Background: an optimization exercise with open tools, aiming at small area, a short achievable clock period and few clock cycles. Do not read the settings as production practice. In this exercise RTL edits were held to simulation tests only and were not proved equivalent to the original. The series may have gaps, and a smaller design here may also do less where the tests do not look. No activity file was given, so power comes from the tool's default toggle rates.

## design.v

```verilog
`timescale 1ns / 1ps
module Proccessor(
    input         clk,
    input         reset,
    output [31:0] imem_addr,
    input  [31:0] imem_rdata,
    output [31:0] dmem_addr,
    output [31:0] dmem_wdata,
    output [3:0]  dmem_wstrb,
    input  [31:0] dmem_rdata
);
    reg         started;         
    reg  [31:2] pc;              
    reg  [31:0] ir;
    always @(posedge clk or posedge reset)
        if (reset) started <= 1'b0;
        else       started <= 1'b1;
    wire [4:0] opc = ir[6:2];
    wire [2:0] f3  = ir[14:12];
    wire [4:0] rs1a = ir[19:15];
    wire [4:0] rs2a = ir[24:20];
    wire [4:0] rda  = ir[11:7];
    wire is_lui   = opc == 5'b01101;
    wire is_auipc = opc == 5'b00101;
    wire is_jal   = opc == 5'b11011;
    wire is_jalr  = opc == 5'b11001;
    wire is_br    = opc == 5'b11000;
    wire is_load  = opc == 5'b00000;
    wire is_store = opc == 5'b01000;
    wire is_opi   = opc == 5'b00100;
    wire is_opr   = opc == 5'b01100;
    wire is_alu   = is_opi | is_opr;
    wire [31:0] imm_i = {{21{ir[31]}}, ir[30:20]};
    wire [31:0] imm_s = {{21{ir[31]}}, ir[30:25], ir[11:7]};
    wire [31:0] imm_b = {{20{ir[31]}}, ir[7], ir[30:25], ir[11:8], 1'b0};
    wire [31:0] imm_u = {ir[31:12], 12'b0};
    wire [31:0] imm_j = {{12{ir[31]}}, ir[19:12], ir[20], ir[30:21], 1'b0};
    wire        rf_we;
    wire [31:0] wb;
    wire [31:0] rfq [0:31];
    assign rfq[0] = 32'b0;
    genvar gi;
    generate
        for (gi = 1; gi < 32; gi = gi + 1) begin : g_rf
            reg [31:0] r;
            always @(posedge clk)
                if (rf_we && rda == gi) r <= wb;
            assign rfq[gi] = r;
        end
    endgenerate
    wire [31:0] rs1 = rfq[rs1a];
    wire [31:0] rs2 = rfq[rs2a];
    wire use_rs2 = is_opr | is_br;
    wire [31:0] opb = use_rs2 ? rs2 : (is_store ? imm_s : imm_i);
    wire do_sub = is_br | (is_alu & (f3 == 3'b010 || f3 == 3'b011)) |
                  (is_opr & f3 == 3'b000 & ir[30]);
    wire [31:0] opb_x = do_sub ? ~opb : opb;
    wire [32:0] sum = {1'b0, rs1} + {1'b0, opb_x} + {32'b0, do_sub};
    wire cf = sum[32];
    wire sf = sum[31];
    wire vf = (rs1[31] ^ opb_x[31] ^ sum[31] ^ cf);
    wire lt_s = sf ^ vf;
    wire lt_u = ~cf;
    wire        shl = ~f3[2];
    wire [4:0]  shamt = opb[4:0];
    wire [31:0] rs1_rev;
    wire [31:0] sh_r;
    wire [31:0] sh_rev;
    generate
        for (gi = 0; gi < 32; gi = gi + 1) begin : g_rev
            assign rs1_rev[gi] = rs1[31 - gi];
            assign sh_rev[gi]  = sh_r[31 - gi];
        end
    endgenerate
    wire [31:0] sh_in = shl ? rs1_rev : rs1;
    wire        sh_fill = ir[30] & rs1[31] & ~shl;
    wire [32:0] sh_full = $signed({sh_fill, sh_in}) >>> shamt;
    assign sh_r = sh_full[31:0];
    wire [31:0] sh_res = shl ? sh_rev : sh_r;
    reg [31:0] alu_res;
    always @(*) begin
        case (f3)
            3'b000: alu_res = sum[31:0];
            3'b001: alu_res = sh_res;
            3'b010: alu_res = {31'b0, lt_s};
            3'b011: alu_res = {31'b0, lt_u};
            3'b100: alu_res = rs1 ^ opb;
            3'b101: alu_res = sh_res;
            3'b110: alu_res = rs1 | opb;
            default: alu_res = rs1 & opb;
        endcase
    end
    wire eq = rs1 == rs2;
    reg  br_cond;
    always @(*) begin
        case (f3)
            3'b000: br_cond = eq;
            3'b001: br_cond = ~eq;
            3'b100: br_cond = lt_s;
            3'b101: br_cond = ~lt_s;
            3'b110: br_cond = lt_u;
            3'b111: br_cond = ~lt_u;
            default: br_cond = 1'b0;
        endcase
    end
    wire [31:0] pc_imm = is_jal ? imm_j : (is_br ? imm_b : imm_u);
    wire [31:0] pc_t = {pc, 2'b00} + pc_imm;
    wire [31:2] pc_4 = pc + 30'd1;
    wire        take = is_jal | (is_br & br_cond);
    wire [31:0] next_pc = ~started ? 32'b0 :
                          is_jalr ? {sum[31:1], 1'b0} :
                          take    ? pc_t : {pc_4, 2'b00};
    assign imem_addr = next_pc;
    always @(posedge clk) begin
        ir <= imem_rdata;
        pc <= next_pc[31:2];
    end
    wire [1:0] lo = sum[1:0];
    assign dmem_addr = sum[31:0];
    assign dmem_wdata = f3[1] ? rs2 : f3[0] ? {2{rs2[15:0]}} : {4{rs2[7:0]}};
    wire [3:0] st_mask = f3[1] ? 4'b1111 :
                         f3[0] ? (lo[1] ? 4'b1100 : 4'b0011) :
                                 (4'b0001 << lo);
    assign dmem_wstrb = (started & is_store) ? st_mask : 4'b0000;
    wire [31:0] rsh = dmem_rdata >> {lo, 3'b000};
    wire [31:0] ld = f3[1] ? dmem_rdata :
                     f3[0] ? {{16{rsh[15] & ~f3[2]}}, rsh[15:0]} :
                             {{24{rsh[7] & ~f3[2]}}, rsh[7:0]};
    assign wb = is_alu   ? alu_res :
                is_load  ? ld :
                is_lui   ? imm_u :
                is_auipc ? pc_t : {pc_4, 2'b00};
    assign rf_we = started & (is_alu | is_load | is_lui | is_auipc | is_jal | is_jalr) &
                   (rda != 5'd0);
endmodule
```

## run.sh

```bash
#!/bin/bash
# synth_recipe.tcl (not shown) runs the flow's synth.tcl, then flattens the netlist and writes it again
# the make line also repeats each setting of config.mk as NAME=value (left out here)
make -C /OpenROAD-flow-scripts/flow DESIGN_CONFIG=/design/flow/config.mk WORK_HOME=/design/flow/orfs CLKGATE_MAP_FILE= SYNTH_SCRIPT=/design/flow/synth_recipe.tcl finish
```

## constraint.sdc

```tcl
create_clock -name core_clock -period 18.0 [get_ports {clk}]
set_input_delay 3.6000 -clock core_clock [delete_from_list [all_inputs] [get_ports {clk}]]
set_output_delay 3.6000 -clock core_clock [all_outputs]
set_load 0.01 [all_outputs]
```

## config.mk

```make
export PLATFORM = sky130hd
export DESIGN_NAME = Proccessor
export DESIGN_NICKNAME = Proccessor
export VERILOG_FILES = /design/flow/design.v
export SDC_FILE = /design/flow/constraint.sdc
export NUM_CORES = 4
export LEC_CHECK = 0
export CAP_MARGIN = 20
export CORE_MARGIN = 2
export CORE_UTILIZATION = 30
export PLACE_DENSITY = 0.35
export SLEW_MARGIN = 20
```

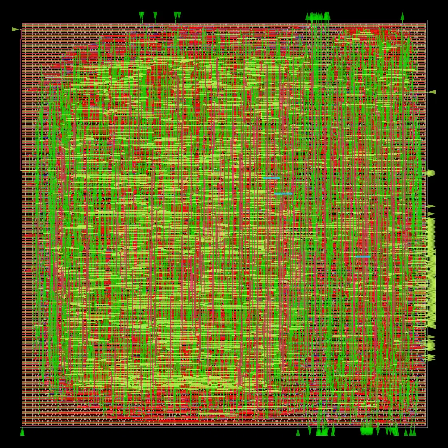
Run 1: signal routing as the flow saved it
GRT Total Usage: 0.393
wire length on met2: 172000 um
top routing layer used: met5

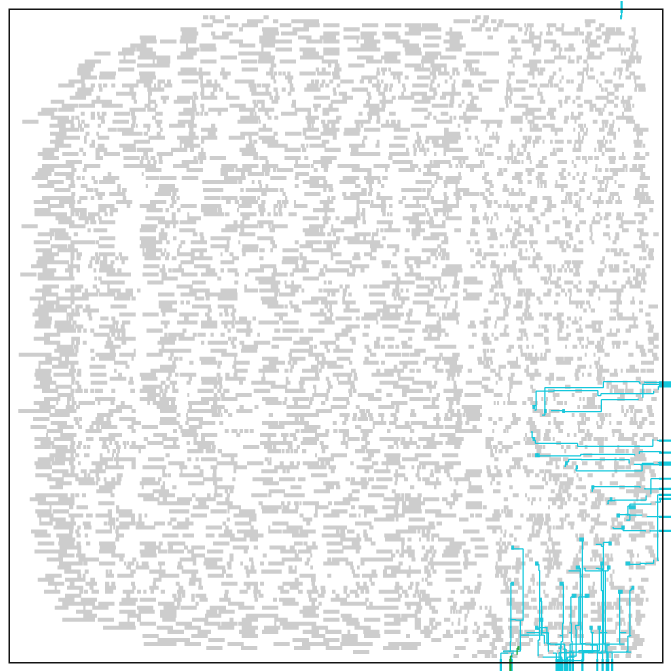
Run 1: nets reached from selected ports
legend:
  imem_addr:
    colour: cyan
    bits: 32
    direction: output
    edge: 18 south, 13 east, 1 north
    end_cells: 32
    buffers: 31
    wire: 2140 um
  reset:
    colour: green
    bits: 1
    direction: input
    edge: south
    end_cells: 1
    buffers: 1
    wire: 10.0 um

==> run summary, run 1 <==
Biggest register=g_rf.r; ys flop type=edfxtp_1; Post-Syn Nets=about 5.3k; area leader, netlist=edfxtp_1; min-delay src=started$_DFF_PP0_; top flop regs=g_rf.r x992, ir x30, pc x30; CTS tree=done; CP Class=flop to primary output; Synth Area in XOR/XNOR=0.0234; final worst setup slack=about 3 ns; Leak Pwr=24.7 nW; GPL Wtd Cong=roughly 0.95; Clk pin slew, worst setup/hold paths=~0.060 ns; max-cap viol count=0; Net Sw Frac=0.318; CP peak stage delay=0.70 ns; critical path's slowest cell=dfxtp_1; Clock Latency Late Sink=roughly 0.84 ns; Antenna diodes=19; pin count of the biggest net entering global routing=54; cell count after synthesis=between 5k and 6k; Top delay family on crit path=compound AO/OA/AOI/OAI gates; fin nets=5488; max-slew violations=0; dpl cell area=around 64000 um^2; FF-to-FF Start=ir[22]$_DFF_P_; CP endpoint=imem_addr[17]; Final TNS setup=0 ns; total wire length=~400000 um; largest family of logic cells by synthesized area=compound AO/OA/AOI/OAI gates; Layout area overhead=18.2%; sequential cell area=slightly above 30000 um^2; DR vias=about 54k; Post-Synth Simple-Gate Area=0.157; Fin Clk Skew=approximately 0.055 ns; Synth top area share=0.519; die area=195000 um^2; Root Buffer=clkbuf_16; status=complete, no violations; WHS Path Cells=3; comb pwr=roughly 0.0014 W; P_clk=approximately 0.0027 W; I/O pins=around 170; Non-clock inverters=between 100 and 150; max FFs per register=approximately 990; Critical Path Stages=28; Placed Cells=7672; TritonCTS buffer count=between 100 and 150; clock buffers=around 170; endpoint class of the critical path=primary output; most frequent cells in the layout=edfxtp_1 (992), a22oi_1 (524), and3_1 (406); CP Launch Type=flop; share of layout cells above drive strength 1=0.136; syn avg cell area=11.2 um^2; die height=about 440 um; Hold Violations, Final=0; count leader, synth=edfxtp_1; commonest non-fill, non-tap cell in the layout=edfxtp_1; Synth Register Bits=approximately 1.1k; Pwr Total=a little under 0.007 W
Testbench counts for the RTL of run 1, summed over its fixed seeds: cycles 50,846.
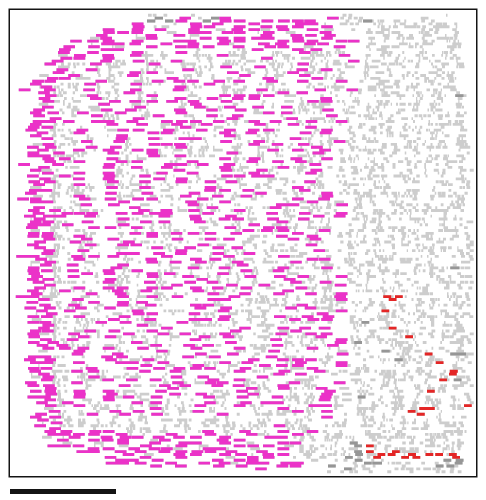
Run 1: sequential cells coloured by netlist name
The bar under the picture is 100 um long. Other sequential cells in the stronger grey, the rest of the logic in the fainter grey.
legend:
  pc:
    colour: red
    flops: 30
    where: south-east
  g_rf.r:
    colour: magenta
    flops: 992
not coloured: 31
P_seq: 0.00274 W
final core utilization: 0.357
sequential cell area share: 0.457

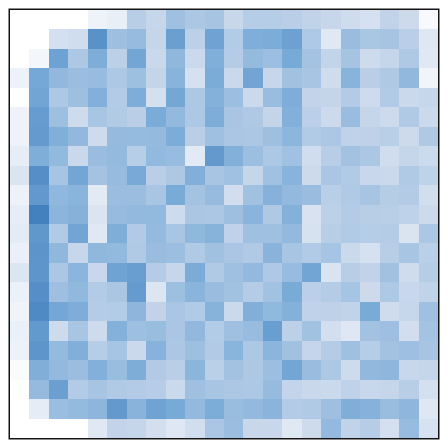
Run 1: placement density heat map
The die is cut into 22 by 22 equal tiles; white is low, dark blue is high, 0 to 100% covered.
fullest tile: 68%
nearly empty tiles: 2.9%
mean over tiles: 33%
core footprint: 190000 um^2
initial core utilization: 0.302

==> run 1 -> run 2 <==
--- a/design.v
+++ b/design.v
@@ -48,8 +48,15 @@
             assign rfq[gi] = r;
         end
     endgenerate
-    wire [31:0] rs1 = rfq[rs1a];
-    wire [31:0] rs2 = rfq[rs2a];
+    wire [4:0]  f_rs1 = imem_rdata[19:15];
+    wire [4:0]  f_rs2 = imem_rdata[24:20];
+    wire        byp1 = rf_we & (rda == f_rs1);
+    wire        byp2 = rf_we & (rda == f_rs2);
+    reg  [31:0] rs1, rs2;
+    always @(posedge clk) begin
+        rs1 <= byp1 ? wb : rfq[f_rs1];
+        rs2 <= byp2 ? wb : rfq[f_rs2];
+    end
     wire use_rs2 = is_opr | is_br;
     wire [31:0] opb = use_rs2 ? rs2 : (is_store ? imm_s : imm_i);
     wire do_sub = is_br | (is_alu & (f3 == 3'b010 || f3 == 3'b011)) |
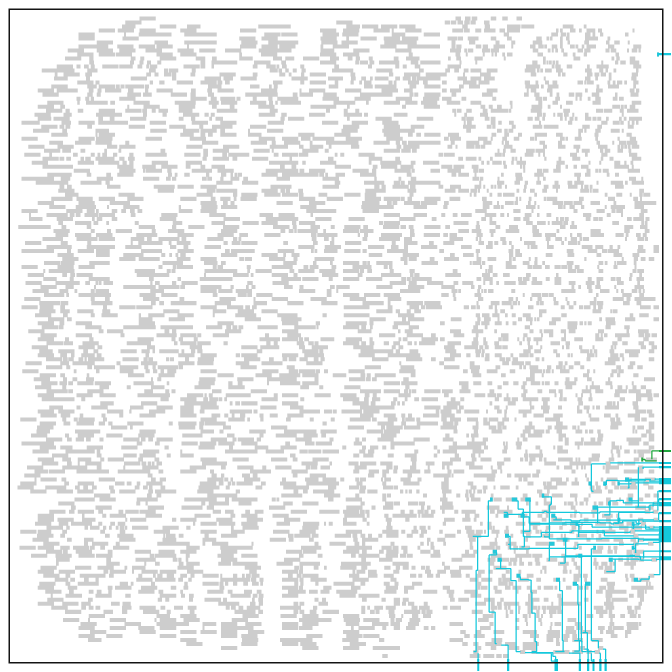
Run 2: nets reached from selected ports
legend:
  reset:
    colour: green
    bits: 1
    direction: input
    edge: east
    end_cells: 1
    buffers: 1
    wire: 23.1 um
  imem_addr:
    colour: cyan
    bits: 32
    direction: output
    edge: 23 east, 9 south
    end_cells: 32
    buffers: 31
    wire: 2270 um
Port Buf Inserts: 162
I/O pins: 166

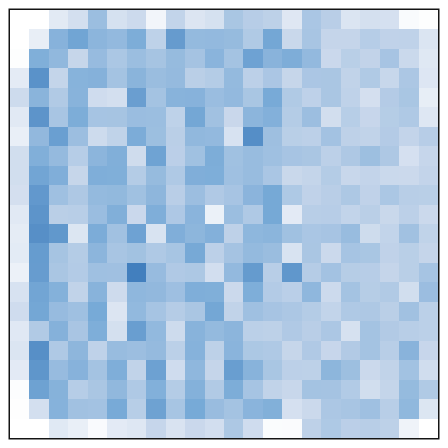
Run 2: placement density heat map
The die is cut into 22 by 22 equal tiles; white is low, dark blue is high, 0 to 100% covered.
fullest tile: 68%
nearly empty tiles: 2.1%
mean over tiles: 33%
final core utilization: 0.358
core footprint: 191000 um^2
initial core utilization: 0.302

==> run 2 against run 1 <==
Against the previous run: still clean; clock-buffer cell count fell by 2; maximum frequency increased by 27%; hold slack got worse by 0.12 ns; critical path depth shrank 10; clock skew down 0.019 ns; global-route usage shrank 2.4 points; die area up 0.35%.
==> run summary, run 2 <==
status=complete, no violations; WHS Path Cells=4; pin count of the biggest net entering global routing=56; Hold Path Class=flop to flop; GPL Wtd Cong=around 0.97; power per cell area=about 110 nW/um^2; Non-clock inverters=around 100; Worst R2R End=g_rf[28].r[25]$_DFFE_PP_; Yosys Warn Count=1; FFs & Latches=~1.1k; CP Launch Type=flop; f_max=roughly 85 MHz; GRT Total Usage=0.369; cell count after synthesis=approximately 5k; number of global-route vias before repair=49.8k; Top pwr grp=sequential cells; Leak Pwr=~23 nW; top cells by area, synth=edfxtp_1 (52%), a22oi_1 (4.6%), a221oi_1 (4.5%), a22o_1 (4.4%), dfxtp_1 (4.3%); commonest non-fill, non-tap cell in the layout=edfxtp_1; CP endpoint=imem_addr[31]; GRT Residual Overflow=0; Synth Area in XOR/XNOR=0.0234; Post-Syn Nets=5098; wire length on met2=roughly 170000 um; EDFF count, synth=slightly below 1k; Compound-Gate Fraction of Synth Area=0.241; share of layout cells above drive strength 1=0.129; unrepaired setup endpoints after global routing=false; Pwr Total=0.00719 W; Biggest register=g_rf.r; Max-Slew Margin vs Limit=0.0964; die area=approximately 200000 um^2; M2 GR Usage=0.587; DR vias=about 53k; CTS Buffer Depth=3; Critical Path Stages=18; Fin Clk Skew=around 0.036 ns; P_seq=0.00298 W; sequential cell area share=0.474; CTS tree=done; critical path's slowest cell=o311ai_0; Final Setup Violations=0; Sw Pwr=~0.0022 W; max-slew violations=0; Top delay family on crit path=compound AO/OA/AOI/OAI gates; Hold Violations, Final=0; max-cap viol count=0; largest class=sequential cells; endpoint class of the critical path=primary output; Antenna diodes=7; count leader, synth=edfxtp_1; Post-Synth Simple-Gate Area=0.0951; dpl hpwl=between 200000 and 250000 um; Clk pin slew, worst setup/hold paths=roughly 0.060 ns; Placed Cells=7456; unique cell type count in the Yosys netlist=around 110; Synth top area share=0.517; Clock Latency Late Sink=about 0.82 ns; final worst setup slack=around 6.2 ns; die height=roughly 440 um; GRT busiest layer=met2; area leader, netlist=edfxtp_1; WP data required=between 10 and 15 ns; Internal=approximately 0.005 W; top flop regs=g_rf.r x992, rs1 x32, rs2 x32; comb pwr=0.00142 W; Root Buffer=clkbuf_16; Routed Antenna Nets=0; fin nets=~5.3k; cts repair resizes=0; Layout area overhead=18.3%; top routing layer used=met5; FF-to-FF Start=ir[6]$_DFF_P_; Synth Register Bits=between 1k and 1.5k; CP peak stage delay=roughly 1 ns; Async SR Flop Fraction=0.000895; clock buffers=170; hold endpoint=rs1[19]$_DFF_P_; Mapped Area=~58000 um^2; P_clk=approximately 0.0028 W; largest family of logic cells by synthesized area=compound AO/OA/AOI/OAI gates; Seq/Total Area, Yosys=0.560; max FFs per register=992; min-delay src=g_rf[25].r[19]$_DFFE_PP_; syn avg cell area=11.8 um^2; Comb pwr share=0.197; Crit path buffers/inverters=3; sequential cell area=about 32000 um^2; CP Class=flop to primary output; ys flop type=edfxtp_1; Iter 0 DRT Violations=approximately 8.7k; most frequent cells in the layout=edfxtp_1 (992), a22oi_1 (354), a221oi_1 (294); R2R setup slack=approximately 11 ns; TritonCTS buffer count=approximately 130; Final TNS setup=0 ns; dpl cell area=approximately 64000 um^2; Net Sw Frac=0.313; total wire length=roughly 370000 um
Testbench counts for the RTL of run 2, summed over its fixed seeds: cycles 50,846.
Run 2, signal routing as the flow saved it:
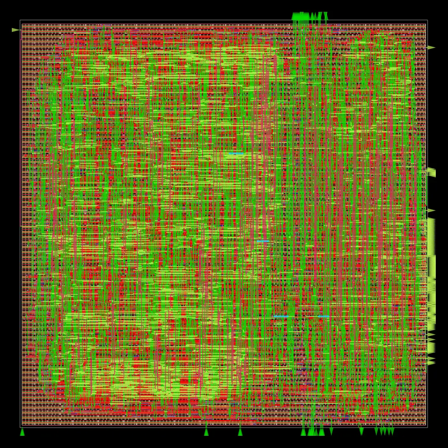

--- run 3 (changed files replaced; the others as in run 2) ---
removed: run.sh
==> design.v <==
`timescale 1ns / 1ps
module Proccessor(
    input         clk,
    input         reset,
    output [31:0] imem_addr,
    input  [31:0] imem_rdata,
    output [31:0] dmem_addr,
    output [31:0] dmem_wdata,
    output [3:0]  dmem_wstrb,
    input  [31:0] dmem_rdata
);
    wire [31:0] fw = imem_rdata;
    wire [4:0]  f_opc = fw[6:2];
    wire [2:0]  f_f3  = fw[14:12];
    wire [4:0]  f_rs1 = fw[19:15];
    wire [4:0]  f_rs2 = fw[24:20];
    wire [4:0]  f_rd  = fw[11:7];
    wire f_lui   = f_opc == 5'b01101;
    wire f_auipc = f_opc == 5'b00101;
    wire f_jal   = f_opc == 5'b11011;
    wire f_jalr  = f_opc == 5'b11001;
    wire f_br    = f_opc == 5'b11000;
    wire f_load  = f_opc == 5'b00000;
    wire f_store = f_opc == 5'b01000;
    wire f_opi   = f_opc == 5'b00100;
    wire f_opr   = f_opc == 5'b01100;
    wire f_alu   = f_opi | f_opr;
    wire f_wr    = (f_alu | f_load | f_lui | f_auipc | f_jal | f_jalr) & (f_rd != 5'd0);
    wire f_sub   = f_br | (f_alu & (f_f3 == 3'b010 || f_f3 == 3'b011)) |
                   (f_opr & f_f3 == 3'b000 & fw[30]);
    wire [31:0] f_imm = f_store ? {{21{fw[31]}}, fw[30:25], fw[11:7]}
                                : {{21{fw[31]}}, fw[30:20]};
    reg  [31:0] ir;                  
    reg  [31:2] pc;                  
    reg  [31:0] a;                   
    reg  [31:0] b;                   
    reg  [31:0] sd;                  
    reg  [4:0]  sa;                  
    reg         c_sub, c_alu, c_load, c_lui, c_auipc;
    reg         c_wr, c_store, c_jal, c_br, c_jalr;    
    reg         started;             
    wire [4:0] rd = ir[11:7];
    wire [2:0] f3 = ir[14:12];
    wire [31:0] wb;
    wire [31:0] rfq [0:31];
    assign rfq[0] = 32'b0;
    genvar gi;
    generate
        for (gi = 1; gi < 32; gi = gi + 1) begin : g_rf
            reg [31:0] r;
            always @(posedge clk)
                if (c_wr && rd == gi) r <= wb;
            assign rfq[gi] = r;
        end
    endgenerate
    wire [31:0] r1 = (c_wr && rd == f_rs1) ? wb : rfq[f_rs1];
    wire [31:0] r2 = (c_wr && rd == f_rs2) ? wb : rfq[f_rs2];
    wire [31:0] f_b = (f_opr | f_br) ? r2 : f_imm;
    wire [31:0] f_sd = f_f3[1] ? r2 : f_f3[0] ? {2{r2[15:0]}} : {4{r2[7:0]}};
    always @(posedge clk) begin
        ir      <= fw;
        a       <= r1;
        b       <= f_sub ? ~f_b : f_b;
        sd      <= f_sd;
        sa      <= f_b[4:0];
        c_sub   <= f_sub;
        c_alu   <= f_alu;
        c_load  <= f_load;
        c_lui   <= f_lui;
        c_auipc <= f_auipc;
    end
    always @(posedge clk or posedge reset)
        if (reset) begin
            started <= 1'b0;
            c_wr    <= 1'b0;
            c_store <= 1'b0;
            c_jal   <= 1'b0;
            c_br    <= 1'b0;
            c_jalr  <= 1'b0;
        end else begin
            started <= 1'b1;
            c_wr    <= f_wr;
            c_store <= f_store;
            c_jal   <= f_jal;
            c_br    <= f_br;
            c_jalr  <= f_jalr;
        end
    wire [33:0] sum_x = {1'b0, a, 1'b1} + {1'b0, b, c_sub};
    wire [32:0] sum = sum_x[33:1];
    wire lt_u = ~sum[32];
    wire lt_s = (a[31] == b[31]) ? a[31] : lt_u;
    wire eq   = &(a ^ b);            
    wire        shl = ~f3[2];
    wire [4:0]  shamt = sa;
    wire [31:0] a_rev;
    wire [31:0] sh_r;
    wire [31:0] sh_rev;
    generate
        for (gi = 0; gi < 32; gi = gi + 1) begin : g_rev
            assign a_rev[gi]  = a[31 - gi];
            assign sh_rev[gi] = sh_r[31 - gi];
        end
    endgenerate
    wire [31:0] sh_in = shl ? a_rev : a;
    wire        sh_fill = ir[30] & a[31] & ~shl;
    wire [32:0] sh_full = $signed({sh_fill, sh_in}) >>> shamt;
    assign sh_r = sh_full[31:0];
    wire [31:0] sh_res = shl ? sh_rev : sh_r;
    reg [31:0] alu_res;
    always @(*) begin
        case (f3)
            3'b000: alu_res = sum[31:0];
            3'b001: alu_res = sh_res;
            3'b010: alu_res = {31'b0, lt_s};
            3'b011: alu_res = {31'b0, lt_u};
            3'b100: alu_res = a ^ b;
            3'b101: alu_res = sh_res;
            3'b110: alu_res = a | b;
            default: alu_res = a & b;
        endcase
    end
    wire cond = f3[2] ? ((f3[1] ? lt_u : lt_s) ^ f3[0]) : (eq ^ f3[0]);
    wire take = c_jal | (c_br & cond);
    wire [31:0] imm_b = {{20{ir[31]}}, ir[7], ir[30:25], ir[11:8], 1'b0};
    wire [31:0] imm_u = {ir[31:12], 12'b0};
    wire [31:0] imm_j = {{12{ir[31]}}, ir[19:12], ir[20], ir[30:21], 1'b0};
    wire [31:0] pc_imm = c_jal ? imm_j : (c_br ? imm_b : imm_u);
    wire [31:0] pc_t = {pc, 2'b00} + pc_imm;
    wire [31:2] pc_4 = pc + 30'd1;
    wire [31:0] seq  = c_jalr ? {sum[31:1], 1'b0} : (started ? {pc_4, 2'b00} : 32'b0);
    wire [31:0] next_pc = take ? pc_t : seq;
    assign imem_addr = next_pc;
    always @(posedge clk)
        pc <= next_pc[31:2];
    wire [1:0] lo = sum[1:0];
    assign dmem_addr  = sum[31:0];
    assign dmem_wdata = sd;
    wire [3:0] st_mask = f3[1] ? 4'b1111 :
                         f3[0] ? (lo[1] ? 4'b1100 : 4'b0011) :
                                 (4'b0001 << lo);
    assign dmem_wstrb = c_store ? st_mask : 4'b0000;
    wire [31:0] rsh = dmem_rdata >> {lo, 3'b000};
    wire [31:0] ld = f3[1] ? dmem_rdata :
                     f3[0] ? {{16{rsh[15] & ~f3[2]}}, rsh[15:0]} :
                             {{24{rsh[7] & ~f3[2]}}, rsh[7:0]};
    assign wb = c_alu   ? alu_res :
                c_load  ? ld :
                c_lui   ? imm_u :
                c_auipc ? pc_t : {pc_4, 2'b00};
endmodule
==> flow/run.sh <==
#!/bin/bash
# Own layout flow: the standard synthesis and layout, with the timing
# repair steps asked to leave extra setup slack (the SDC is unchanged).
set -euo pipefail
bash standard.sh synth > run_synth.log 2>&1
bash standard.sh SETUP_SLACK_MARGIN=12 finish > run_layout.log 2>&1
==> standard.sh <==
#!/bin/bash
# synth_recipe.tcl (not shown) runs the flow's synth.tcl, then flattens the netlist and writes it again
# the make line also repeats each setting of config.mk as NAME=value (left out here)
make -C /OpenROAD-flow-scripts/flow DESIGN_CONFIG=/design/flow/config.mk WORK_HOME=/design/flow/orfs CLKGATE_MAP_FILE= SYNTH_SCRIPT=/design/flow/synth_recipe.tcl "${@:-finish}"
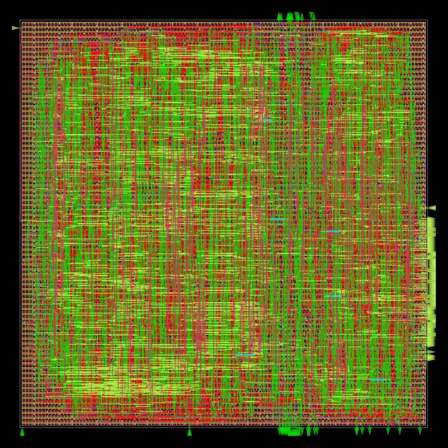
Run 3: signal routing as the flow saved it
Routed WL per cell: 46.9 um
wire length on met2: 180000 um
GRT Total Usage: 0.384
DR vias: 56.0k

==> run 3 against run 2 <==
Against the previous run: setup slack improved by 3.9 ns; largest power group unchanged; clock skew fell by 0.0043 ns; first-iteration DRC count decreased by 6.0%; via count is 5.8% higher; synthesized cell count up 5.6%; clock power is 7% higher; sequential share of layout area fell by 4.5 points; highest routed layer unchanged; die area up 2.8%.
==> run summary, run 3 <==
WHS Path Cells=4; commonest non-fill, non-tap cell in the layout=edfxtp_1; P_seq=around 0.0031 W; Max-Slew Margin vs Limit=0.162; Port Buf Inserts=162; GRT Residual Overflow=0; EDFF count, synth=between 900 and 1k; CTS tree=done; fin nets=between 5k and 6k; Yosys Warn Count=1; Seq/Total Area, Yosys=0.560; FF-to-FF Start=sa[0]$_DFF_P_; Antenna diodes=5; ys flop type=edfxtp_1; endpoint class of the critical path=primary output; Compound-Gate Fraction of Synth Area=0.226; Mapped Area=approximately 59000 um^2; Clk pin slew, worst setup/hold paths=0.05 ns; WP data required=14.40 ns; initial core utilization=0.301; Pwr Total=0.00839 W; max FFs per register=just under 1k; largest class=sequential cells; Critical Path Stages=17; top routing layer used=met5; sequential cell area share=0.429; TritonCTS buffer count=about 140; pin count of the biggest net entering global routing=56; CP Launch Type=flop; number of global-route vias before repair=53.1k; CP endpoint=imem_addr[23]; largest family of logic cells by synthesized area=compound AO/OA/AOI/OAI gates; Top pwr grp=sequential cells; total wire length=396000 um; GPL Wtd Cong=slightly below 1; I/O pins=between 150 and 200; Worst R2R End=b[3]$_DFF_P_; Async SR Flop Fraction=0.00518; clock buffers=between 150 and 200; Sw Pwr=around 0.0027 W; Comb pwr share=0.273; power per cell area=about 110 nW/um^2; core footprint=197000 um^2; status=complete, no violations; Crit path buffers/inverters=7; dpl hpwl=between 200000 and 250000 um; Hold Violations, Final=0; Fin Clk Skew=~0.031 ns; min-delay src=g_rf[24].r[26]$_DFFE_PP_; dpl cell area=66100 um^2; area leader, netlist=edfxtp_1; Net Sw Frac=0.321; Synth Register Bits=around 1.2k; Routed Antenna Nets=0; Final TNS setup=0 ns; Iter 0 DRT Violations=between 8k and 9k; CP Class=flop to primary output; Post-Syn Nets=5342
Testbench counts for the RTL of run 3, summed over its fixed seeds: cycles 50,846.
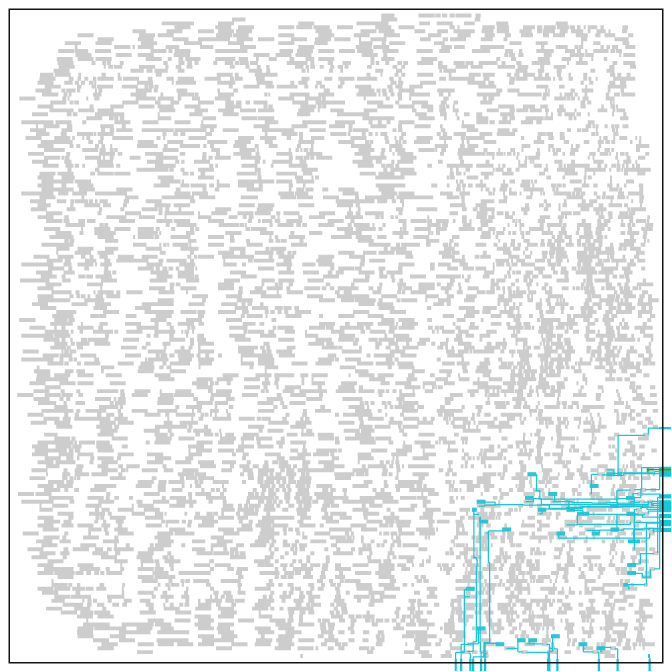
Run 3: nets reached from selected ports
legend:
  imem_addr:
    colour: cyan
    bits: 32
    direction: output
    edge: 20 east, 12 south
    end_cells: 32
    buffers: 31
    wire: 1950 um
  reset:
    colour: green
    bits: 1
    direction: input
    edge: east
    end_cells: 1
    buffers: 1
    wire: 13.3 um

Run 3, placement density heat map:
The die is cut into 22 by 22 equal tiles; white is low, dark blue is high, 0 to 100% covered.
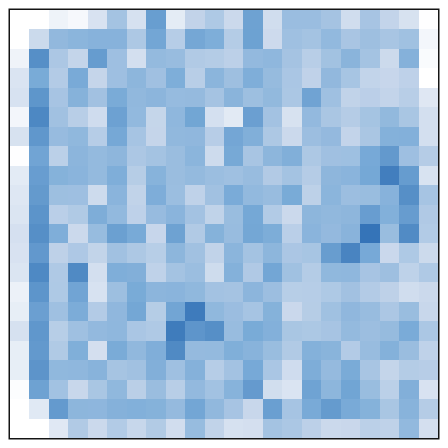

--- run 4 (changed files replaced; the others as in run 3) ---
==> design.v <==
`timescale 1ns / 1ps
module Proccessor(
    input         clk,
    input         reset,
    output [31:0] imem_addr,
    input  [31:0] imem_rdata,
    output [31:0] dmem_addr,
    output [31:0] dmem_wdata,
    output [3:0]  dmem_wstrb,
    input  [31:0] dmem_rdata
);
    reg  [4:0]  rd;                  
    reg  [2:0]  f3;                  
    reg         c_sra;               
    reg  [31:0] a;                   
    reg  [31:0] b;                   
    reg  [4:0]  sa;                  
    reg  [31:0] addr;                
    reg  [31:1] bt;                  
    reg  [31:2] pc4;                 
    reg         c_sub, c_alu, c_load, c_auipc;
    reg         c_wr, c_take, c_jalr;    
    reg  [3:0]  wstrb;                   
    reg         started;             
    wire [31:0] next_pc = ~started ? 32'b0 :
                          c_take  ? {bt, 1'b0} :
                          c_jalr  ? {addr[31:1], 1'b0} : {pc4, 2'b00};
    assign imem_addr = next_pc;
    wire [31:0] fw = imem_rdata;
    wire [4:0]  f_opc = fw[6:2];
    wire [2:0]  f_f3  = fw[14:12];
    wire [4:0]  f_rs1 = fw[19:15];
    wire [4:0]  f_rs2 = fw[24:20];
    wire [4:0]  f_rd  = fw[11:7];
    wire f_lui   = f_opc == 5'b01101;
    wire f_auipc = f_opc == 5'b00101;
    wire f_jal   = f_opc == 5'b11011;
    wire f_jalr  = f_opc == 5'b11001;
    wire f_br    = f_opc == 5'b11000;
    wire f_load  = f_opc == 5'b00000;
    wire f_store = f_opc == 5'b01000;
    wire f_opi   = f_opc == 5'b00100;
    wire f_opr   = f_opc == 5'b01100;
    wire f_alu   = f_opi | f_opr | f_lui;
    wire f_wr    = (f_alu | f_load | f_auipc | f_jal | f_jalr) & (f_rd != 5'd0);
    wire f_arith = f_opi | f_opr;
    wire f_sub   = (f_arith & (f_f3 == 3'b010 || f_f3 == 3'b011)) |
                   (f_opr & f_f3 == 3'b000 & fw[30]);
    wire [31:0] f_imm_i = {{21{fw[31]}}, fw[30:20]};
    wire [31:0] f_imm_s = {{21{fw[31]}}, fw[30:25], fw[11:7]};
    wire [31:0] f_imm_b = {{20{fw[31]}}, fw[7], fw[30:25], fw[11:8], 1'b0};
    wire [31:0] f_imm_u = {fw[31:12], 12'b0};
    wire [31:0] f_imm_j = {{12{fw[31]}}, fw[19:12], fw[20], fw[30:21], 1'b0};
    wire [31:0] wb;
    wire [31:0] rfq [0:31];
    assign rfq[0] = 32'b0;
    genvar gi;
    generate
        for (gi = 1; gi < 32; gi = gi + 1) begin : g_rf
            reg [31:0] r;
            always @(posedge clk)
                if (c_wr && rd == gi) r <= wb;
            assign rfq[gi] = r;
        end
    endgenerate
    wire [31:0] r1 = (c_wr && rd == f_rs1) ? wb : rfq[f_rs1];
    wire [31:0] r2 = (c_wr && rd == f_rs2) ? wb : rfq[f_rs2];
    wire [31:0] f_b    = f_opr ? r2 : f_lui ? f_imm_u : f_imm_i;
    wire [31:0] f_bx   = f_sub ? ~f_b : f_b;
    wire [31:0] f_sd   = f_f3[1] ? r2 : f_f3[0] ? {2{r2[15:0]}} : {4{r2[7:0]}};
    wire [31:0] f_addr = r1 + (f_store ? f_imm_s : f_imm_i);
    wire [31:0] f_bimm = f_jal ? f_imm_j : (f_br ? f_imm_b : f_imm_u);
    wire [31:1] f_bt   = next_pc[31:1] + f_bimm[31:1];
    wire [31:2] f_pc4  = next_pc[31:2] + 30'd1;
    wire [31:0] cg0 = r1 & ~r2;
    wire [31:0] cl0 = ~r1 & r2;
    wire [15:0] cg1, cl1;
    wire [7:0]  cg2, cl2;
    wire [3:0]  cg3, cl3;
    wire [1:0]  cg4, cl4;
    generate
        for (gi = 0; gi < 16; gi = gi + 1) begin : g_c1
            assign cg1[gi] = cg0[2*gi+1] | ~cl0[2*gi+1] & cg0[2*gi];
            assign cl1[gi] = cl0[2*gi+1] | ~cg0[2*gi+1] & cl0[2*gi];
        end
        for (gi = 0; gi < 8; gi = gi + 1) begin : g_c2
            assign cg2[gi] = cg1[2*gi+1] | ~cl1[2*gi+1] & cg1[2*gi];
            assign cl2[gi] = cl1[2*gi+1] | ~cg1[2*gi+1] & cl1[2*gi];
        end
        for (gi = 0; gi < 4; gi = gi + 1) begin : g_c3
            assign cg3[gi] = cg2[2*gi+1] | ~cl2[2*gi+1] & cg2[2*gi];
            assign cl3[gi] = cl2[2*gi+1] | ~cg2[2*gi+1] & cl2[2*gi];
        end
        for (gi = 0; gi < 2; gi = gi + 1) begin : g_c4
            assign cg4[gi] = cg3[2*gi+1] | ~cl3[2*gi+1] & cg3[2*gi];
            assign cl4[gi] = cl3[2*gi+1] | ~cg3[2*gi+1] & cl3[2*gi];
        end
    endgenerate
    wire gt_u = cg4[1] | ~cl4[1] & cg4[0];
    wire lt_u = cl4[1] | ~cg4[1] & cl4[0];
    wire eq   = ~(gt_u | lt_u);
    wire lt_s = (r1[31] ^ r2[31]) ? r1[31] : lt_u;
    wire f_cond = f_f3[2] ? ((f_f3[1] ? lt_u : lt_s) ^ f_f3[0]) : (eq ^ f_f3[0]);
    wire f_take = f_jal | (f_br & f_cond);
    wire [3:0] f_mask = f_f3[1] ? 4'b1111 :
                        f_f3[0] ? (f_addr[1] ? 4'b1100 : 4'b0011) :
                                  (4'b0001 << f_addr[1:0]);
    always @(posedge clk) begin
        rd      <= f_rd;
        f3      <= f_lui ? 3'b000 : f_f3;
        c_sra   <= fw[30];
        a       <= f_lui ? 32'b0 : r1;
        b       <= f_store ? f_sd : f_bx;
        sa      <= f_b[4:0];
        addr    <= f_addr;
        bt      <= f_bt;
        pc4     <= f_pc4;
        c_sub   <= f_sub;
        c_alu   <= f_alu;
        c_load  <= f_load;
        c_auipc <= f_auipc;
    end
    always @(posedge clk or posedge reset)
        if (reset) begin
            started <= 1'b0;
            c_wr    <= 1'b0;
            c_take  <= 1'b0;
            c_jalr  <= 1'b0;
            wstrb   <= 4'b0000;
        end else begin
            started <= 1'b1;
            c_wr    <= f_wr;
            c_take  <= f_take;
            c_jalr  <= f_jalr;
            wstrb   <= f_store ? f_mask : 4'b0000;
        end
    wire [33:0] sum_x = {1'b0, a, 1'b1} + {1'b0, b, c_sub};
    wire [32:0] sum = sum_x[33:1];
    wire s_lt_u = ~sum[32];
    wire s_lt_s = (a[31] == b[31]) ? a[31] : s_lt_u;
    wire        shl = ~f3[2];
    wire [31:0] a_rev;
    wire [31:0] sh_r;
    wire [31:0] sh_rev;
    generate
        for (gi = 0; gi < 32; gi = gi + 1) begin : g_rev
            assign a_rev[gi]  = a[31 - gi];
            assign sh_rev[gi] = sh_r[31 - gi];
        end
    endgenerate
    wire [31:0] sh_in = shl ? a_rev : a;
    wire        sh_fill = c_sra & a[31] & ~shl;
    wire [32:0] sh_full = $signed({sh_fill, sh_in}) >>> sa;
    assign sh_r = sh_full[31:0];
    wire [31:0] sh_res = shl ? sh_rev : sh_r;
    reg [31:0] alu_res;
    always @(*) begin
        case (f3)
            3'b000: alu_res = sum[31:0];
            3'b001: alu_res = sh_res;
            3'b010: alu_res = {31'b0, s_lt_s};
            3'b011: alu_res = {31'b0, s_lt_u};
            3'b100: alu_res = a ^ b;
            3'b101: alu_res = sh_res;
            3'b110: alu_res = a | b;
            default: alu_res = a & b;
        endcase
    end
    assign dmem_addr  = addr;
    assign dmem_wdata = b;
    assign dmem_wstrb = wstrb;
    wire [1:0]  lo  = addr[1:0];
    wire [31:0] rsh = dmem_rdata >> {lo, 3'b000};
    wire [31:0] ld = f3[1] ? dmem_rdata :
                     f3[0] ? {{16{rsh[15] & ~f3[2]}}, rsh[15:0]} :
                             {{24{rsh[7] & ~f3[2]}}, rsh[7:0]};
    assign wb = c_alu   ? alu_res :
                c_load  ? ld :
                c_auipc ? {bt, 1'b0} : {pc4, 2'b00};
endmodule
==> flow/run.sh <==
#!/bin/bash
# Own layout flow: the standard synthesis and layout (standard.sh), with
# the timing repair steps asked to leave extra setup slack. The SDC, clock
# period and every other step are unchanged.
set -euo pipefail
bash standard.sh synth > run_synth.log 2>&1
bash standard.sh SETUP_SLACK_MARGIN=11 finish > run_layout.log 2>&1
==> config.mk <==
export PLATFORM = sky130hd
export DESIGN_NAME = Proccessor
export DESIGN_NICKNAME = Proccessor
export VERILOG_FILES = /design/flow/design.v
export SDC_FILE = /design/flow/constraint.sdc
export NUM_CORES = 4
export LEC_CHECK = 0
export ABC_AREA = 1
export CAP_MARGIN = 20
export CORE_MARGIN = 2
export CORE_UTILIZATION = 50
export PLACE_DENSITY = 0.6
export SLEW_MARGIN = 20
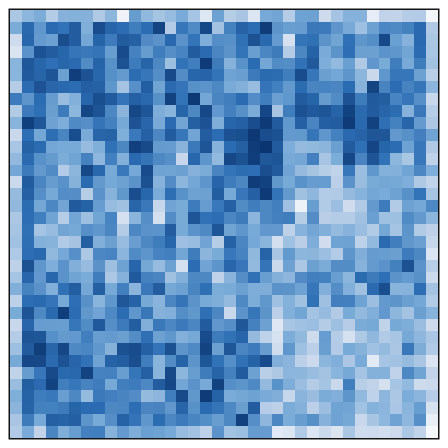
Run 4: placement density heat map
The die is cut into 36 by 36 equal tiles; white is low, dark blue is high, 0 to 100% covered.
mean over tiles: 58%
fullest tile: 98%
tiles over 75% full: 22%
initial core utilization: 0.505
final core utilization: 0.616
core footprint: 126000 um^2

==> run 4 against run 3 <==
Against the previous run: sequential power is 2% higher; final area about the same; synthesized cell count is 39% higher; power shrank 11%; clock power shrank 8.4%; utilization grew 22 points; critical path depth rose by 13; flip-flop and latch count grew 16; non-clock buffer count decreased by 134; largest cell class unchanged; highest routed layer unchanged; register-to-register slack worse by 0.50 ns.
==> run summary, run 4 <==
EDFF count, synth=992; Yosys Warn Count=1; Synth Area in XOR/XNOR=0.0161; Clk pin slew, worst setup/hold paths=around 0.05 ns; top cells by area, synth=edfxtp_1 (47%), nand2_1 (11%), dfxtp_1 (5.5%), inv_1 (5.0%), nand3_1 (3.8%); ys flop type=edfxtp_1; Hold Violations, Final=0; area leader, netlist=edfxtp_1; Crit path buffers/inverters=8; sequential cell area=~33000 um^2; Comb pwr share=0.208; Mapped Area=about 64000 um^2; Synth Register Bits=approximately 1.2k; status=complete, no violations; clock buffers=~160; min-delay src=bt[2]$_DFF_P_; CP Launch Type=input pin; Antenna diodes=27; Leak Pwr=between 30 and 40 nW; Top delay family on crit path=simple AND/OR/NAND/NOR gates; total wire length=~340000 um; unrepaired setup endpoints after global routing=true; P_seq=about 0.0032 W; Root Buffer=clkbuf_16; CTS Buffer Depth=3; largest family of logic cells by synthesized area=simple AND/OR/NAND/NOR gates; CP peak stage delay=between 0.5 and 0.6 ns; max-slew violations=0; GRT Residual Overflow=0; Top pwr grp=sequential cells; power per cell area=96.4 nW/um^2; Routed WL per cell=between 30 and 40 um; Seq/Total Area, Yosys=0.527; Clock Latency Late Sink=0.82 ns; cell count after synthesis=7179; M2 GR Usage=0.716; cts repair resizes=roughly 620; commonest non-fill, non-tap cell in the layout=nand2_1; Sw Pwr=0.00236 W; most frequent cells in the layout=nand2_1 (1762), edfxtp_1 (992), inv_1 (833); dpl hpwl=209000 um; CP endpoint=addr[28]$_DFF_P_; Final Setup Violations=0; comb pwr=between 0.0015 and 0.002 W; Hold Path Class=flop to flop; FFs & Latches=between 1k and 1.5k; Post-Syn Nets=7376; Fin Clk Skew=0.0476 ns
Testbench counts for the RTL of run 4, summed over its fixed seeds: cycles 50,846.
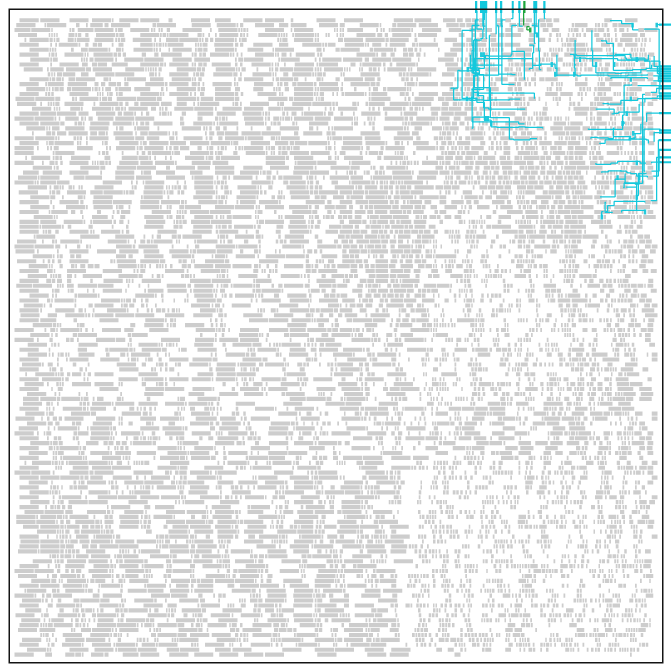
Run 4: nets reached from selected ports
legend:
  reset:
    colour: green
    bits: 1
    direction: input
    edge: north
    end_cells: 1
    buffers: 1
    wire: 13.4 um
  imem_addr:
    colour: cyan
    bits: 32
    direction: output
    edge: 20 east, 12 north
    end_cells: 32
    buffers: 31
    wire: 2100 um

Run 4, signal routing as the flow saved it:
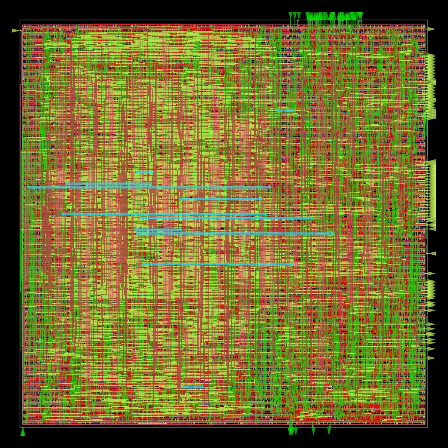

==> run 5: a larger rewrite; changed files in full <==
==> design.v <==
`timescale 1ns / 1ps
module Proccessor(
    input         clk,
    input         reset,
    output [31:0] imem_addr,
    input  [31:0] imem_rdata,
    output [31:0] dmem_addr,
    output [31:0] dmem_wdata,
    output [3:0]  dmem_wstrb,
    input  [31:0] dmem_rdata
);
    reg  [4:0]  rd;                  
    reg  [2:0]  f3;                  
    reg         c_sra;               
    reg  [31:0] a;                   
    reg  [31:0] b;                   
    reg  [4:0]  sa;                  
    reg  [11:0] addr_lo;
    reg         addr_inc, addr_dec;
    reg  [15:1] bt_lo;
    reg  [31:16] bt_hi0, bt_hi1;
    reg         bt_c;
    reg  [31:2] pc4;                 
    reg  [3:0]  cmp_g, cmp_l;
    reg         s1_neg, s_diff;
    reg         c_sub, c_alu, c_load, c_auipc;
    reg         c_wr, c_jal, c_br, c_jalr;    
    reg  [3:0]  wstrb;                   
    reg         started;             
    wire [31:12] a_inc = a[31:12] + 20'd1;
    wire [31:12] a_dec = a[31:12] - 20'd1;
    wire [31:12] addr_hi = addr_inc ? a_inc : addr_dec ? a_dec : a[31:12];
    wire [31:0]  addr = {addr_hi, addr_lo};
    wire [31:1]  bt = {bt_c ? bt_hi1 : bt_hi0, bt_lo};
    wire cg_hi = cmp_g[3] | ~cmp_l[3] & cmp_g[2];
    wire cl_hi = cmp_l[3] | ~cmp_g[3] & cmp_l[2];
    wire cg_lo = cmp_g[1] | ~cmp_l[1] & cmp_g[0];
    wire cl_lo = cmp_l[1] | ~cmp_g[1] & cmp_l[0];
    wire e_gt_u = cg_hi | ~cl_hi & cg_lo;
    wire e_lt_u = cl_hi | ~cg_hi & cl_lo;
    wire e_eq   = ~(e_gt_u | e_lt_u);
    wire e_lt_s = s_diff ? s1_neg : e_lt_u;
    wire cond = f3[2] ? ((f3[1] ? e_lt_u : e_lt_s) ^ f3[0]) : (e_eq ^ f3[0]);
    wire take = c_jal | (c_br & cond);
    wire [31:0] next_pc = ~started ? 32'b0 :
                          take    ? {bt, 1'b0} :
                          c_jalr  ? {addr[31:1], 1'b0} : {pc4, 2'b00};
    assign imem_addr = next_pc;
    wire [31:0] fw = imem_rdata;
    wire [4:0]  f_opc = fw[6:2];
    wire [2:0]  f_f3  = fw[14:12];
    wire [4:0]  f_rs1 = fw[19:15];
    wire [4:0]  f_rs2 = fw[24:20];
    wire [4:0]  f_rd  = fw[11:7];
    wire f_lui   = f_opc == 5'b01101;
    wire f_auipc = f_opc == 5'b00101;
    wire f_jal   = f_opc == 5'b11011;
    wire f_jalr  = f_opc == 5'b11001;
    wire f_br    = f_opc == 5'b11000;
    wire f_load  = f_opc == 5'b00000;
    wire f_store = f_opc == 5'b01000;
    wire f_opi   = f_opc == 5'b00100;
    wire f_opr   = f_opc == 5'b01100;
    wire f_alu   = f_opi | f_opr | f_lui;
    wire f_wr    = (f_alu | f_load | f_auipc | f_jal | f_jalr) & (f_rd != 5'd0);
    wire f_arith = f_opi | f_opr;
    wire f_sub   = (f_arith & (f_f3 == 3'b010 || f_f3 == 3'b011)) |
                   (f_opr & f_f3 == 3'b000 & fw[30]);
    wire [31:0] f_imm_i = {{21{fw[31]}}, fw[30:20]};
    wire [31:0] f_imm_s = {{21{fw[31]}}, fw[30:25], fw[11:7]};
    wire [31:0] f_imm_b = {{20{fw[31]}}, fw[7], fw[30:25], fw[11:8], 1'b0};
    wire [31:0] f_imm_u = {fw[31:12], 12'b0};
    wire [31:0] f_imm_j = {{12{fw[31]}}, fw[19:12], fw[20], fw[30:21], 1'b0};
    wire [31:0] wb;
    wire [31:0] rfq [0:31];
    assign rfq[0] = 32'b0;
    genvar gi;
    generate
        for (gi = 1; gi < 32; gi = gi + 1) begin : g_rf
            reg [31:0] r;
            always @(posedge clk)
                if (c_wr && rd == gi) r <= wb;
            assign rfq[gi] = r;
        end
    endgenerate
    wire [31:0] r1 = (c_wr && rd == f_rs1) ? wb : rfq[f_rs1];
    wire [31:0] r2 = (c_wr && rd == f_rs2) ? wb : rfq[f_rs2];
    wire [31:0] f_b    = f_opr ? r2 : f_lui ? f_imm_u : f_imm_i;
    wire [31:0] f_bx   = f_sub ? ~f_b : f_b;
    wire [31:0] f_sd   = f_f3[1] ? r2 : f_f3[0] ? {2{r2[15:0]}} : {4{r2[7:0]}};
    wire [11:0] f_ofs    = f_store ? f_imm_s[11:0] : f_imm_i[11:0];
    wire [12:0] f_addr_l = {1'b0, r1[11:0]} + {1'b0, f_ofs};
    wire [1:0]  f_lo     = f_addr_l[1:0];
    wire [31:0] f_bimm = f_jal ? f_imm_j : (f_br ? f_imm_b : f_imm_u);
    wire [16:1]  f_bt_l  = {1'b0, next_pc[15:1]} + {1'b0, f_bimm[15:1]};
    wire [31:16] f_bt_h0 = next_pc[31:16] + f_bimm[31:16];
    wire [31:16] f_bt_h1 = next_pc[31:16] + f_bimm[31:16] + 16'd1;
    wire [31:2] f_pc4  = next_pc[31:2] + 30'd1;
    wire [31:0] cg0 = r1 & ~r2;
    wire [31:0] cl0 = ~r1 & r2;
    wire [15:0] cg1, cl1;
    wire [7:0]  cg2, cl2;
    wire [3:0]  cg3, cl3;
    generate
        for (gi = 0; gi < 16; gi = gi + 1) begin : g_c1
            assign cg1[gi] = cg0[2*gi+1] | ~cl0[2*gi+1] & cg0[2*gi];
            assign cl1[gi] = cl0[2*gi+1] | ~cg0[2*gi+1] & cl0[2*gi];
        end
        for (gi = 0; gi < 8; gi = gi + 1) begin : g_c2
            assign cg2[gi] = cg1[2*gi+1] | ~cl1[2*gi+1] & cg1[2*gi];
            assign cl2[gi] = cl1[2*gi+1] | ~cg1[2*gi+1] & cl1[2*gi];
        end
        for (gi = 0; gi < 4; gi = gi + 1) begin : g_c3
            assign cg3[gi] = cg2[2*gi+1] | ~cl2[2*gi+1] & cg2[2*gi];
            assign cl3[gi] = cl2[2*gi+1] | ~cg2[2*gi+1] & cl2[2*gi];
        end
    endgenerate
    wire [3:0] f_mask = f_f3[1] ? 4'b1111 :
                        f_f3[0] ? (f_lo[1] ? 4'b1100 : 4'b0011) :
                                  (4'b0001 << f_lo);
    always @(posedge clk) begin
        rd      <= f_rd;
        f3      <= f_lui ? 3'b000 : f_f3;
        c_sra   <= fw[30];
        a       <= f_lui ? 32'b0 : r1;
        b       <= f_store ? f_sd : f_bx;
        sa      <= f_b[4:0];
        addr_lo <= f_addr_l[11:0];
        addr_inc <= f_addr_l[12] & ~f_ofs[11];
        addr_dec <= ~f_addr_l[12] & f_ofs[11];
        bt_lo   <= f_bt_l[15:1];
        bt_c    <= f_bt_l[16];
        bt_hi0  <= f_bt_h0;
        bt_hi1  <= f_bt_h1;
        pc4     <= f_pc4;
        cmp_g   <= cg3;
        cmp_l   <= cl3;
        s1_neg  <= r1[31];
        s_diff  <= r1[31] ^ r2[31];
        c_sub   <= f_sub;
        c_alu   <= f_alu;
        c_load  <= f_load;
        c_auipc <= f_auipc;
    end
    always @(posedge clk or posedge reset)
        if (reset) begin
            started <= 1'b0;
            c_wr    <= 1'b0;
            c_jal   <= 1'b0;
            c_br    <= 1'b0;
            c_jalr  <= 1'b0;
            wstrb   <= 4'b0000;
        end else begin
            started <= 1'b1;
            c_wr    <= f_wr;
            c_jal   <= f_jal;
            c_br    <= f_br;
            c_jalr  <= f_jalr;
            wstrb   <= f_store ? f_mask : 4'b0000;
        end
    wire [33:0] sum_x = {1'b0, a, 1'b1} + {1'b0, b, c_sub};
    wire [32:0] sum = sum_x[33:1];
    wire s_lt_u = ~sum[32];
    wire s_lt_s = (a[31] == b[31]) ? a[31] : s_lt_u;
    wire        shl = ~f3[2];
    wire [31:0] a_rev;
    wire [31:0] sh_r;
    wire [31:0] sh_rev;
    generate
        for (gi = 0; gi < 32; gi = gi + 1) begin : g_rev
            assign a_rev[gi]  = a[31 - gi];
            assign sh_rev[gi] = sh_r[31 - gi];
        end
    endgenerate
    wire [31:0] sh_in = shl ? a_rev : a;
    wire        sh_fill = c_sra & a[31] & ~shl;
    wire [32:0] sh_full = $signed({sh_fill, sh_in}) >>> sa;
    assign sh_r = sh_full[31:0];
    wire [31:0] sh_res = shl ? sh_rev : sh_r;
    reg [31:0] alu_res;
    always @(*) begin
        case (f3)
            3'b000: alu_res = sum[31:0];
            3'b001: alu_res = sh_res;
            3'b010: alu_res = {31'b0, s_lt_s};
            3'b011: alu_res = {31'b0, s_lt_u};
            3'b100: alu_res = a ^ b;
            3'b101: alu_res = sh_res;
            3'b110: alu_res = a | b;
            default: alu_res = a & b;
        endcase
    end
    assign dmem_addr  = addr;
    assign dmem_wdata = b;
    assign dmem_wstrb = wstrb;
    wire [1:0]  lo  = addr[1:0];
    wire [31:0] rsh = dmem_rdata >> {lo, 3'b000};
    wire [31:0] ld = f3[1] ? dmem_rdata :
                     f3[0] ? {{16{rsh[15] & ~f3[2]}}, rsh[15:0]} :
                             {{24{rsh[7] & ~f3[2]}}, rsh[7:0]};
    assign wb = c_alu   ? alu_res :
                c_load  ? ld :
                c_auipc ? {bt, 1'b0} : {pc4, 2'b00};
endmodule
==> flow/run.sh <==
#!/bin/bash
# Own layout flow: the standard synthesis and layout (standard.sh), with
# the timing repair steps asked to leave extra setup slack, and the port
# buffers made with buf_4 cells rather than the default choice. The SDC,
# clock period and every other step are unchanged.
set -euo pipefail
bash standard.sh synth > run_synth.log 2>&1
bash standard.sh SETUP_SLACK_MARGIN=11 "BUFFER_PORTS_ARGS=-buffer_cell sky130_fd_sc_hd__buf_4" finish > run_layout.log 2>&1
==> config.mk <==
export PLATFORM = sky130hd
export DESIGN_NAME = Proccessor
export DESIGN_NICKNAME = Proccessor
export VERILOG_FILES = /design/flow/design.v
export SDC_FILE = /design/flow/constraint.sdc
export NUM_CORES = 4
export LEC_CHECK = 0
export ABC_AREA = 1
export CAP_MARGIN = 20
export CORE_MARGIN = 2
export CORE_UTILIZATION = 40
export PLACE_DENSITY = 0.5
export SLEW_MARGIN = 20
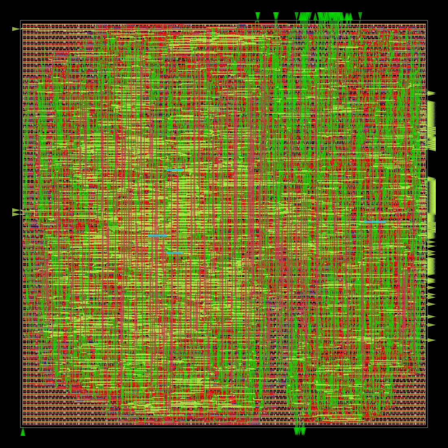
Run 5: signal routing as the flow saved it
DR vias: 58.4k
total wire length: 318000 um
Met3 Routed Length: 34400 um
GRT Total Usage: 0.386

==> run 5 against run 4 <==
Against the previous run: setup slack gained 0.68 ns; utilization shrank 14 points; hold slack gained 0.065 ns; first-iteration DRC count shrank 33%; global-route usage shrank 13 points; clock-buffer cell count grew 16; still clean on timing, DRC and antenna; non-clock buffer count shrank 163.
==> run summary, run 5 <==
status=complete, no violations; Antenna diodes=4; Clock Latency Late Sink=between 0.8 and 0.9 ns; Worst R2R End=addr_inc$_DFF_P_; die height=about 400 um; Root Buffer=clkbuf_16; TritonCTS buffer count=roughly 140; unique cell type count in the Yosys netlist=71; commonest non-fill, non-tap cell in the layout=nand2_1; Seq/Total Area, Yosys=0.536; cts repair resizes=~210; Place WS=between 8 and 9 ns; FF-to-FF Start=f3[2]$_SDFF_PP0_; Fin Clk Skew=between 0.07 and 0.08 ns; R2R setup slack=between 10 and 15 ns; Leak Pwr=between 20 and 30 nW; Routed WL per cell=roughly 34 um; Post-Syn Nets=7143; Mapped Area=62900 um^2; number of global-route vias before repair=between 50k and 60k; I/O pins=about 170; ys flop type=edfxtp_1; P_clk=approximately 0.0028 W; max FFs per register=around 990; Iter 0 DRT Violations=approximately 8k; Post-Synth Simple-Gate Area=0.191; max-slew violations=0; EDFF count, synth=just under 1k; Placed Cells=about 9.1k; Clk pin slew, worst setup/hold paths=0.06 ns; area leader, netlist=edfxtp_1; count leader, synth=nand2_1; sequential cell area=approximately 34000 um^2; M2 GR Usage=0.600; Sw Pwr=0.00234 W; power per cell area=99.7 nW/um^2; hold endpoint=pc4[2]$_DFF_P_; Non-clock inverters=869; FFs & Latches=~1.2k; f_max=141 MHz; Compound-Gate Fraction of Synth Area=0.159; syn avg cell area=between 9 and 10 um^2; Async SR Flop Fraction=0.00759; core footprint=approximately 160000 um^2; CP endpoint=b[7]$_DFF_P_; Layout area overhead=18.1%; Top delay family on crit path=simple AND/OR/NAND/NOR gates; cell count after synthesis=between 6k and 7k; dpl hpwl=216000 um; CTS Buffer Depth=3; Hold Path Class=flop to flop; Biggest register=g_rf.r; area of the multi-input gates=around 26000 um^2; Critical Path Stages=18; pin count of the biggest net entering global routing=56; Max-Slew Margin vs Limit=0.109; GPL Wtd Cong=1.03; WP data required=about 19 ns; Pwr Total=roughly 0.0074 W; dpl cell area=~67000 um^2; Internal=between 0.005 and 0.006 W; Hold Violations, Final=0; CP peak stage delay=approximately 0.56 ns; wire length on met2=141000 um; Top pwr grp=sequential cells; Final TNS setup=0 ns; count of multi-input gates=roughly 4.6k; CP Class=input pin to flop; final core utilization=0.475; Final Setup Violations=0; GRT Residual Overflow=0; critical path's slowest cell=nor4_1; unrepaired setup endpoints after global routing=true; fin nets=between 7k and 8k; CTS tree=done; Port Buf Inserts=about 160; initial core utilization=0.403; Synth Register Bits=roughly 1.2k; Synth Area in XOR/XNOR=0.0146; max-cap viol count=0; Synth top area share=0.474; Routed Antenna Nets=0; clock buffers=between 150 and 200; Comb pwr share=0.188; die area=around 160000 um^2; Worst Path Max Fanout=17; final worst setup slack=10.90 ns; P_seq=about 0.0032 W; Yosys Warn Count=1; GRT busiest layer=met2; top routing layer used=met5; most frequent cells in the layout=nand2_1 (1628), edfxtp_1 (992), inv_1 (791); share of total power in sequential cells=0.432; min-delay src=bt_lo[2]$_DFF_P_; largest family of logic cells by synthesized area=simple AND/OR/NAND/NOR gates; top flop regs=g_rf.r x992, a x32, b x32
Testbench counts for the RTL of run 5, summed over its fixed seeds: cycles 50,846.
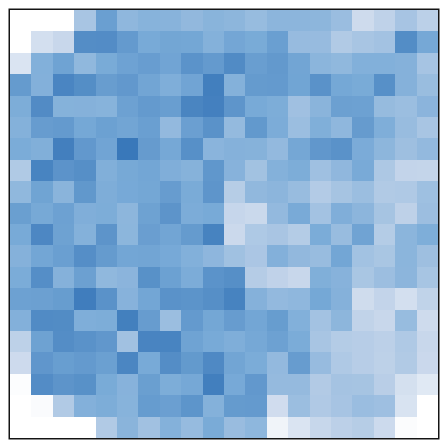
Run 5: placement density heat map
The die is cut into 20 by 20 equal tiles; white is low, dark blue is high, 0 to 100% covered.
nearly empty tiles: 3.3%
emptiest ninth of the die: south-east
fullest tile: 71%

Run 5, sequential cells coloured by netlist name:
The bar under the picture is 100 um long. Other sequential cells in the stronger grey, the rest of the logic in the fainter grey.
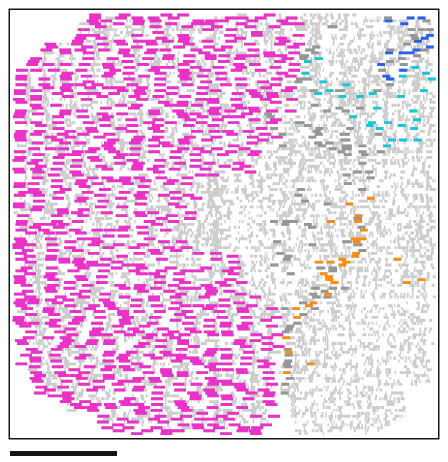

==> run 5 -> run 6 <==
--- a/design.v
+++ b/design.v
@@ -23,7 +23,7 @@
     reg  [31:2] pc4;                 
     reg  [3:0]  cmp_g, cmp_l;
     reg         s1_neg, s_diff;
-    reg         c_sub, c_alu, c_load, c_auipc;
+    reg         c_sub, c_alu, c_lui, c_load, c_auipc;
     reg         c_wr, c_jal, c_br, c_jalr;    
     reg  [3:0]  wstrb;                   
     reg         started;             
@@ -42,9 +42,11 @@
     wire e_lt_s = s_diff ? s1_neg : e_lt_u;
     wire cond = f3[2] ? ((f3[1] ? e_lt_u : e_lt_s) ^ f3[0]) : (e_eq ^ f3[0]);
     wire take = c_jal | (c_br & cond);
-    wire [31:0] next_pc = ~started ? 32'b0 :
-                          take    ? {bt, 1'b0} :
-                          c_jalr  ? {addr[31:1], 1'b0} : {pc4, 2'b00};
+    wire        sel_j = c_jalr & started;
+    wire        sel_s = ~c_jalr & started & ~take;
+    wire [31:0] next_pc = ({32{sel_j}} & {addr[31:1], 1'b0}) |
+                          ({32{take}}  & {bt, 1'b0}) |
+                          ({32{sel_s}} & {pc4, 2'b00});
     assign imem_addr = next_pc;
     wire [31:0] fw = imem_rdata;
     wire [4:0]  f_opc = fw[6:2];
@@ -61,10 +63,9 @@
     wire f_store = f_opc == 5'b01000;
     wire f_opi   = f_opc == 5'b00100;
     wire f_opr   = f_opc == 5'b01100;
-    wire f_alu   = f_opi | f_opr | f_lui;
-    wire f_wr    = (f_alu | f_load | f_auipc | f_jal | f_jalr) & (f_rd != 5'd0);
-    wire f_arith = f_opi | f_opr;
-    wire f_sub   = (f_arith & (f_f3 == 3'b010 || f_f3 == 3'b011)) |
+    wire f_alu   = f_opi | f_opr;
+    wire f_wr    = (f_alu | f_lui | f_load | f_auipc | f_jal | f_jalr) & (f_rd != 5'd0);
+    wire f_sub   = (f_alu & (f_f3 == 3'b010 || f_f3 == 3'b011)) |
                    (f_opr & f_f3 == 3'b000 & fw[30]);
     wire [31:0] f_imm_i = {{21{fw[31]}}, fw[30:20]};
     wire [31:0] f_imm_s = {{21{fw[31]}}, fw[30:25], fw[11:7]};
@@ -85,9 +86,7 @@
     endgenerate
     wire [31:0] r1 = (c_wr && rd == f_rs1) ? wb : rfq[f_rs1];
     wire [31:0] r2 = (c_wr && rd == f_rs2) ? wb : rfq[f_rs2];
-    wire [31:0] f_b    = f_opr ? r2 : f_lui ? f_imm_u : f_imm_i;
-    wire [31:0] f_bx   = f_sub ? ~f_b : f_b;
-    wire [31:0] f_sd   = f_f3[1] ? r2 : f_f3[0] ? {2{r2[15:0]}} : {4{r2[7:0]}};
+    wire [31:0] f_b    = (f_opr | f_store) ? r2 : f_lui ? f_imm_u : f_imm_i;
     wire [11:0] f_ofs    = f_store ? f_imm_s[11:0] : f_imm_i[11:0];
     wire [12:0] f_addr_l = {1'b0, r1[11:0]} + {1'b0, f_ofs};
     wire [1:0]  f_lo     = f_addr_l[1:0];
@@ -120,10 +119,10 @@
                                   (4'b0001 << f_lo);
     always @(posedge clk) begin
         rd      <= f_rd;
-        f3      <= f_lui ? 3'b000 : f_f3;
+        f3      <= f_f3;
         c_sra   <= fw[30];
-        a       <= f_lui ? 32'b0 : r1;
-        b       <= f_store ? f_sd : f_bx;
+        a       <= r1;
+        b       <= f_b;
         sa      <= f_b[4:0];
         addr_lo <= f_addr_l[11:0];
         addr_inc <= f_addr_l[12] & ~f_ofs[11];
@@ -139,6 +138,7 @@
         s_diff  <= r1[31] ^ r2[31];
         c_sub   <= f_sub;
         c_alu   <= f_alu;
+        c_lui   <= f_lui;
         c_load  <= f_load;
         c_auipc <= f_auipc;
     end
@@ -158,10 +158,11 @@
             c_jalr  <= f_jalr;
             wstrb   <= f_store ? f_mask : 4'b0000;
         end
-    wire [33:0] sum_x = {1'b0, a, 1'b1} + {1'b0, b, c_sub};
+    wire [31:0] bx = c_sub ? ~b : b;
+    wire [33:0] sum_x = {1'b0, a, 1'b1} + {1'b0, bx, c_sub};
     wire [32:0] sum = sum_x[33:1];
     wire s_lt_u = ~sum[32];
-    wire s_lt_s = (a[31] == b[31]) ? a[31] : s_lt_u;
+    wire s_lt_s = (a[31] == bx[31]) ? a[31] : s_lt_u;
     wire        shl = ~f3[2];
     wire [31:0] a_rev;
     wire [31:0] sh_r;
@@ -191,7 +192,7 @@
         endcase
     end
     assign dmem_addr  = addr;
-    assign dmem_wdata = b;
+    assign dmem_wdata = f3[1] ? b : f3[0] ? {2{b[15:0]}} : {4{b[7:0]}};
     assign dmem_wstrb = wstrb;
     wire [1:0]  lo  = addr[1:0];
     wire [31:0] rsh = dmem_rdata >> {lo, 3'b000};
@@ -199,6 +200,7 @@
                      f3[0] ? {{16{rsh[15] & ~f3[2]}}, rsh[15:0]} :
                              {{24{rsh[7] & ~f3[2]}}, rsh[7:0]};
     assign wb = c_alu   ? alu_res :
+                c_lui   ? b :
                 c_load  ? ld :
                 c_auipc ? {bt, 1'b0} : {pc4, 2'b00};
 endmodule
--- a/config.mk
+++ b/config.mk
@@ -9,5 +9,7 @@
 export CAP_MARGIN = 20
 export CORE_MARGIN = 2
 export CORE_UTILIZATION = 40
+export CTS_BUF_LIST = sky130_fd_sc_hd__clkbuf_8
+export CTS_CLUSTER_SIZE = 30
 export PLACE_DENSITY = 0.5
 export SLEW_MARGIN = 20
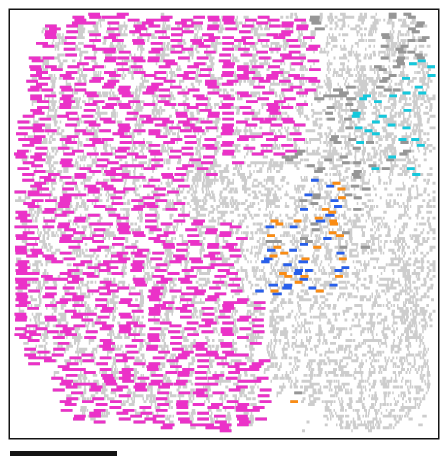
Run 6: sequential cells coloured by netlist name
The bar under the picture is 100 um long. Other sequential cells in the stronger grey, the rest of the logic in the fainter grey.
legend:
  a:
    colour: blue
    flops: 32
  g_rf.r:
    colour: magenta
    flops: 992
  pc4:
    colour: cyan
    flops: 30
    where: north-east
  b:
    colour: orange
    flops: 28
P_seq: 0.00321 W
sequential cell area share: 0.462
final core utilization: 0.467
sequential cell area: 33600 um^2

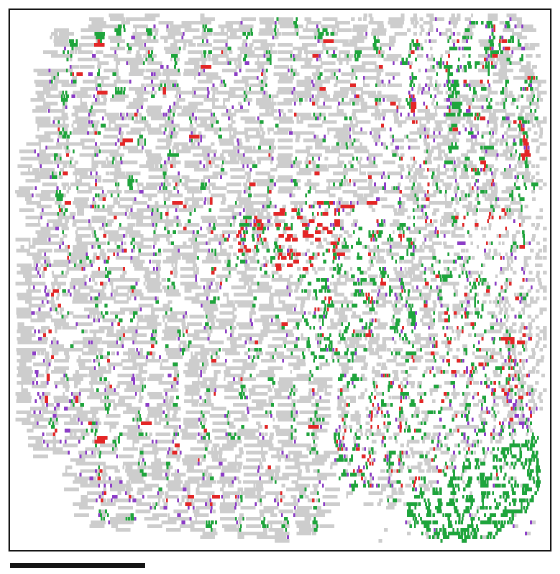
Run 6: logic cells by family
The bar under the picture is 100 um long.
legend:
  NAND gates:
    colour: green
    cells: 2210
    where: spread over the die
  NOR gates:
    colour: red
    cells: 508
    where: spread over the die
  inverters:
    colour: purple
    cells: 827
    where: spread over the die
fin cells: 9365
commonest non-fill, non-tap cell in the layout: nand2_1
multi-input combinational area share: 0.356

==> run 6 against run 5 <==
Against the previous run: sequential share of layout area rose by 0.81 points; flip-flop and latch count fell by 5; critical endpoint is now addr_inc$_DFF_P_; first-iteration DRC count rose by 2.8%; maximum frequency fell by 2.2%.
==> run summary, run 6 <==
Comb pwr share=0.196; pin count of the biggest net entering global routing=102; Iter 0 DRT Violations=8133; final worst setup slack=around 11 ns; Final TNS setup=0 ns; Met3 Routed Length=approximately 33000 um; cell count after synthesis=roughly 6.8k; top routing layer used=met5; Post-Synth Simple-Gate Area=0.189; share of layout cells above drive strength 1=0.145; GRT Total Usage=0.385; hold endpoint=pc4[2]$_DFF_P_; area leader, netlist=edfxtp_1; initial core utilization=0.402; Sw Pwr=approximately 0.0023 W; top flop regs=g_rf.r x992, a x32, pc4 x30; Placed Cells=~8.9k; Port Buf Inserts=around 160; share of total power in sequential cells=0.466; unrepaired setup endpoints after global routing=true; I/O pins=~170; largest family of logic cells by synthesized area=simple AND/OR/NAND/NOR gates; Internal=0.00460 W; CP Launch Type=input pin; Worst R2R End=addr_inc$_DFF_P_; total wire length=between 300000 and 400000 um; Pwr Total=a little under 0.007 W; Compound-Gate Fraction of Synth Area=0.156; most frequent cells in the layout=nand2_1 (1589), edfxtp_1 (992), inv_1 (812); P_clk=about 0.0023 W; Fin Clk Skew=0.0719 ns; core footprint=approximately 160000 um^2; Leak Pwr=just under 30 nW; TritonCTS buffer count=204; status=complete, no violations; FF-to-FF Start=c_sub$_DFF_P_; Clock Latency Late Sink=0.98 ns; Synth top area share=0.475; Critical Path Stages=17; Final Setup Violations=0; GRT Residual Overflow=0; GPL Wtd Cong=between 1 and 1.5; EDFF count, synth=approximately 990; Top delay family on crit path=compound AO/OA/AOI/OAI gates; CP Class=input pin to flop; power per cell area=about 95 nW/um^2; area of the multi-input gates=25900 um^2; clock buffers=215; number of global-route vias before repair=53.2k; WP data required=18.82 ns; Seq/Total Area, Yosys=0.536; Worst Path Max Fanout=18; max-slew violations=0; CTS Buffer Depth=3; largest class=sequential cells; Clk pin slew, worst setup/hold paths=roughly 0.060 ns; die area=160000 um^2; Non-clock inverters=~830; Mapped Area=around 63000 um^2
Testbench counts for the RTL of run 6, summed over its fixed seeds: cycles 50,846.
Run 6, signal routing as the flow saved it:
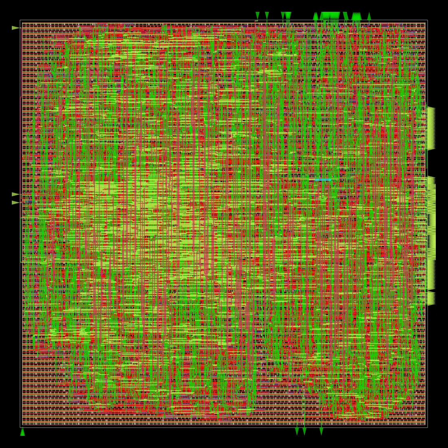

==> run 6 -> run 7 <==
--- a/config.mk
+++ b/config.mk
@@ -8,8 +8,8 @@
 export ABC_AREA = 1
 export CAP_MARGIN = 20
 export CORE_MARGIN = 2
-export CORE_UTILIZATION = 40
+export CORE_UTILIZATION = 45
 export CTS_BUF_LIST = sky130_fd_sc_hd__clkbuf_8
 export CTS_CLUSTER_SIZE = 30
-export PLACE_DENSITY = 0.5
+export PLACE_DENSITY = 0.55
 export SLEW_MARGIN = 20
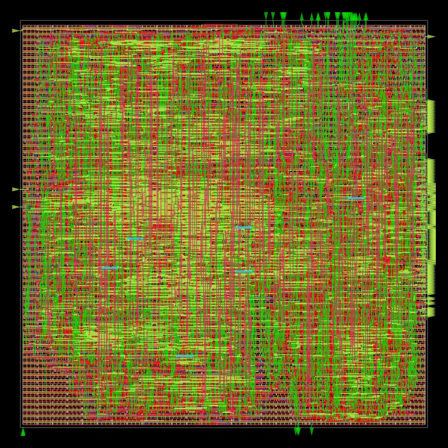
Run 7: signal routing as the flow saved it
WL met1: 109000 um
wire length on met2: 127000 um
Routed WL per cell: 33.1 um
DR vias: 58.2k

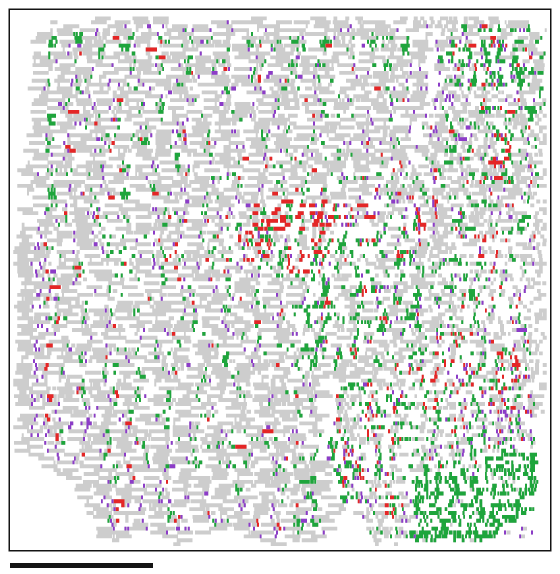
Run 7: logic cells by family
The bar under the picture is 100 um long.
legend:
  inverters:
    colour: purple
    cells: 827
    where: spread over the die
  NAND gates:
    colour: green
    cells: 2210
    where: spread over the die
  NOR gates:
    colour: red
    cells: 508

==> run 7 against run 6 <==
Against the previous run: utilization up 5.7 points; first-iteration DRC count up 11%; final cell count decreased by 2.9%; critical path depth grew 5; critical path type unchanged; still clean; non-clock buffer count shrank 4; sequential share of layout area up 0.39 points; maximum frequency up 1.4%; register-to-register slack improved by 0.39 ns.
==> run summary, run 7 <==
Compound-Gate Fraction of Synth Area=0.156; I/O pins=around 170; Place WS=around 9 ns; power per cell area=95.1 nW/um^2; total wire length=roughly 300000 um; count leader, synth=nand2_1; dpl cell area=roughly 67000 um^2; status=complete, no violations; top flop regs=g_rf.r x992, a x32, pc4 x30; Async SR Flop Fraction=0.00763; Synth top area share=0.475; FFs & Latches=1180; Mapped Area=62700 um^2; fin cells=roughly 9k; GRT Total Usage=0.415; Top delay family on crit path=simple AND/OR/NAND/NOR gates; Top pwr grp=sequential cells; Max-Slew Margin vs Limit=0.124; sequential cell area=approximately 34000 um^2; ys flop type=edfxtp_1; Root Buffer=clkbuf_8; Worst R2R End=addr_lo[11]$_DFF_P_; comb pwr=0.00133 W; Port Buf Inserts=~160; Post-Syn Nets=around 7.0k; Biggest register=g_rf.r; CP Class=input pin to flop; dpl hpwl=roughly 200000 um; Synth Area in XOR/XNOR=0.0170; commonest non-fill, non-tap cell in the layout=nand2_1; min-delay src=pc4[2]$_DFF_P_; Leak Pwr=29.1 nW; die height=377 um; unique cell type count in the Yosys netlist=80; GRT busiest layer=met2; Final TNS setup=0 ns; hold endpoint=pc4[2]$_DFF_P_; Final Setup Violations=0; sequential cell area share=0.466; largest class=sequential cells; Worst Path Max Fanout=14; Fin Clk Skew=around 0.10 ns; Antenna diodes=3; max-cap viol count=0; area of the multi-input gates=roughly 26000 um^2; TritonCTS buffer count=about 200; Post-Synth Simple-Gate Area=0.189; P_clk=roughly 0.0023 W; final core utilization=0.524; Comb pwr share=0.193; FF-to-FF Start=addr_lo[0]$_DFF_P_; cell count after synthesis=slightly below 7k; unrepaired setup endpoints after global routing=true; final worst setup slack=10.84 ns; top cells by area, synth=edfxtp_1 (48%), nand2_1 (9.7%), dfxtp_1 (5.7%), inv_1 (4.5%), nand3_1 (3.2%); Sw Pwr=about 0.0022 W; Iter 0 DRT Violations=9049; syn avg cell area=approximately 9.2 um^2; CTS Buffer Depth=3; initial core utilization=0.455; Placed Cells=around 8.7k; R2R setup slack=between 10 and 15 ns; M2 GR Usage=0.613; max FFs per register=just under 1k; most frequent cells in the layout=nand2_1 (1603), edfxtp_1 (992), inv_1 (815); count of multi-input gates=about 4.5k; Non-clock inverters=827; Met3 Routed Length=about 37000 um; endpoint class of the critical path=flop; Internal=between 0.004 and 0.005 W; Routed Antenna Nets=0; max-slew violations=0; Synth Register Bits=approximately 1.2k; fin nets=7340; clock buffers=around 220; CP endpoint=addr_dec$_DFF_P_; share of total power in sequential cells=0.467; Net Sw Frac=0.326; f_max=140 MHz; pin count of the biggest net entering global routing=100; GRT Residual Overflow=0; Hold Path Class=flop to flop; Layout area overhead=15.2%; CP peak stage delay=between 0.9 and 1 ns; area leader, netlist=edfxtp_1
Run 7, nets reached from selected ports:
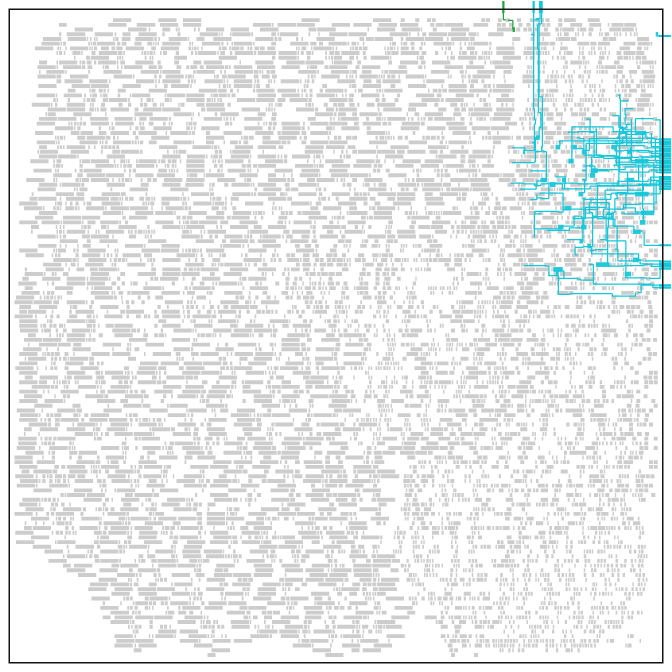

==> run 7 -> run 8 <==
--- a/config.mk
+++ b/config.mk
@@ -8,8 +8,8 @@
 export ABC_AREA = 1
 export CAP_MARGIN = 20
 export CORE_MARGIN = 2
-export CORE_UTILIZATION = 45
+export CORE_UTILIZATION = 48
 export CTS_BUF_LIST = sky130_fd_sc_hd__clkbuf_8
 export CTS_CLUSTER_SIZE = 30
-export PLACE_DENSITY = 0.55
+export PLACE_DENSITY = 0.58
 export SLEW_MARGIN = 20
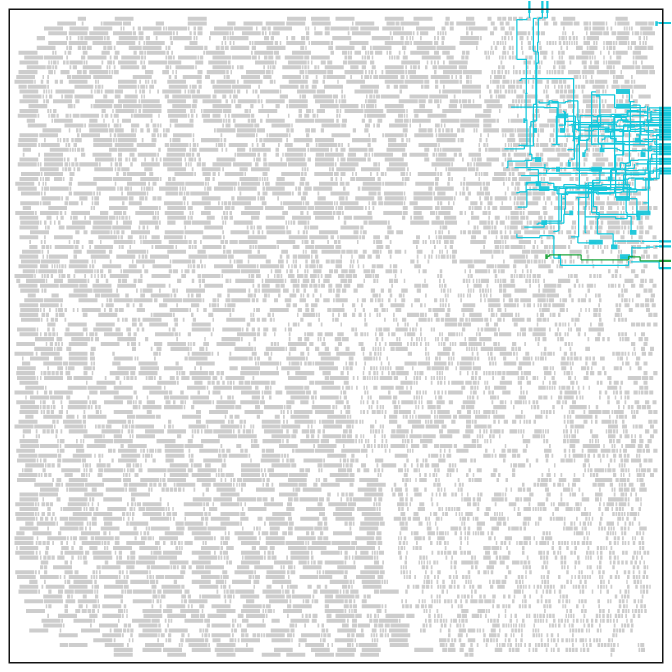
Run 8: nets reached from selected ports
legend:
  imem_addr:
    colour: cyan
    bits: 32
    direction: output
    edge: 29 east, 3 north
    end_cells: 32
    buffers: 35
    wire: 2980 um
  reset:
    colour: green
    bits: 1
    direction: input
    edge: east
    end_cells: 1
    buffers: 1
    wire: 73.5 um

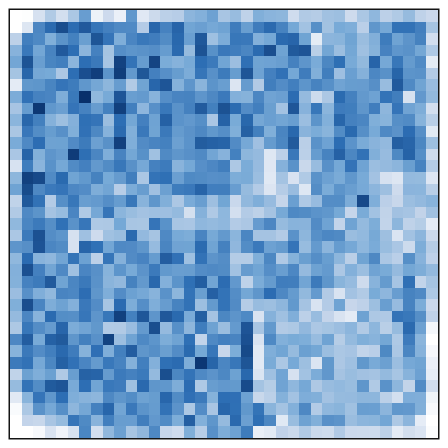
Run 8: placement density heat map
The die is cut into 37 by 37 equal tiles; white is low, dark blue is high, 0 to 100% covered.
tiles over 75% full: 9.6%
mean over tiles: 53%
nearly empty tiles: 0.60%
emptiest ninth of the die: south-east
fullest tile: 100%
initial core utilization: 0.484
core footprint: 129000 um^2

==> run 8 against run 7 <==
Against the previous run: still clean on timing, DRC and antenna; routed wire length rose by 1.1%; non-clock buffer count up 29; power decreased by 0.91%; sequential power about the same; sequential share of layout area decreased by 0.085 points; final cell count shrank 0.41%; clock-buffer cell count down 8; largest cell class unchanged; largest power group unchanged.
==> run summary, run 8 <==
critical path's slowest cell=nor4_1; Async SR Flop Fraction=0.00763; Mapped Area=62700 um^2; CP peak stage delay=0.90 ns; dpl hpwl=203000 um; comb pwr=0.00137 W; DR vias=58.8k; area of the multi-input gates=roughly 26000 um^2; share of total power in sequential cells=0.470; Non-clock inverters=between 800 and 900; fin cells=~9.1k; hold endpoint=pc4[2]$_DFF_P_; Met3 Routed Length=approximately 39000 um; Top pwr grp=sequential cells; Sw Pwr=0.00224 W; WL met1=~110000 um; syn avg cell area=between 9 and 10 um^2; CP endpoint=cmp_l[0]$_DFF_P_; dpl cell area=approximately 67000 um^2; R2R setup slack=between 10 and 15 ns; Placed Cells=roughly 8.6k; final core utilization=0.558; top flop regs=g_rf.r x992, a x32, pc4 x30; ys flop type=edfxtp_1; fin nets=roughly 7.4k; Hold Path Class=flop to flop; Layout area overhead=15.4%; EDFF count, synth=around 1000; status=complete, no violations; most frequent cells in the layout=nand2_1 (1594), edfxtp_1 (992), inv_1 (810); Clock Latency Late Sink=between 0.9 and 1 ns; Yosys Warn Count=1; count leader, synth=nand2_1; clock buffers=between 200 and 250; final worst setup slack=~11 ns; top routing layer used=met5; GRT Residual Overflow=0; Iter 0 DRT Violations=roughly 8.8k; FFs & Latches=between 1k and 1.5k; P_clk=approximately 0.0022 W; Routed WL per cell=33.6 um; max-slew violations=0; cell count after synthesis=between 6k and 7k
Run 8, logic cells by family:
The bar under the picture is 100 um long.
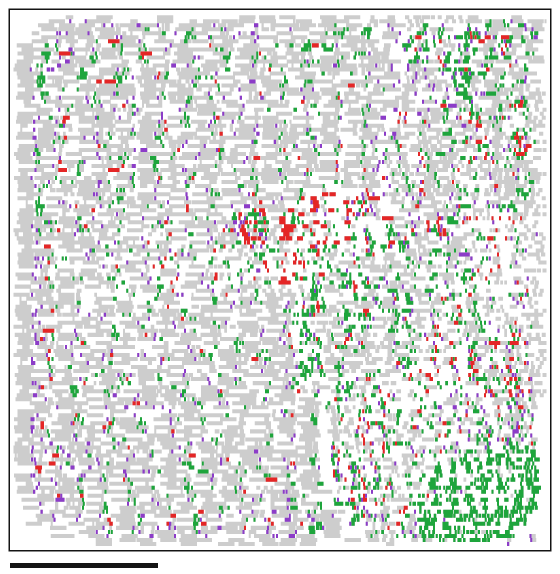

==> run 8 -> run 9 <==
==> run.sh (new file) <==
#!/bin/bash
# synth_recipe.tcl (not shown) runs the flow's synth.tcl, then flattens the netlist and writes it again
# the make line also repeats each setting of config.mk as NAME=value (left out here)
make -C /OpenROAD-flow-scripts/flow DESIGN_CONFIG=/design/flow/config.mk WORK_HOME=/design/flow/orfs CLKGATE_MAP_FILE= SYNTH_SCRIPT=/design/flow/synth_recipe.tcl finish
--- a/config.mk
+++ b/config.mk
@@ -8,8 +8,9 @@
 export ABC_AREA = 1
 export CAP_MARGIN = 20
 export CORE_MARGIN = 2
-export CORE_UTILIZATION = 48
+export CORE_UTILIZATION = 45
 export CTS_BUF_LIST = sky130_fd_sc_hd__clkbuf_8
 export CTS_CLUSTER_SIZE = 30
-export PLACE_DENSITY = 0.58
+export PLACE_DENSITY = 0.55
+export SETUP_SLACK_MARGIN = 5
 export SLEW_MARGIN = 20
removed: flow/run.sh
removed: standard.sh
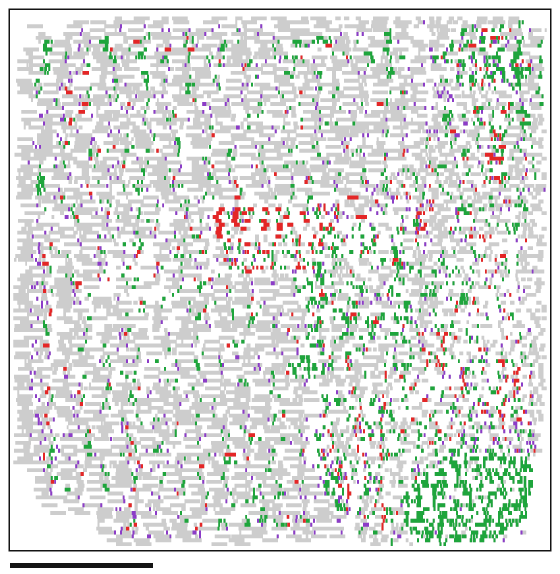
Run 9: logic cells by family
The bar under the picture is 100 um long.
legend:
  inverters:
    colour: purple
    cells: 827
    where: spread over the die
  NAND gates:
    colour: green
    cells: 2208
    where: spread over the die
  NOR gates:
    colour: red
    cells: 508
    where: spread over the die
multi-input combinational area share: 0.353
fin cells: 9047

==> run 9 against run 8 <==
Against the previous run: still clean on timing, DRC and antenna; global-route usage fell by 2.8 points; non-clock buffer count is 69 lower; register-to-register slack got worse by 0.46 ns; hold slack better by 0.042 ns; power about the same; utilization decreased by 4.2 points.
==> run summary, run 9 <==
Top pwr grp=sequential cells; Post-Syn Nets=approximately 7.0k; commonest non-fill, non-tap cell in the layout=nand2_1; Post-Synth Simple-Gate Area=0.189; Met3 Routed Length=roughly 37000 um; Antenna diodes=8; top cells by area, synth=edfxtp_1 (48%), nand2_1 (9.7%), dfxtp_1 (5.7%), inv_1 (4.5%), nand3_1 (3.2%); area leader, netlist=edfxtp_1; comb pwr=approximately 0.0013 W; GRT busiest layer=met2; Layout area overhead=13.5%; Mapped Area=62700 um^2; Routed WL per cell=roughly 34 um; max-slew violations=0; WL met1=approximately 110000 um; Internal=0.00457 W; top flop regs=g_rf.r x992, a x32, pc4 x30; syn avg cell area=about 9 um^2; Place WS=approximately 8.2 ns; max FFs per register=992; wire length on met2=131000 um; Net Sw Frac=0.329; f_max=between 100 and 150 MHz; die area=142000 um^2; Clock Latency Late Sink=0.99 ns; Hold Path Class=flop to flop; area of the multi-input gates=25100 um^2; status=complete, no violations; CTS tree=done; number of global-route vias before repair=between 50k and 60k; Root Buffer=clkbuf_8; endpoint class of the critical path=flop; WP data required=~19 ns; FFs & Latches=1180; sequential cell area=33600 um^2; largest family of logic cells by synthesized area=simple AND/OR/NAND/NOR gates; largest class=sequential cells; Yosys Warn Count=1; CP endpoint=addr_inc$_DFF_P_; fin nets=~7.3k; CP peak stage delay=between 0.8 and 0.9 ns; Seq/Total Area, Yosys=0.536; CP Launch Type=input pin; hold endpoint=pc4[14]$_DFF_P_; unrepaired setup endpoints after global routing=false; GRT Total Usage=0.420; Synth Area in XOR/XNOR=0.0170; top routing layer used=met5; total wire length=approximately 300000 um; Worst R2R End=addr_dec$_DFF_P_; Synth Register Bits=roughly 1.2k; Sw Pwr=between 0.002 and 0.0025 W; unique cell type count in the Yosys netlist=80; WHS Path Cells=3; I/O pins=between 150 and 200; Synth top area share=0.475; P_clk=approximately 0.0023 W; Critical Path Stages=25; Port Buf Inserts=162
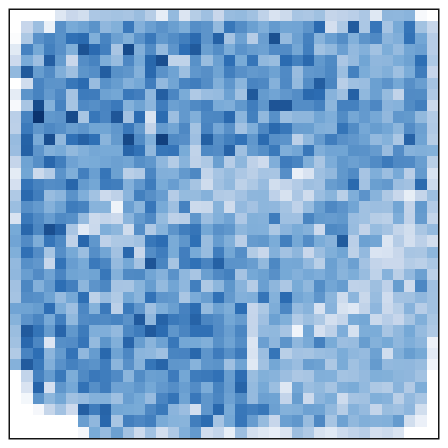
Run 9: placement density heat map
The die is cut into 38 by 38 equal tiles; white is low, dark blue is high, 0 to 100% covered.
nearly empty tiles: 2.2%
mean over tiles: 48%
emptiest ninth of the die: south-east
fullest tile: 99%
tiles over 75% full: 6.0%
core footprint: 138000 um^2
initial core utilization: 0.455
final core utilization: 0.516

Run 9, nets reached from selected ports:
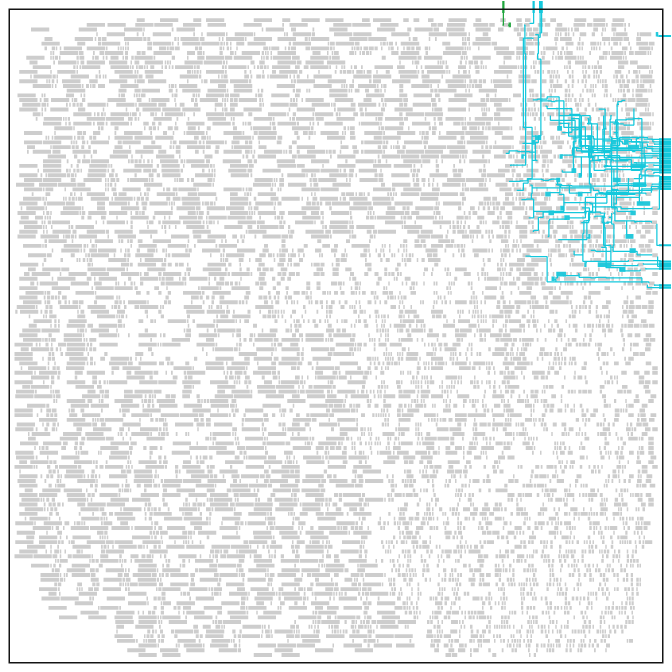

==> run 9 -> run 10 <==
--- a/design.v
+++ b/design.v
@@ -84,8 +84,29 @@
             assign rfq[gi] = r;
         end
     endgenerate
-    wire [31:0] r1 = (c_wr && rd == f_rs1) ? wb : rfq[f_rs1];
-    wire [31:0] r2 = (c_wr && rd == f_rs2) ? wb : rfq[f_rs2];
+    wire [7:0]  s1_lo = 8'b1 << f_rs1[2:0];
+    wire [3:0]  s1_hi = 4'b1 << f_rs1[4:3];
+    wire [7:0]  s2_lo = 8'b1 << f_rs2[2:0];
+    wire [3:0]  s2_hi = 4'b1 << f_rs2[4:3];
+    reg  [31:0] g1 [0:3];
+    reg  [31:0] g2 [0:3];
+    integer gj, gk;
+    always @(*) begin
+        for (gj = 0; gj < 4; gj = gj + 1) begin
+            g1[gj] = 32'b0;
+            g2[gj] = 32'b0;
+            for (gk = 0; gk < 8; gk = gk + 1) begin
+                g1[gj] = g1[gj] | (rfq[8*gj+gk] & {32{s1_lo[gk]}});
+                g2[gj] = g2[gj] | (rfq[8*gj+gk] & {32{s2_lo[gk]}});
+            end
+        end
+    end
+    wire [31:0] rd1 = (g1[0] & {32{s1_hi[0]}}) | (g1[1] & {32{s1_hi[1]}}) |
+                      (g1[2] & {32{s1_hi[2]}}) | (g1[3] & {32{s1_hi[3]}});
+    wire [31:0] rd2 = (g2[0] & {32{s2_hi[0]}}) | (g2[1] & {32{s2_hi[1]}}) |
+                      (g2[2] & {32{s2_hi[2]}}) | (g2[3] & {32{s2_hi[3]}});
+    wire [31:0] r1 = (c_wr && rd == f_rs1) ? wb : rd1;
+    wire [31:0] r2 = (c_wr && rd == f_rs2) ? wb : rd2;
     wire [31:0] f_b    = (f_opr | f_store) ? r2 : f_lui ? f_imm_u : f_imm_i;
     wire [11:0] f_ofs    = f_store ? f_imm_s[11:0] : f_imm_i[11:0];
     wire [12:0] f_addr_l = {1'b0, r1[11:0]} + {1'b0, f_ofs};
==> flow/run.sh (new file) <==
#!/bin/bash
# Own layout flow: the standard synthesis and layout (standard.sh), with
# the timing repair steps asked to leave extra setup slack, and the port
# buffers made with buf_4 cells rather than the default choice. The SDC,
# clock period and every other step are unchanged.
set -euo pipefail
bash standard.sh synth > run_synth.log 2>&1
bash standard.sh SETUP_SLACK_MARGIN=11 "BUFFER_PORTS_ARGS=-buffer_cell sky130_fd_sc_hd__buf_4" finish > run_layout.log 2>&1
==> standard.sh (new file) <==
#!/bin/bash
# synth_recipe.tcl (not shown) runs the flow's synth.tcl, then flattens the netlist and writes it again
# the make line also repeats each setting of config.mk as NAME=value (left out here)
make -C /OpenROAD-flow-scripts/flow DESIGN_CONFIG=/design/flow/config.mk WORK_HOME=/design/flow/orfs CLKGATE_MAP_FILE= SYNTH_SCRIPT=/design/flow/synth_recipe.tcl "${@:-finish}"
--- a/config.mk
+++ b/config.mk
@@ -12,5 +12,4 @@
 export CTS_BUF_LIST = sky130_fd_sc_hd__clkbuf_8
 export CTS_CLUSTER_SIZE = 30
 export PLACE_DENSITY = 0.55
-export SETUP_SLACK_MARGIN = 5
 export SLEW_MARGIN = 20
removed: run.sh
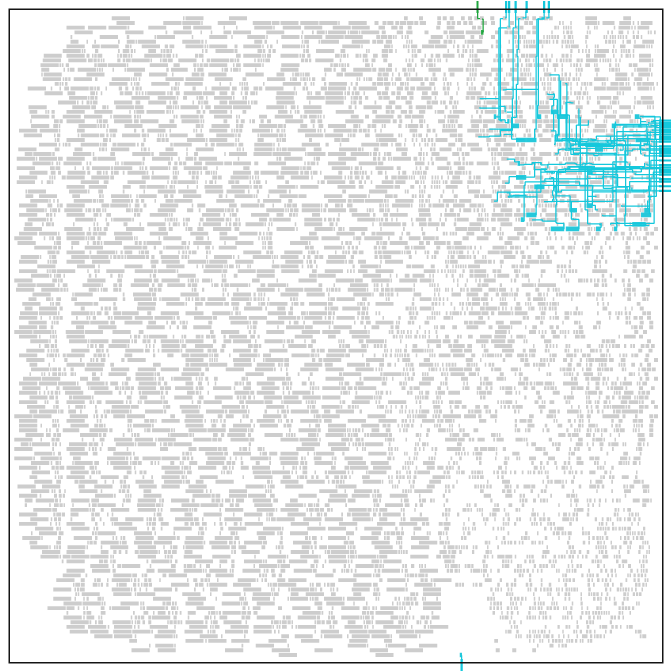
Run 10: nets reached from selected ports
legend:
  imem_addr:
    colour: cyan
    bits: 32
    direction: output
    edge: 25 east, 6 north, 1 south
    end_cells: 32
    buffers: 36
    wire: 3140 um
  reset:
    colour: green
    bits: 1
    direction: input
    edge: north
    end_cells: 1
    buffers: 1
    wire: 14.6 um

==> run 10 against run 9 <==
Against the previous run: power fell by 0.32%; still clean; final cell count rose by 2.0%; flip-flop and latch count did not move; die area rose by 0.89%; non-clock buffer count fell by 18; combinational power barely moved; clock power barely moved; highest routed layer unchanged; clock-buffer cell count rose by 6; sequential power barely moved; register-to-register slack improved by 0.14 ns; final area rose by 1.0%; utilization fell by 0.11 points.
==> run summary, run 10 <==
endpoint class of the critical path=flop; largest class=sequential cells; Clock Latency Late Sink=roughly 1 ns; top flop regs=g_rf.r x992, a x32, pc4 x30; Comb pwr share=0.195; cts repair resizes=between 90 and 100; count of multi-input gates=between 4k and 5k; power per cell area=between 90 and 100 nW/um^2; comb pwr=~0.0013 W; Net Sw Frac=0.326; Sw Pwr=0.00221 W; Compound-Gate Fraction of Synth Area=0.169; sequential cell area share=0.468; Biggest register=g_rf.r; Seq/Total Area, Yosys=0.531; max-cap viol count=0; status=complete, no violations; Fin Clk Skew=around 0.072 ns; CP peak stage delay=approximately 0.80 ns; number of global-route vias before repair=approximately 54k; GRT busiest layer=met2; Place WS=between 8 and 9 ns; Critical Path Stages=16; FFs & Latches=roughly 1.2k; P_seq=about 0.0032 W; Crit path buffers/inverters=4; GRT Total Usage=0.407; Hold Path Class=flop to flop; syn avg cell area=~9 um^2; total wire length=approximately 300000 um; WHS Path Cells=2; Root Buffer=clkbuf_8; Routed WL per cell=about 32 um; Synth Area in XOR/XNOR=0.0162; WL met1=~110000 um; min-delay src=pc4[2]$_DFF_P_; area leader, netlist=edfxtp_1; unrepaired setup endpoints after global routing=true; fin cells=between 9k and 10k; Internal=0.00457 W; Final TNS setup=0 ns; GPL Wtd Cong=1.03; share of total power in sequential cells=0.467; Iter 0 DRT Violations=8685; max FFs per register=around 990
Testbench counts for the RTL of run 10, summed over its fixed seeds: cycles 50,846.
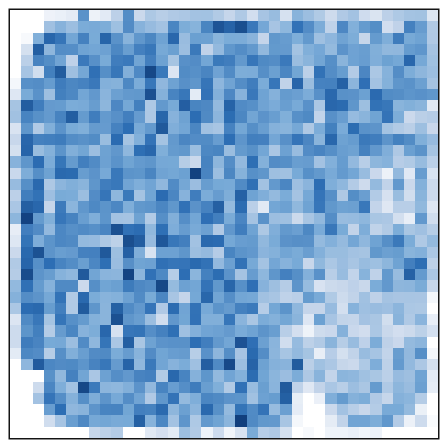
Run 10: placement density heat map
The die is cut into 38 by 38 equal tiles; white is low, dark blue is high, 0 to 100% covered.
nearly empty tiles: 3.4%
emptiest ninth of the die: south-east
mean over tiles: 48%
tiles over 75% full: 6.3%
fullest tile: 94%

Run 10, signal routing as the flow saved it:
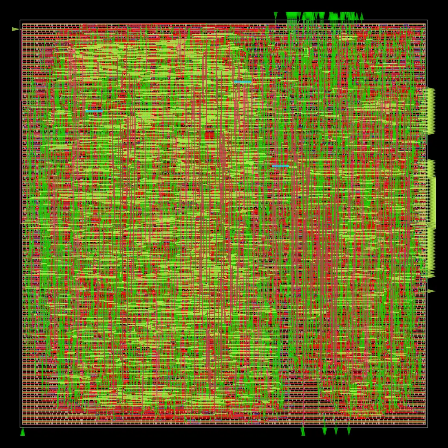

==> run 10 -> run 11 <==
--- a/design.v
+++ b/design.v
@@ -17,19 +17,19 @@
     reg  [4:0]  sa;                  
     reg  [11:0] addr_lo;
     reg         addr_inc, addr_dec;
+    reg  [31:13] inc_m, dec_m;
     reg  [15:1] bt_lo;
     reg  [31:16] bt_hi0, bt_hi1;
     reg         bt_c;
     reg  [31:2] pc4;                 
     reg  [3:0]  cmp_g, cmp_l;
-    reg         s1_neg, s_diff;
+    reg         k_take, p_eq, p_ne, p_lt, p_ge;
     reg         c_sub, c_alu, c_lui, c_load, c_auipc;
-    reg         c_wr, c_jal, c_br, c_jalr;    
+    reg         c_wr, c_jalr;    
     reg  [3:0]  wstrb;                   
     reg         started;             
-    wire [31:12] a_inc = a[31:12] + 20'd1;
-    wire [31:12] a_dec = a[31:12] - 20'd1;
-    wire [31:12] addr_hi = addr_inc ? a_inc : addr_dec ? a_dec : a[31:12];
+    wire [31:12] flip = {({19{addr_inc}} & inc_m) | ({19{addr_dec}} & dec_m), addr_inc | addr_dec};
+    wire [31:12] addr_hi = a[31:12] ^ flip;
     wire [31:0]  addr = {addr_hi, addr_lo};
     wire [31:1]  bt = {bt_c ? bt_hi1 : bt_hi0, bt_lo};
     wire cg_hi = cmp_g[3] | ~cmp_l[3] & cmp_g[2];
@@ -39,9 +39,7 @@
     wire e_gt_u = cg_hi | ~cl_hi & cg_lo;
     wire e_lt_u = cl_hi | ~cg_hi & cl_lo;
     wire e_eq   = ~(e_gt_u | e_lt_u);
-    wire e_lt_s = s_diff ? s1_neg : e_lt_u;
-    wire cond = f3[2] ? ((f3[1] ? e_lt_u : e_lt_s) ^ f3[0]) : (e_eq ^ f3[0]);
-    wire take = c_jal | (c_br & cond);
+    wire take = k_take | (p_eq & e_eq) | (p_ne & ~e_eq) | (p_lt & e_lt_u) | (p_ge & ~e_lt_u);
     wire        sel_j = c_jalr & started;
     wire        sel_s = ~c_jalr & started & ~take;
     wire [31:0] next_pc = ({32{sel_j}} & {addr[31:1], 1'b0}) |
@@ -111,6 +109,15 @@
     wire [11:0] f_ofs    = f_store ? f_imm_s[11:0] : f_imm_i[11:0];
     wire [12:0] f_addr_l = {1'b0, r1[11:0]} + {1'b0, f_ofs};
     wire [1:0]  f_lo     = f_addr_l[1:0];
+    wire [31:13] f_inc_m, f_dec_m;
+    assign f_inc_m[13] = r1[12];
+    assign f_dec_m[13] = ~r1[12];
+    generate
+        for (gi = 14; gi < 32; gi = gi + 1) begin : g_m
+            assign f_inc_m[gi] = &r1[gi-1:12];
+            assign f_dec_m[gi] = ~|r1[gi-1:12];
+        end
+    endgenerate
     wire [31:0] f_bimm = f_jal ? f_imm_j : (f_br ? f_imm_b : f_imm_u);
     wire [16:1]  f_bt_l  = {1'b0, next_pc[15:1]} + {1'b0, f_bimm[15:1]};
     wire [31:16] f_bt_h0 = next_pc[31:16] + f_bimm[31:16];
@@ -135,6 +142,7 @@
             assign cl3[gi] = cl2[2*gi+1] | ~cg2[2*gi+1] & cl2[2*gi];
         end
     endgenerate
+    wire f_sdiff = r1[31] ^ r2[31];
     wire [3:0] f_mask = f_f3[1] ? 4'b1111 :
                         f_f3[0] ? (f_lo[1] ? 4'b1100 : 4'b0011) :
                                   (4'b0001 << f_lo);
@@ -148,6 +156,8 @@
         addr_lo <= f_addr_l[11:0];
         addr_inc <= f_addr_l[12] & ~f_ofs[11];
         addr_dec <= ~f_addr_l[12] & f_ofs[11];
+        inc_m   <= f_inc_m;
+        dec_m   <= f_dec_m;
         bt_lo   <= f_bt_l[15:1];
         bt_c    <= f_bt_l[16];
         bt_hi0  <= f_bt_h0;
@@ -155,8 +165,6 @@
         pc4     <= f_pc4;
         cmp_g   <= cg3;
         cmp_l   <= cl3;
-        s1_neg  <= r1[31];
-        s_diff  <= r1[31] ^ r2[31];
         c_sub   <= f_sub;
         c_alu   <= f_alu;
         c_lui   <= f_lui;
@@ -167,16 +175,22 @@
         if (reset) begin
             started <= 1'b0;
             c_wr    <= 1'b0;
-            c_jal   <= 1'b0;
-            c_br    <= 1'b0;
             c_jalr  <= 1'b0;
+            k_take  <= 1'b0;
+            p_eq    <= 1'b0;
+            p_ne    <= 1'b0;
+            p_lt    <= 1'b0;
+            p_ge    <= 1'b0;
             wstrb   <= 4'b0000;
         end else begin
             started <= 1'b1;
             c_wr    <= f_wr;
-            c_jal   <= f_jal;
-            c_br    <= f_br;
             c_jalr  <= f_jalr;
+            k_take  <= f_jal | (f_br & f_f3[2] & ~f_f3[1] & f_sdiff & (r1[31] ^ f_f3[0]));
+            p_eq    <= f_br & (f_f3 == 3'b000);
+            p_ne    <= f_br & (f_f3 == 3'b001);
+            p_lt    <= f_br & f_f3[2] & (f_f3[1] | ~f_sdiff) & ~f_f3[0];
+            p_ge    <= f_br & f_f3[2] & (f_f3[1] | ~f_sdiff) & f_f3[0];
             wstrb   <= f_store ? f_mask : 4'b0000;
         end
     wire [31:0] bx = c_sub ? ~b : b;
--- a/flow/run.sh
+++ b/flow/run.sh
@@ -5,4 +5,4 @@
 # clock period and every other step are unchanged.
 set -euo pipefail
 bash standard.sh synth > run_synth.log 2>&1
-bash standard.sh SETUP_SLACK_MARGIN=11 "BUFFER_PORTS_ARGS=-buffer_cell sky130_fd_sc_hd__buf_4" finish > run_layout.log 2>&1
+bash standard.sh SETUP_SLACK_MARGIN=11.5 "BUFFER_PORTS_ARGS=-buffer_cell sky130_fd_sc_hd__buf_4" finish > run_layout.log 2>&1
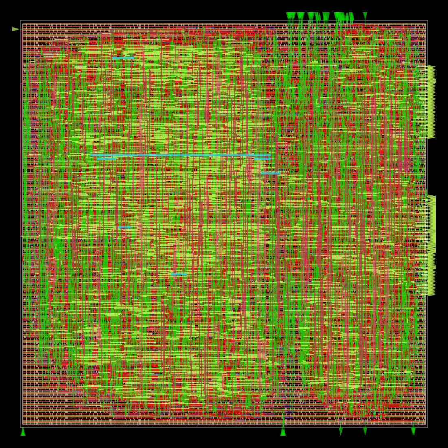
Run 11: signal routing as the flow saved it
total wire length: 314000 um
GRT Total Usage: 0.414

==> run 11 against run 10 <==
Against the previous run: setup slack better by 0.39 ns; clock power increased by 8.7%; combinational power rose by 6%; critical endpoint is now cmp_g[1]$_DFF_P_; largest cell class unchanged; highest routed layer unchanged.
==> run summary, run 11 <==
CP endpoint=cmp_g[1]$_DFF_P_; number of global-route vias before repair=~57k; count leader, synth=nand2_1; share of total power in sequential cells=0.457; Routed Antenna Nets=0; largest family of logic cells by synthesized area=simple AND/OR/NAND/NOR gates; wire length on met2=about 130000 um; Layout area overhead=17.0%; hold endpoint=pc4[13]$_DFF_P_; sequential cell area share=0.453; Sw Pwr=around 0.0023 W; clock group share of total power=0.347; status=complete, no violations; Compound-Gate Fraction of Synth Area=0.162; clock buffers=between 200 and 250; f_max=~150 MHz; signal buffers share of area=0.0609; core footprint=143000 um^2; Synth top area share=0.459; Synth Area in XOR/XNOR=0.0160; CTS tree=done; unrepaired setup endpoints after global routing=true; Top pwr grp=sequential cells; CP Class=input pin to flop; P_seq=~0.0033 W; max-cap viol count=0; Max-Slew Margin vs Limit=0.172; critical path's slowest cell=buf_8; GPL Wtd Cong=1.03; min-delay src=pc4[13]$_DFF_P_; Hold Path Class=flop to flop; Routed WL per cell=roughly 33 um; die height=384 um; final worst setup slack=11.39 ns; Worst R2R End=addr_inc$_DFF_P_; dpl hpwl=about 190000 um; top cells by area, synth=edfxtp_1 (46%), nand2_1 (9.9%), dfxtp_1 (6.6%), inv_1 (4.8%), nand3_1 (3.8%); TritonCTS buffer count=206; P_clk=~0.0025 W; final core utilization=0.530; ys flop type=edfxtp_1; Top delay family on crit path=simple AND/OR/NAND/NOR gates; GRT busiest layer=met2; Hold Violations, Final=0; Final TNS setup=0 ns; Clk pin slew, worst setup/hold paths=around 0.070 ns; area of the multi-input gates=roughly 27000 um^2; CP Launch Type=input pin; Leak Pwr=31.1 nW; FFs & Latches=around 1.2k; fin cells=between 9k and 10k; R2R setup slack=11.69 ns; Antenna diodes=6; CTS Buffer Depth=3; fin nets=~7.7k; Internal=0.00485 W; area leader, netlist=edfxtp_1; largest class=sequential cells; Biggest register=g_rf.r; unique cell type count in the Yosys netlist=77; Worst Path Max Fanout=37; dpl cell area=a little under 70000 um^2; Critical Path Stages=17; M2 GR Usage=0.623; share of layout cells above drive strength 1=0.146; Root Buffer=clkbuf_8; Post-Synth Simple-Gate Area=0.185; top routing layer used=met5; Mapped Area=about 65000 um^2; WHS Path Cells=3; syn avg cell area=roughly 9.0 um^2; Crit path buffers/inverters=5; Comb pwr share=0.196; pin count of the biggest net entering global routing=80; Non-clock inverters=884; Pwr Total=just over 0.007 W; EDFF count, synth=992; endpoint class of the critical path=flop; Clock Latency Late Sink=about 0.97 ns; Seq/Total Area, Yosys=0.530; Net Sw Frac=0.323; Place WS=around 9 ns; die area=around 150000 um^2; FF-to-FF Start=c_sub$_DFF_P_; Met3 Routed Length=42500 um; I/O pins=166; most frequent cells in the layout=nand2_1 (1671), edfxtp_1 (992), inv_1 (879); WL met1=roughly 110000 um; commonest non-fill, non-tap cell in the layout=nand2_1; cell count after synthesis=between 7k and 8k; CP peak stage delay=between 0.4 and 0.5 ns; Post-Syn Nets=approximately 7.4k; Placed Cells=~9.0k; GRT Residual Overflow=0; top flop regs=g_rf.r x992, a x31, pc4 x30; power per cell area=~94 nW/um^2; multi-input combinational area share=0.355; Fin Clk Skew=0.0777 ns; Final Setup Violations=0; max-slew violations=0; Synth Register Bits=about 1.2k; DR vias=approximately 62k
Testbench counts for the RTL of run 11, summed over its fixed seeds: cycles 50,846.
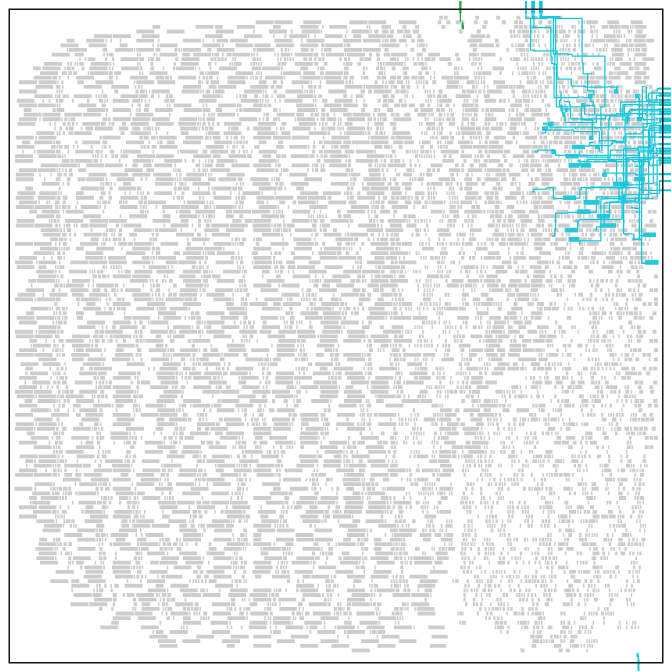
Run 11: nets reached from selected ports
legend:
  imem_addr:
    colour: cyan
    bits: 32
    direction: output
    edge: 26 east, 5 north, 1 south
    end_cells: 32
    buffers: 34
    wire: 2500 um
  reset:
    colour: green
    bits: 1
    direction: input
    edge: north
    end_cells: 1
    buffers: 1
    wire: 9.60 um


## Gallery

Logic cells by family.
The bar under the picture is 100 um long.
picture 1
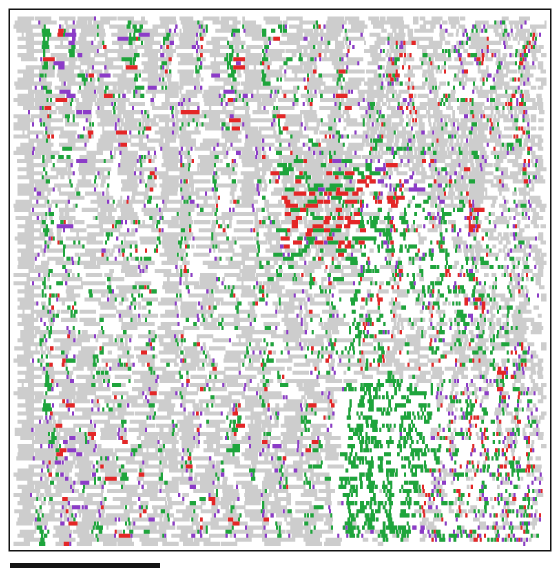
picture 2
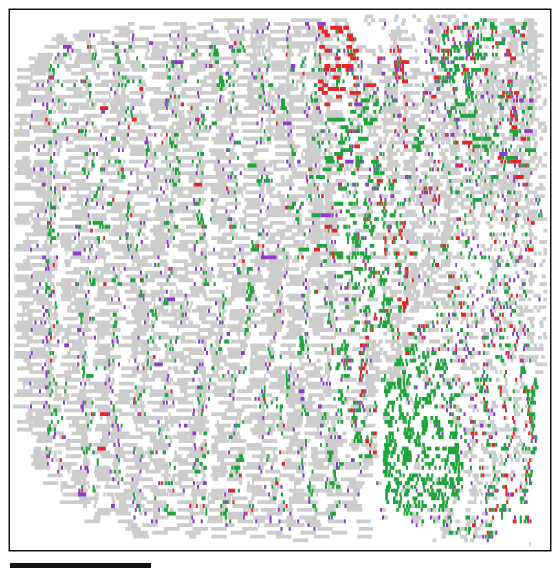
picture 3
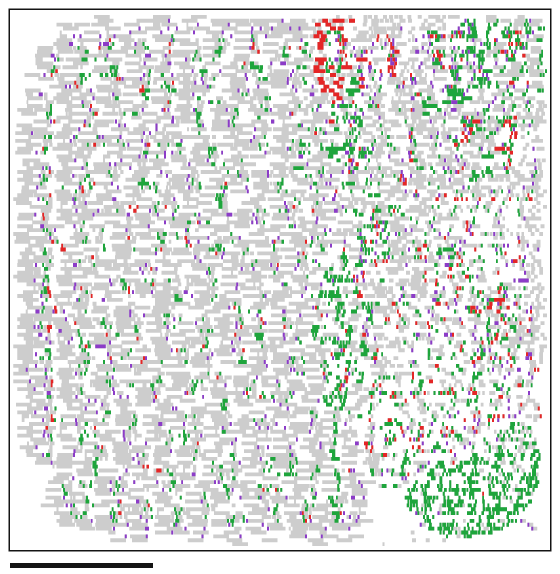
picture 4
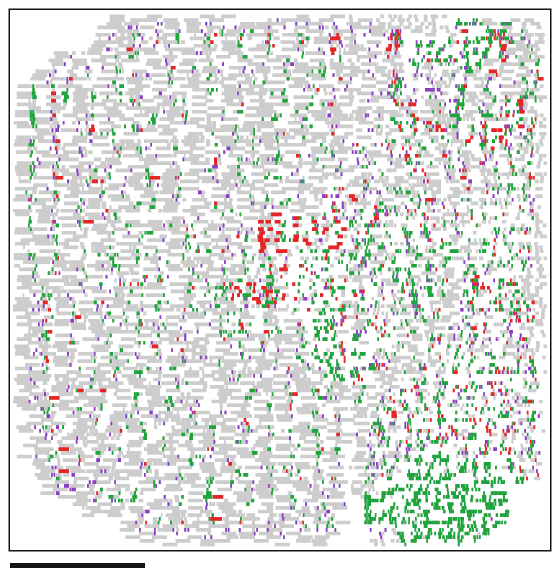
Run 5 is picture 4.
Run 11 is picture 2.
Run 10 is picture 3.
Run 4 is picture 1.

Key to picture 1:
legend:
  NAND gates:
    colour: green
    cells: 2509
    where: spread over the die
  inverters:
    colour: purple
    cells: 941
    where: spread over the die
  NOR gates:
    colour: red
    cells: 595
    where: spread over the die


==> notes/layouts.md <==
Pictures saved along the way, in no particular order.

Sequential cells coloured by netlist name.
The bar under the picture is 100 um long. Other sequential cells in the stronger grey, the rest of the logic in the fainter grey.
Plate I
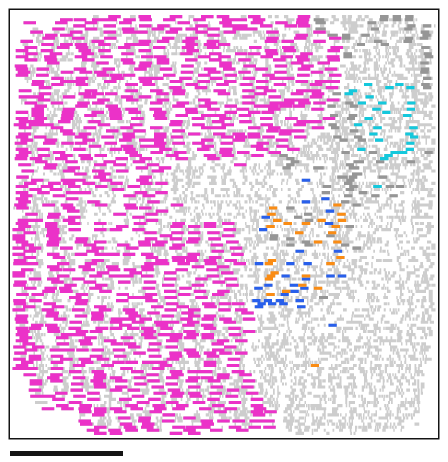
Plate II
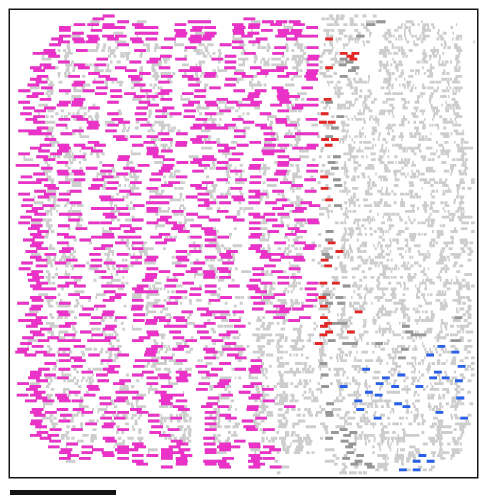
Plate III
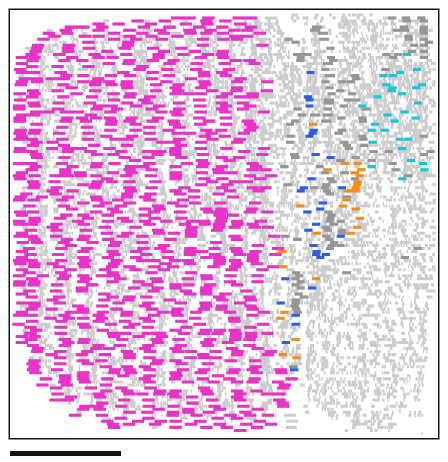
Plate IV
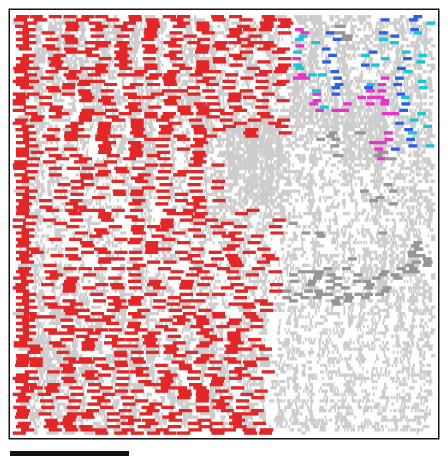
Plate IV is run 4.
Plate II is run 2.
Plate I is run 9.
Plate III is run 11.
Of these, fewest cells: Plate II
Of these, largest die: Plate II

## static timing again, ports no longer ideal
In the flow no input, the clock included, has a driving cell. The finished layouts below were timed again as built, in two steps. Step 1: set_driving_cell puts a clkbuf_16 on clk and a buf_2 on each other input, an assumption about the parent block. Step 2 moves the port delays by t, midway between the first and last clock arrival at a register: inputs arrive t later, outputs are due t later. That takes back most of the time a late clock gives input paths. Slacks: ideal / step 1 / step 2; pairs: ideal / step 1.
run | shift t [ns] | setup slack, ns | worst setup path after step 2 | clock arrival spread, ns
run 1 | 0.905 | 2.982 / 2.894 / 3.798 | register to output | 0.055 / 0.055
run 2 | 0.885 | 6.221 / 6.138 / 7.023 | register to output | 0.036 / 0.035
run 3 | 0.890 | 10.168 / 10.079 / 10.969 | register to output | 0.033 / 0.034
run 4 | 0.881 | 10.224 / 10.244 / 9.364 | input to register | 0.057 / 0.057
run 5 | 0.865 | 10.905 / 10.836 / 9.971 | input to register | 0.077 / 0.078
run 6 | 1.020 | 10.747 / 10.759 / 9.739 | input to register | 0.072 / 0.072
run 7 | 0.996 | 10.844 / 10.897 / 9.901 | input to register | 0.100 / 0.100
run 8 | 1.020 | 10.767 / 10.830 / 9.809 | input to register | 0.066 / 0.067
run 9 | 1.042 | 8.810 / 8.865 / 7.823 | input to register | 0.070 / 0.070
run 10 | 1.026 | 11.004 / 10.936 / 9.976 | input to register | 0.073 / 0.072
run 11 | 1.014 | 11.394 / 11.246 / 10.232 | input to register | 0.078 / 0.079
After both steps every run listed still meets setup and hold. For run 11, which loses most, drivers alone change the setup slack by -0.148 ns; drivers and shift together by -1.162 ns.
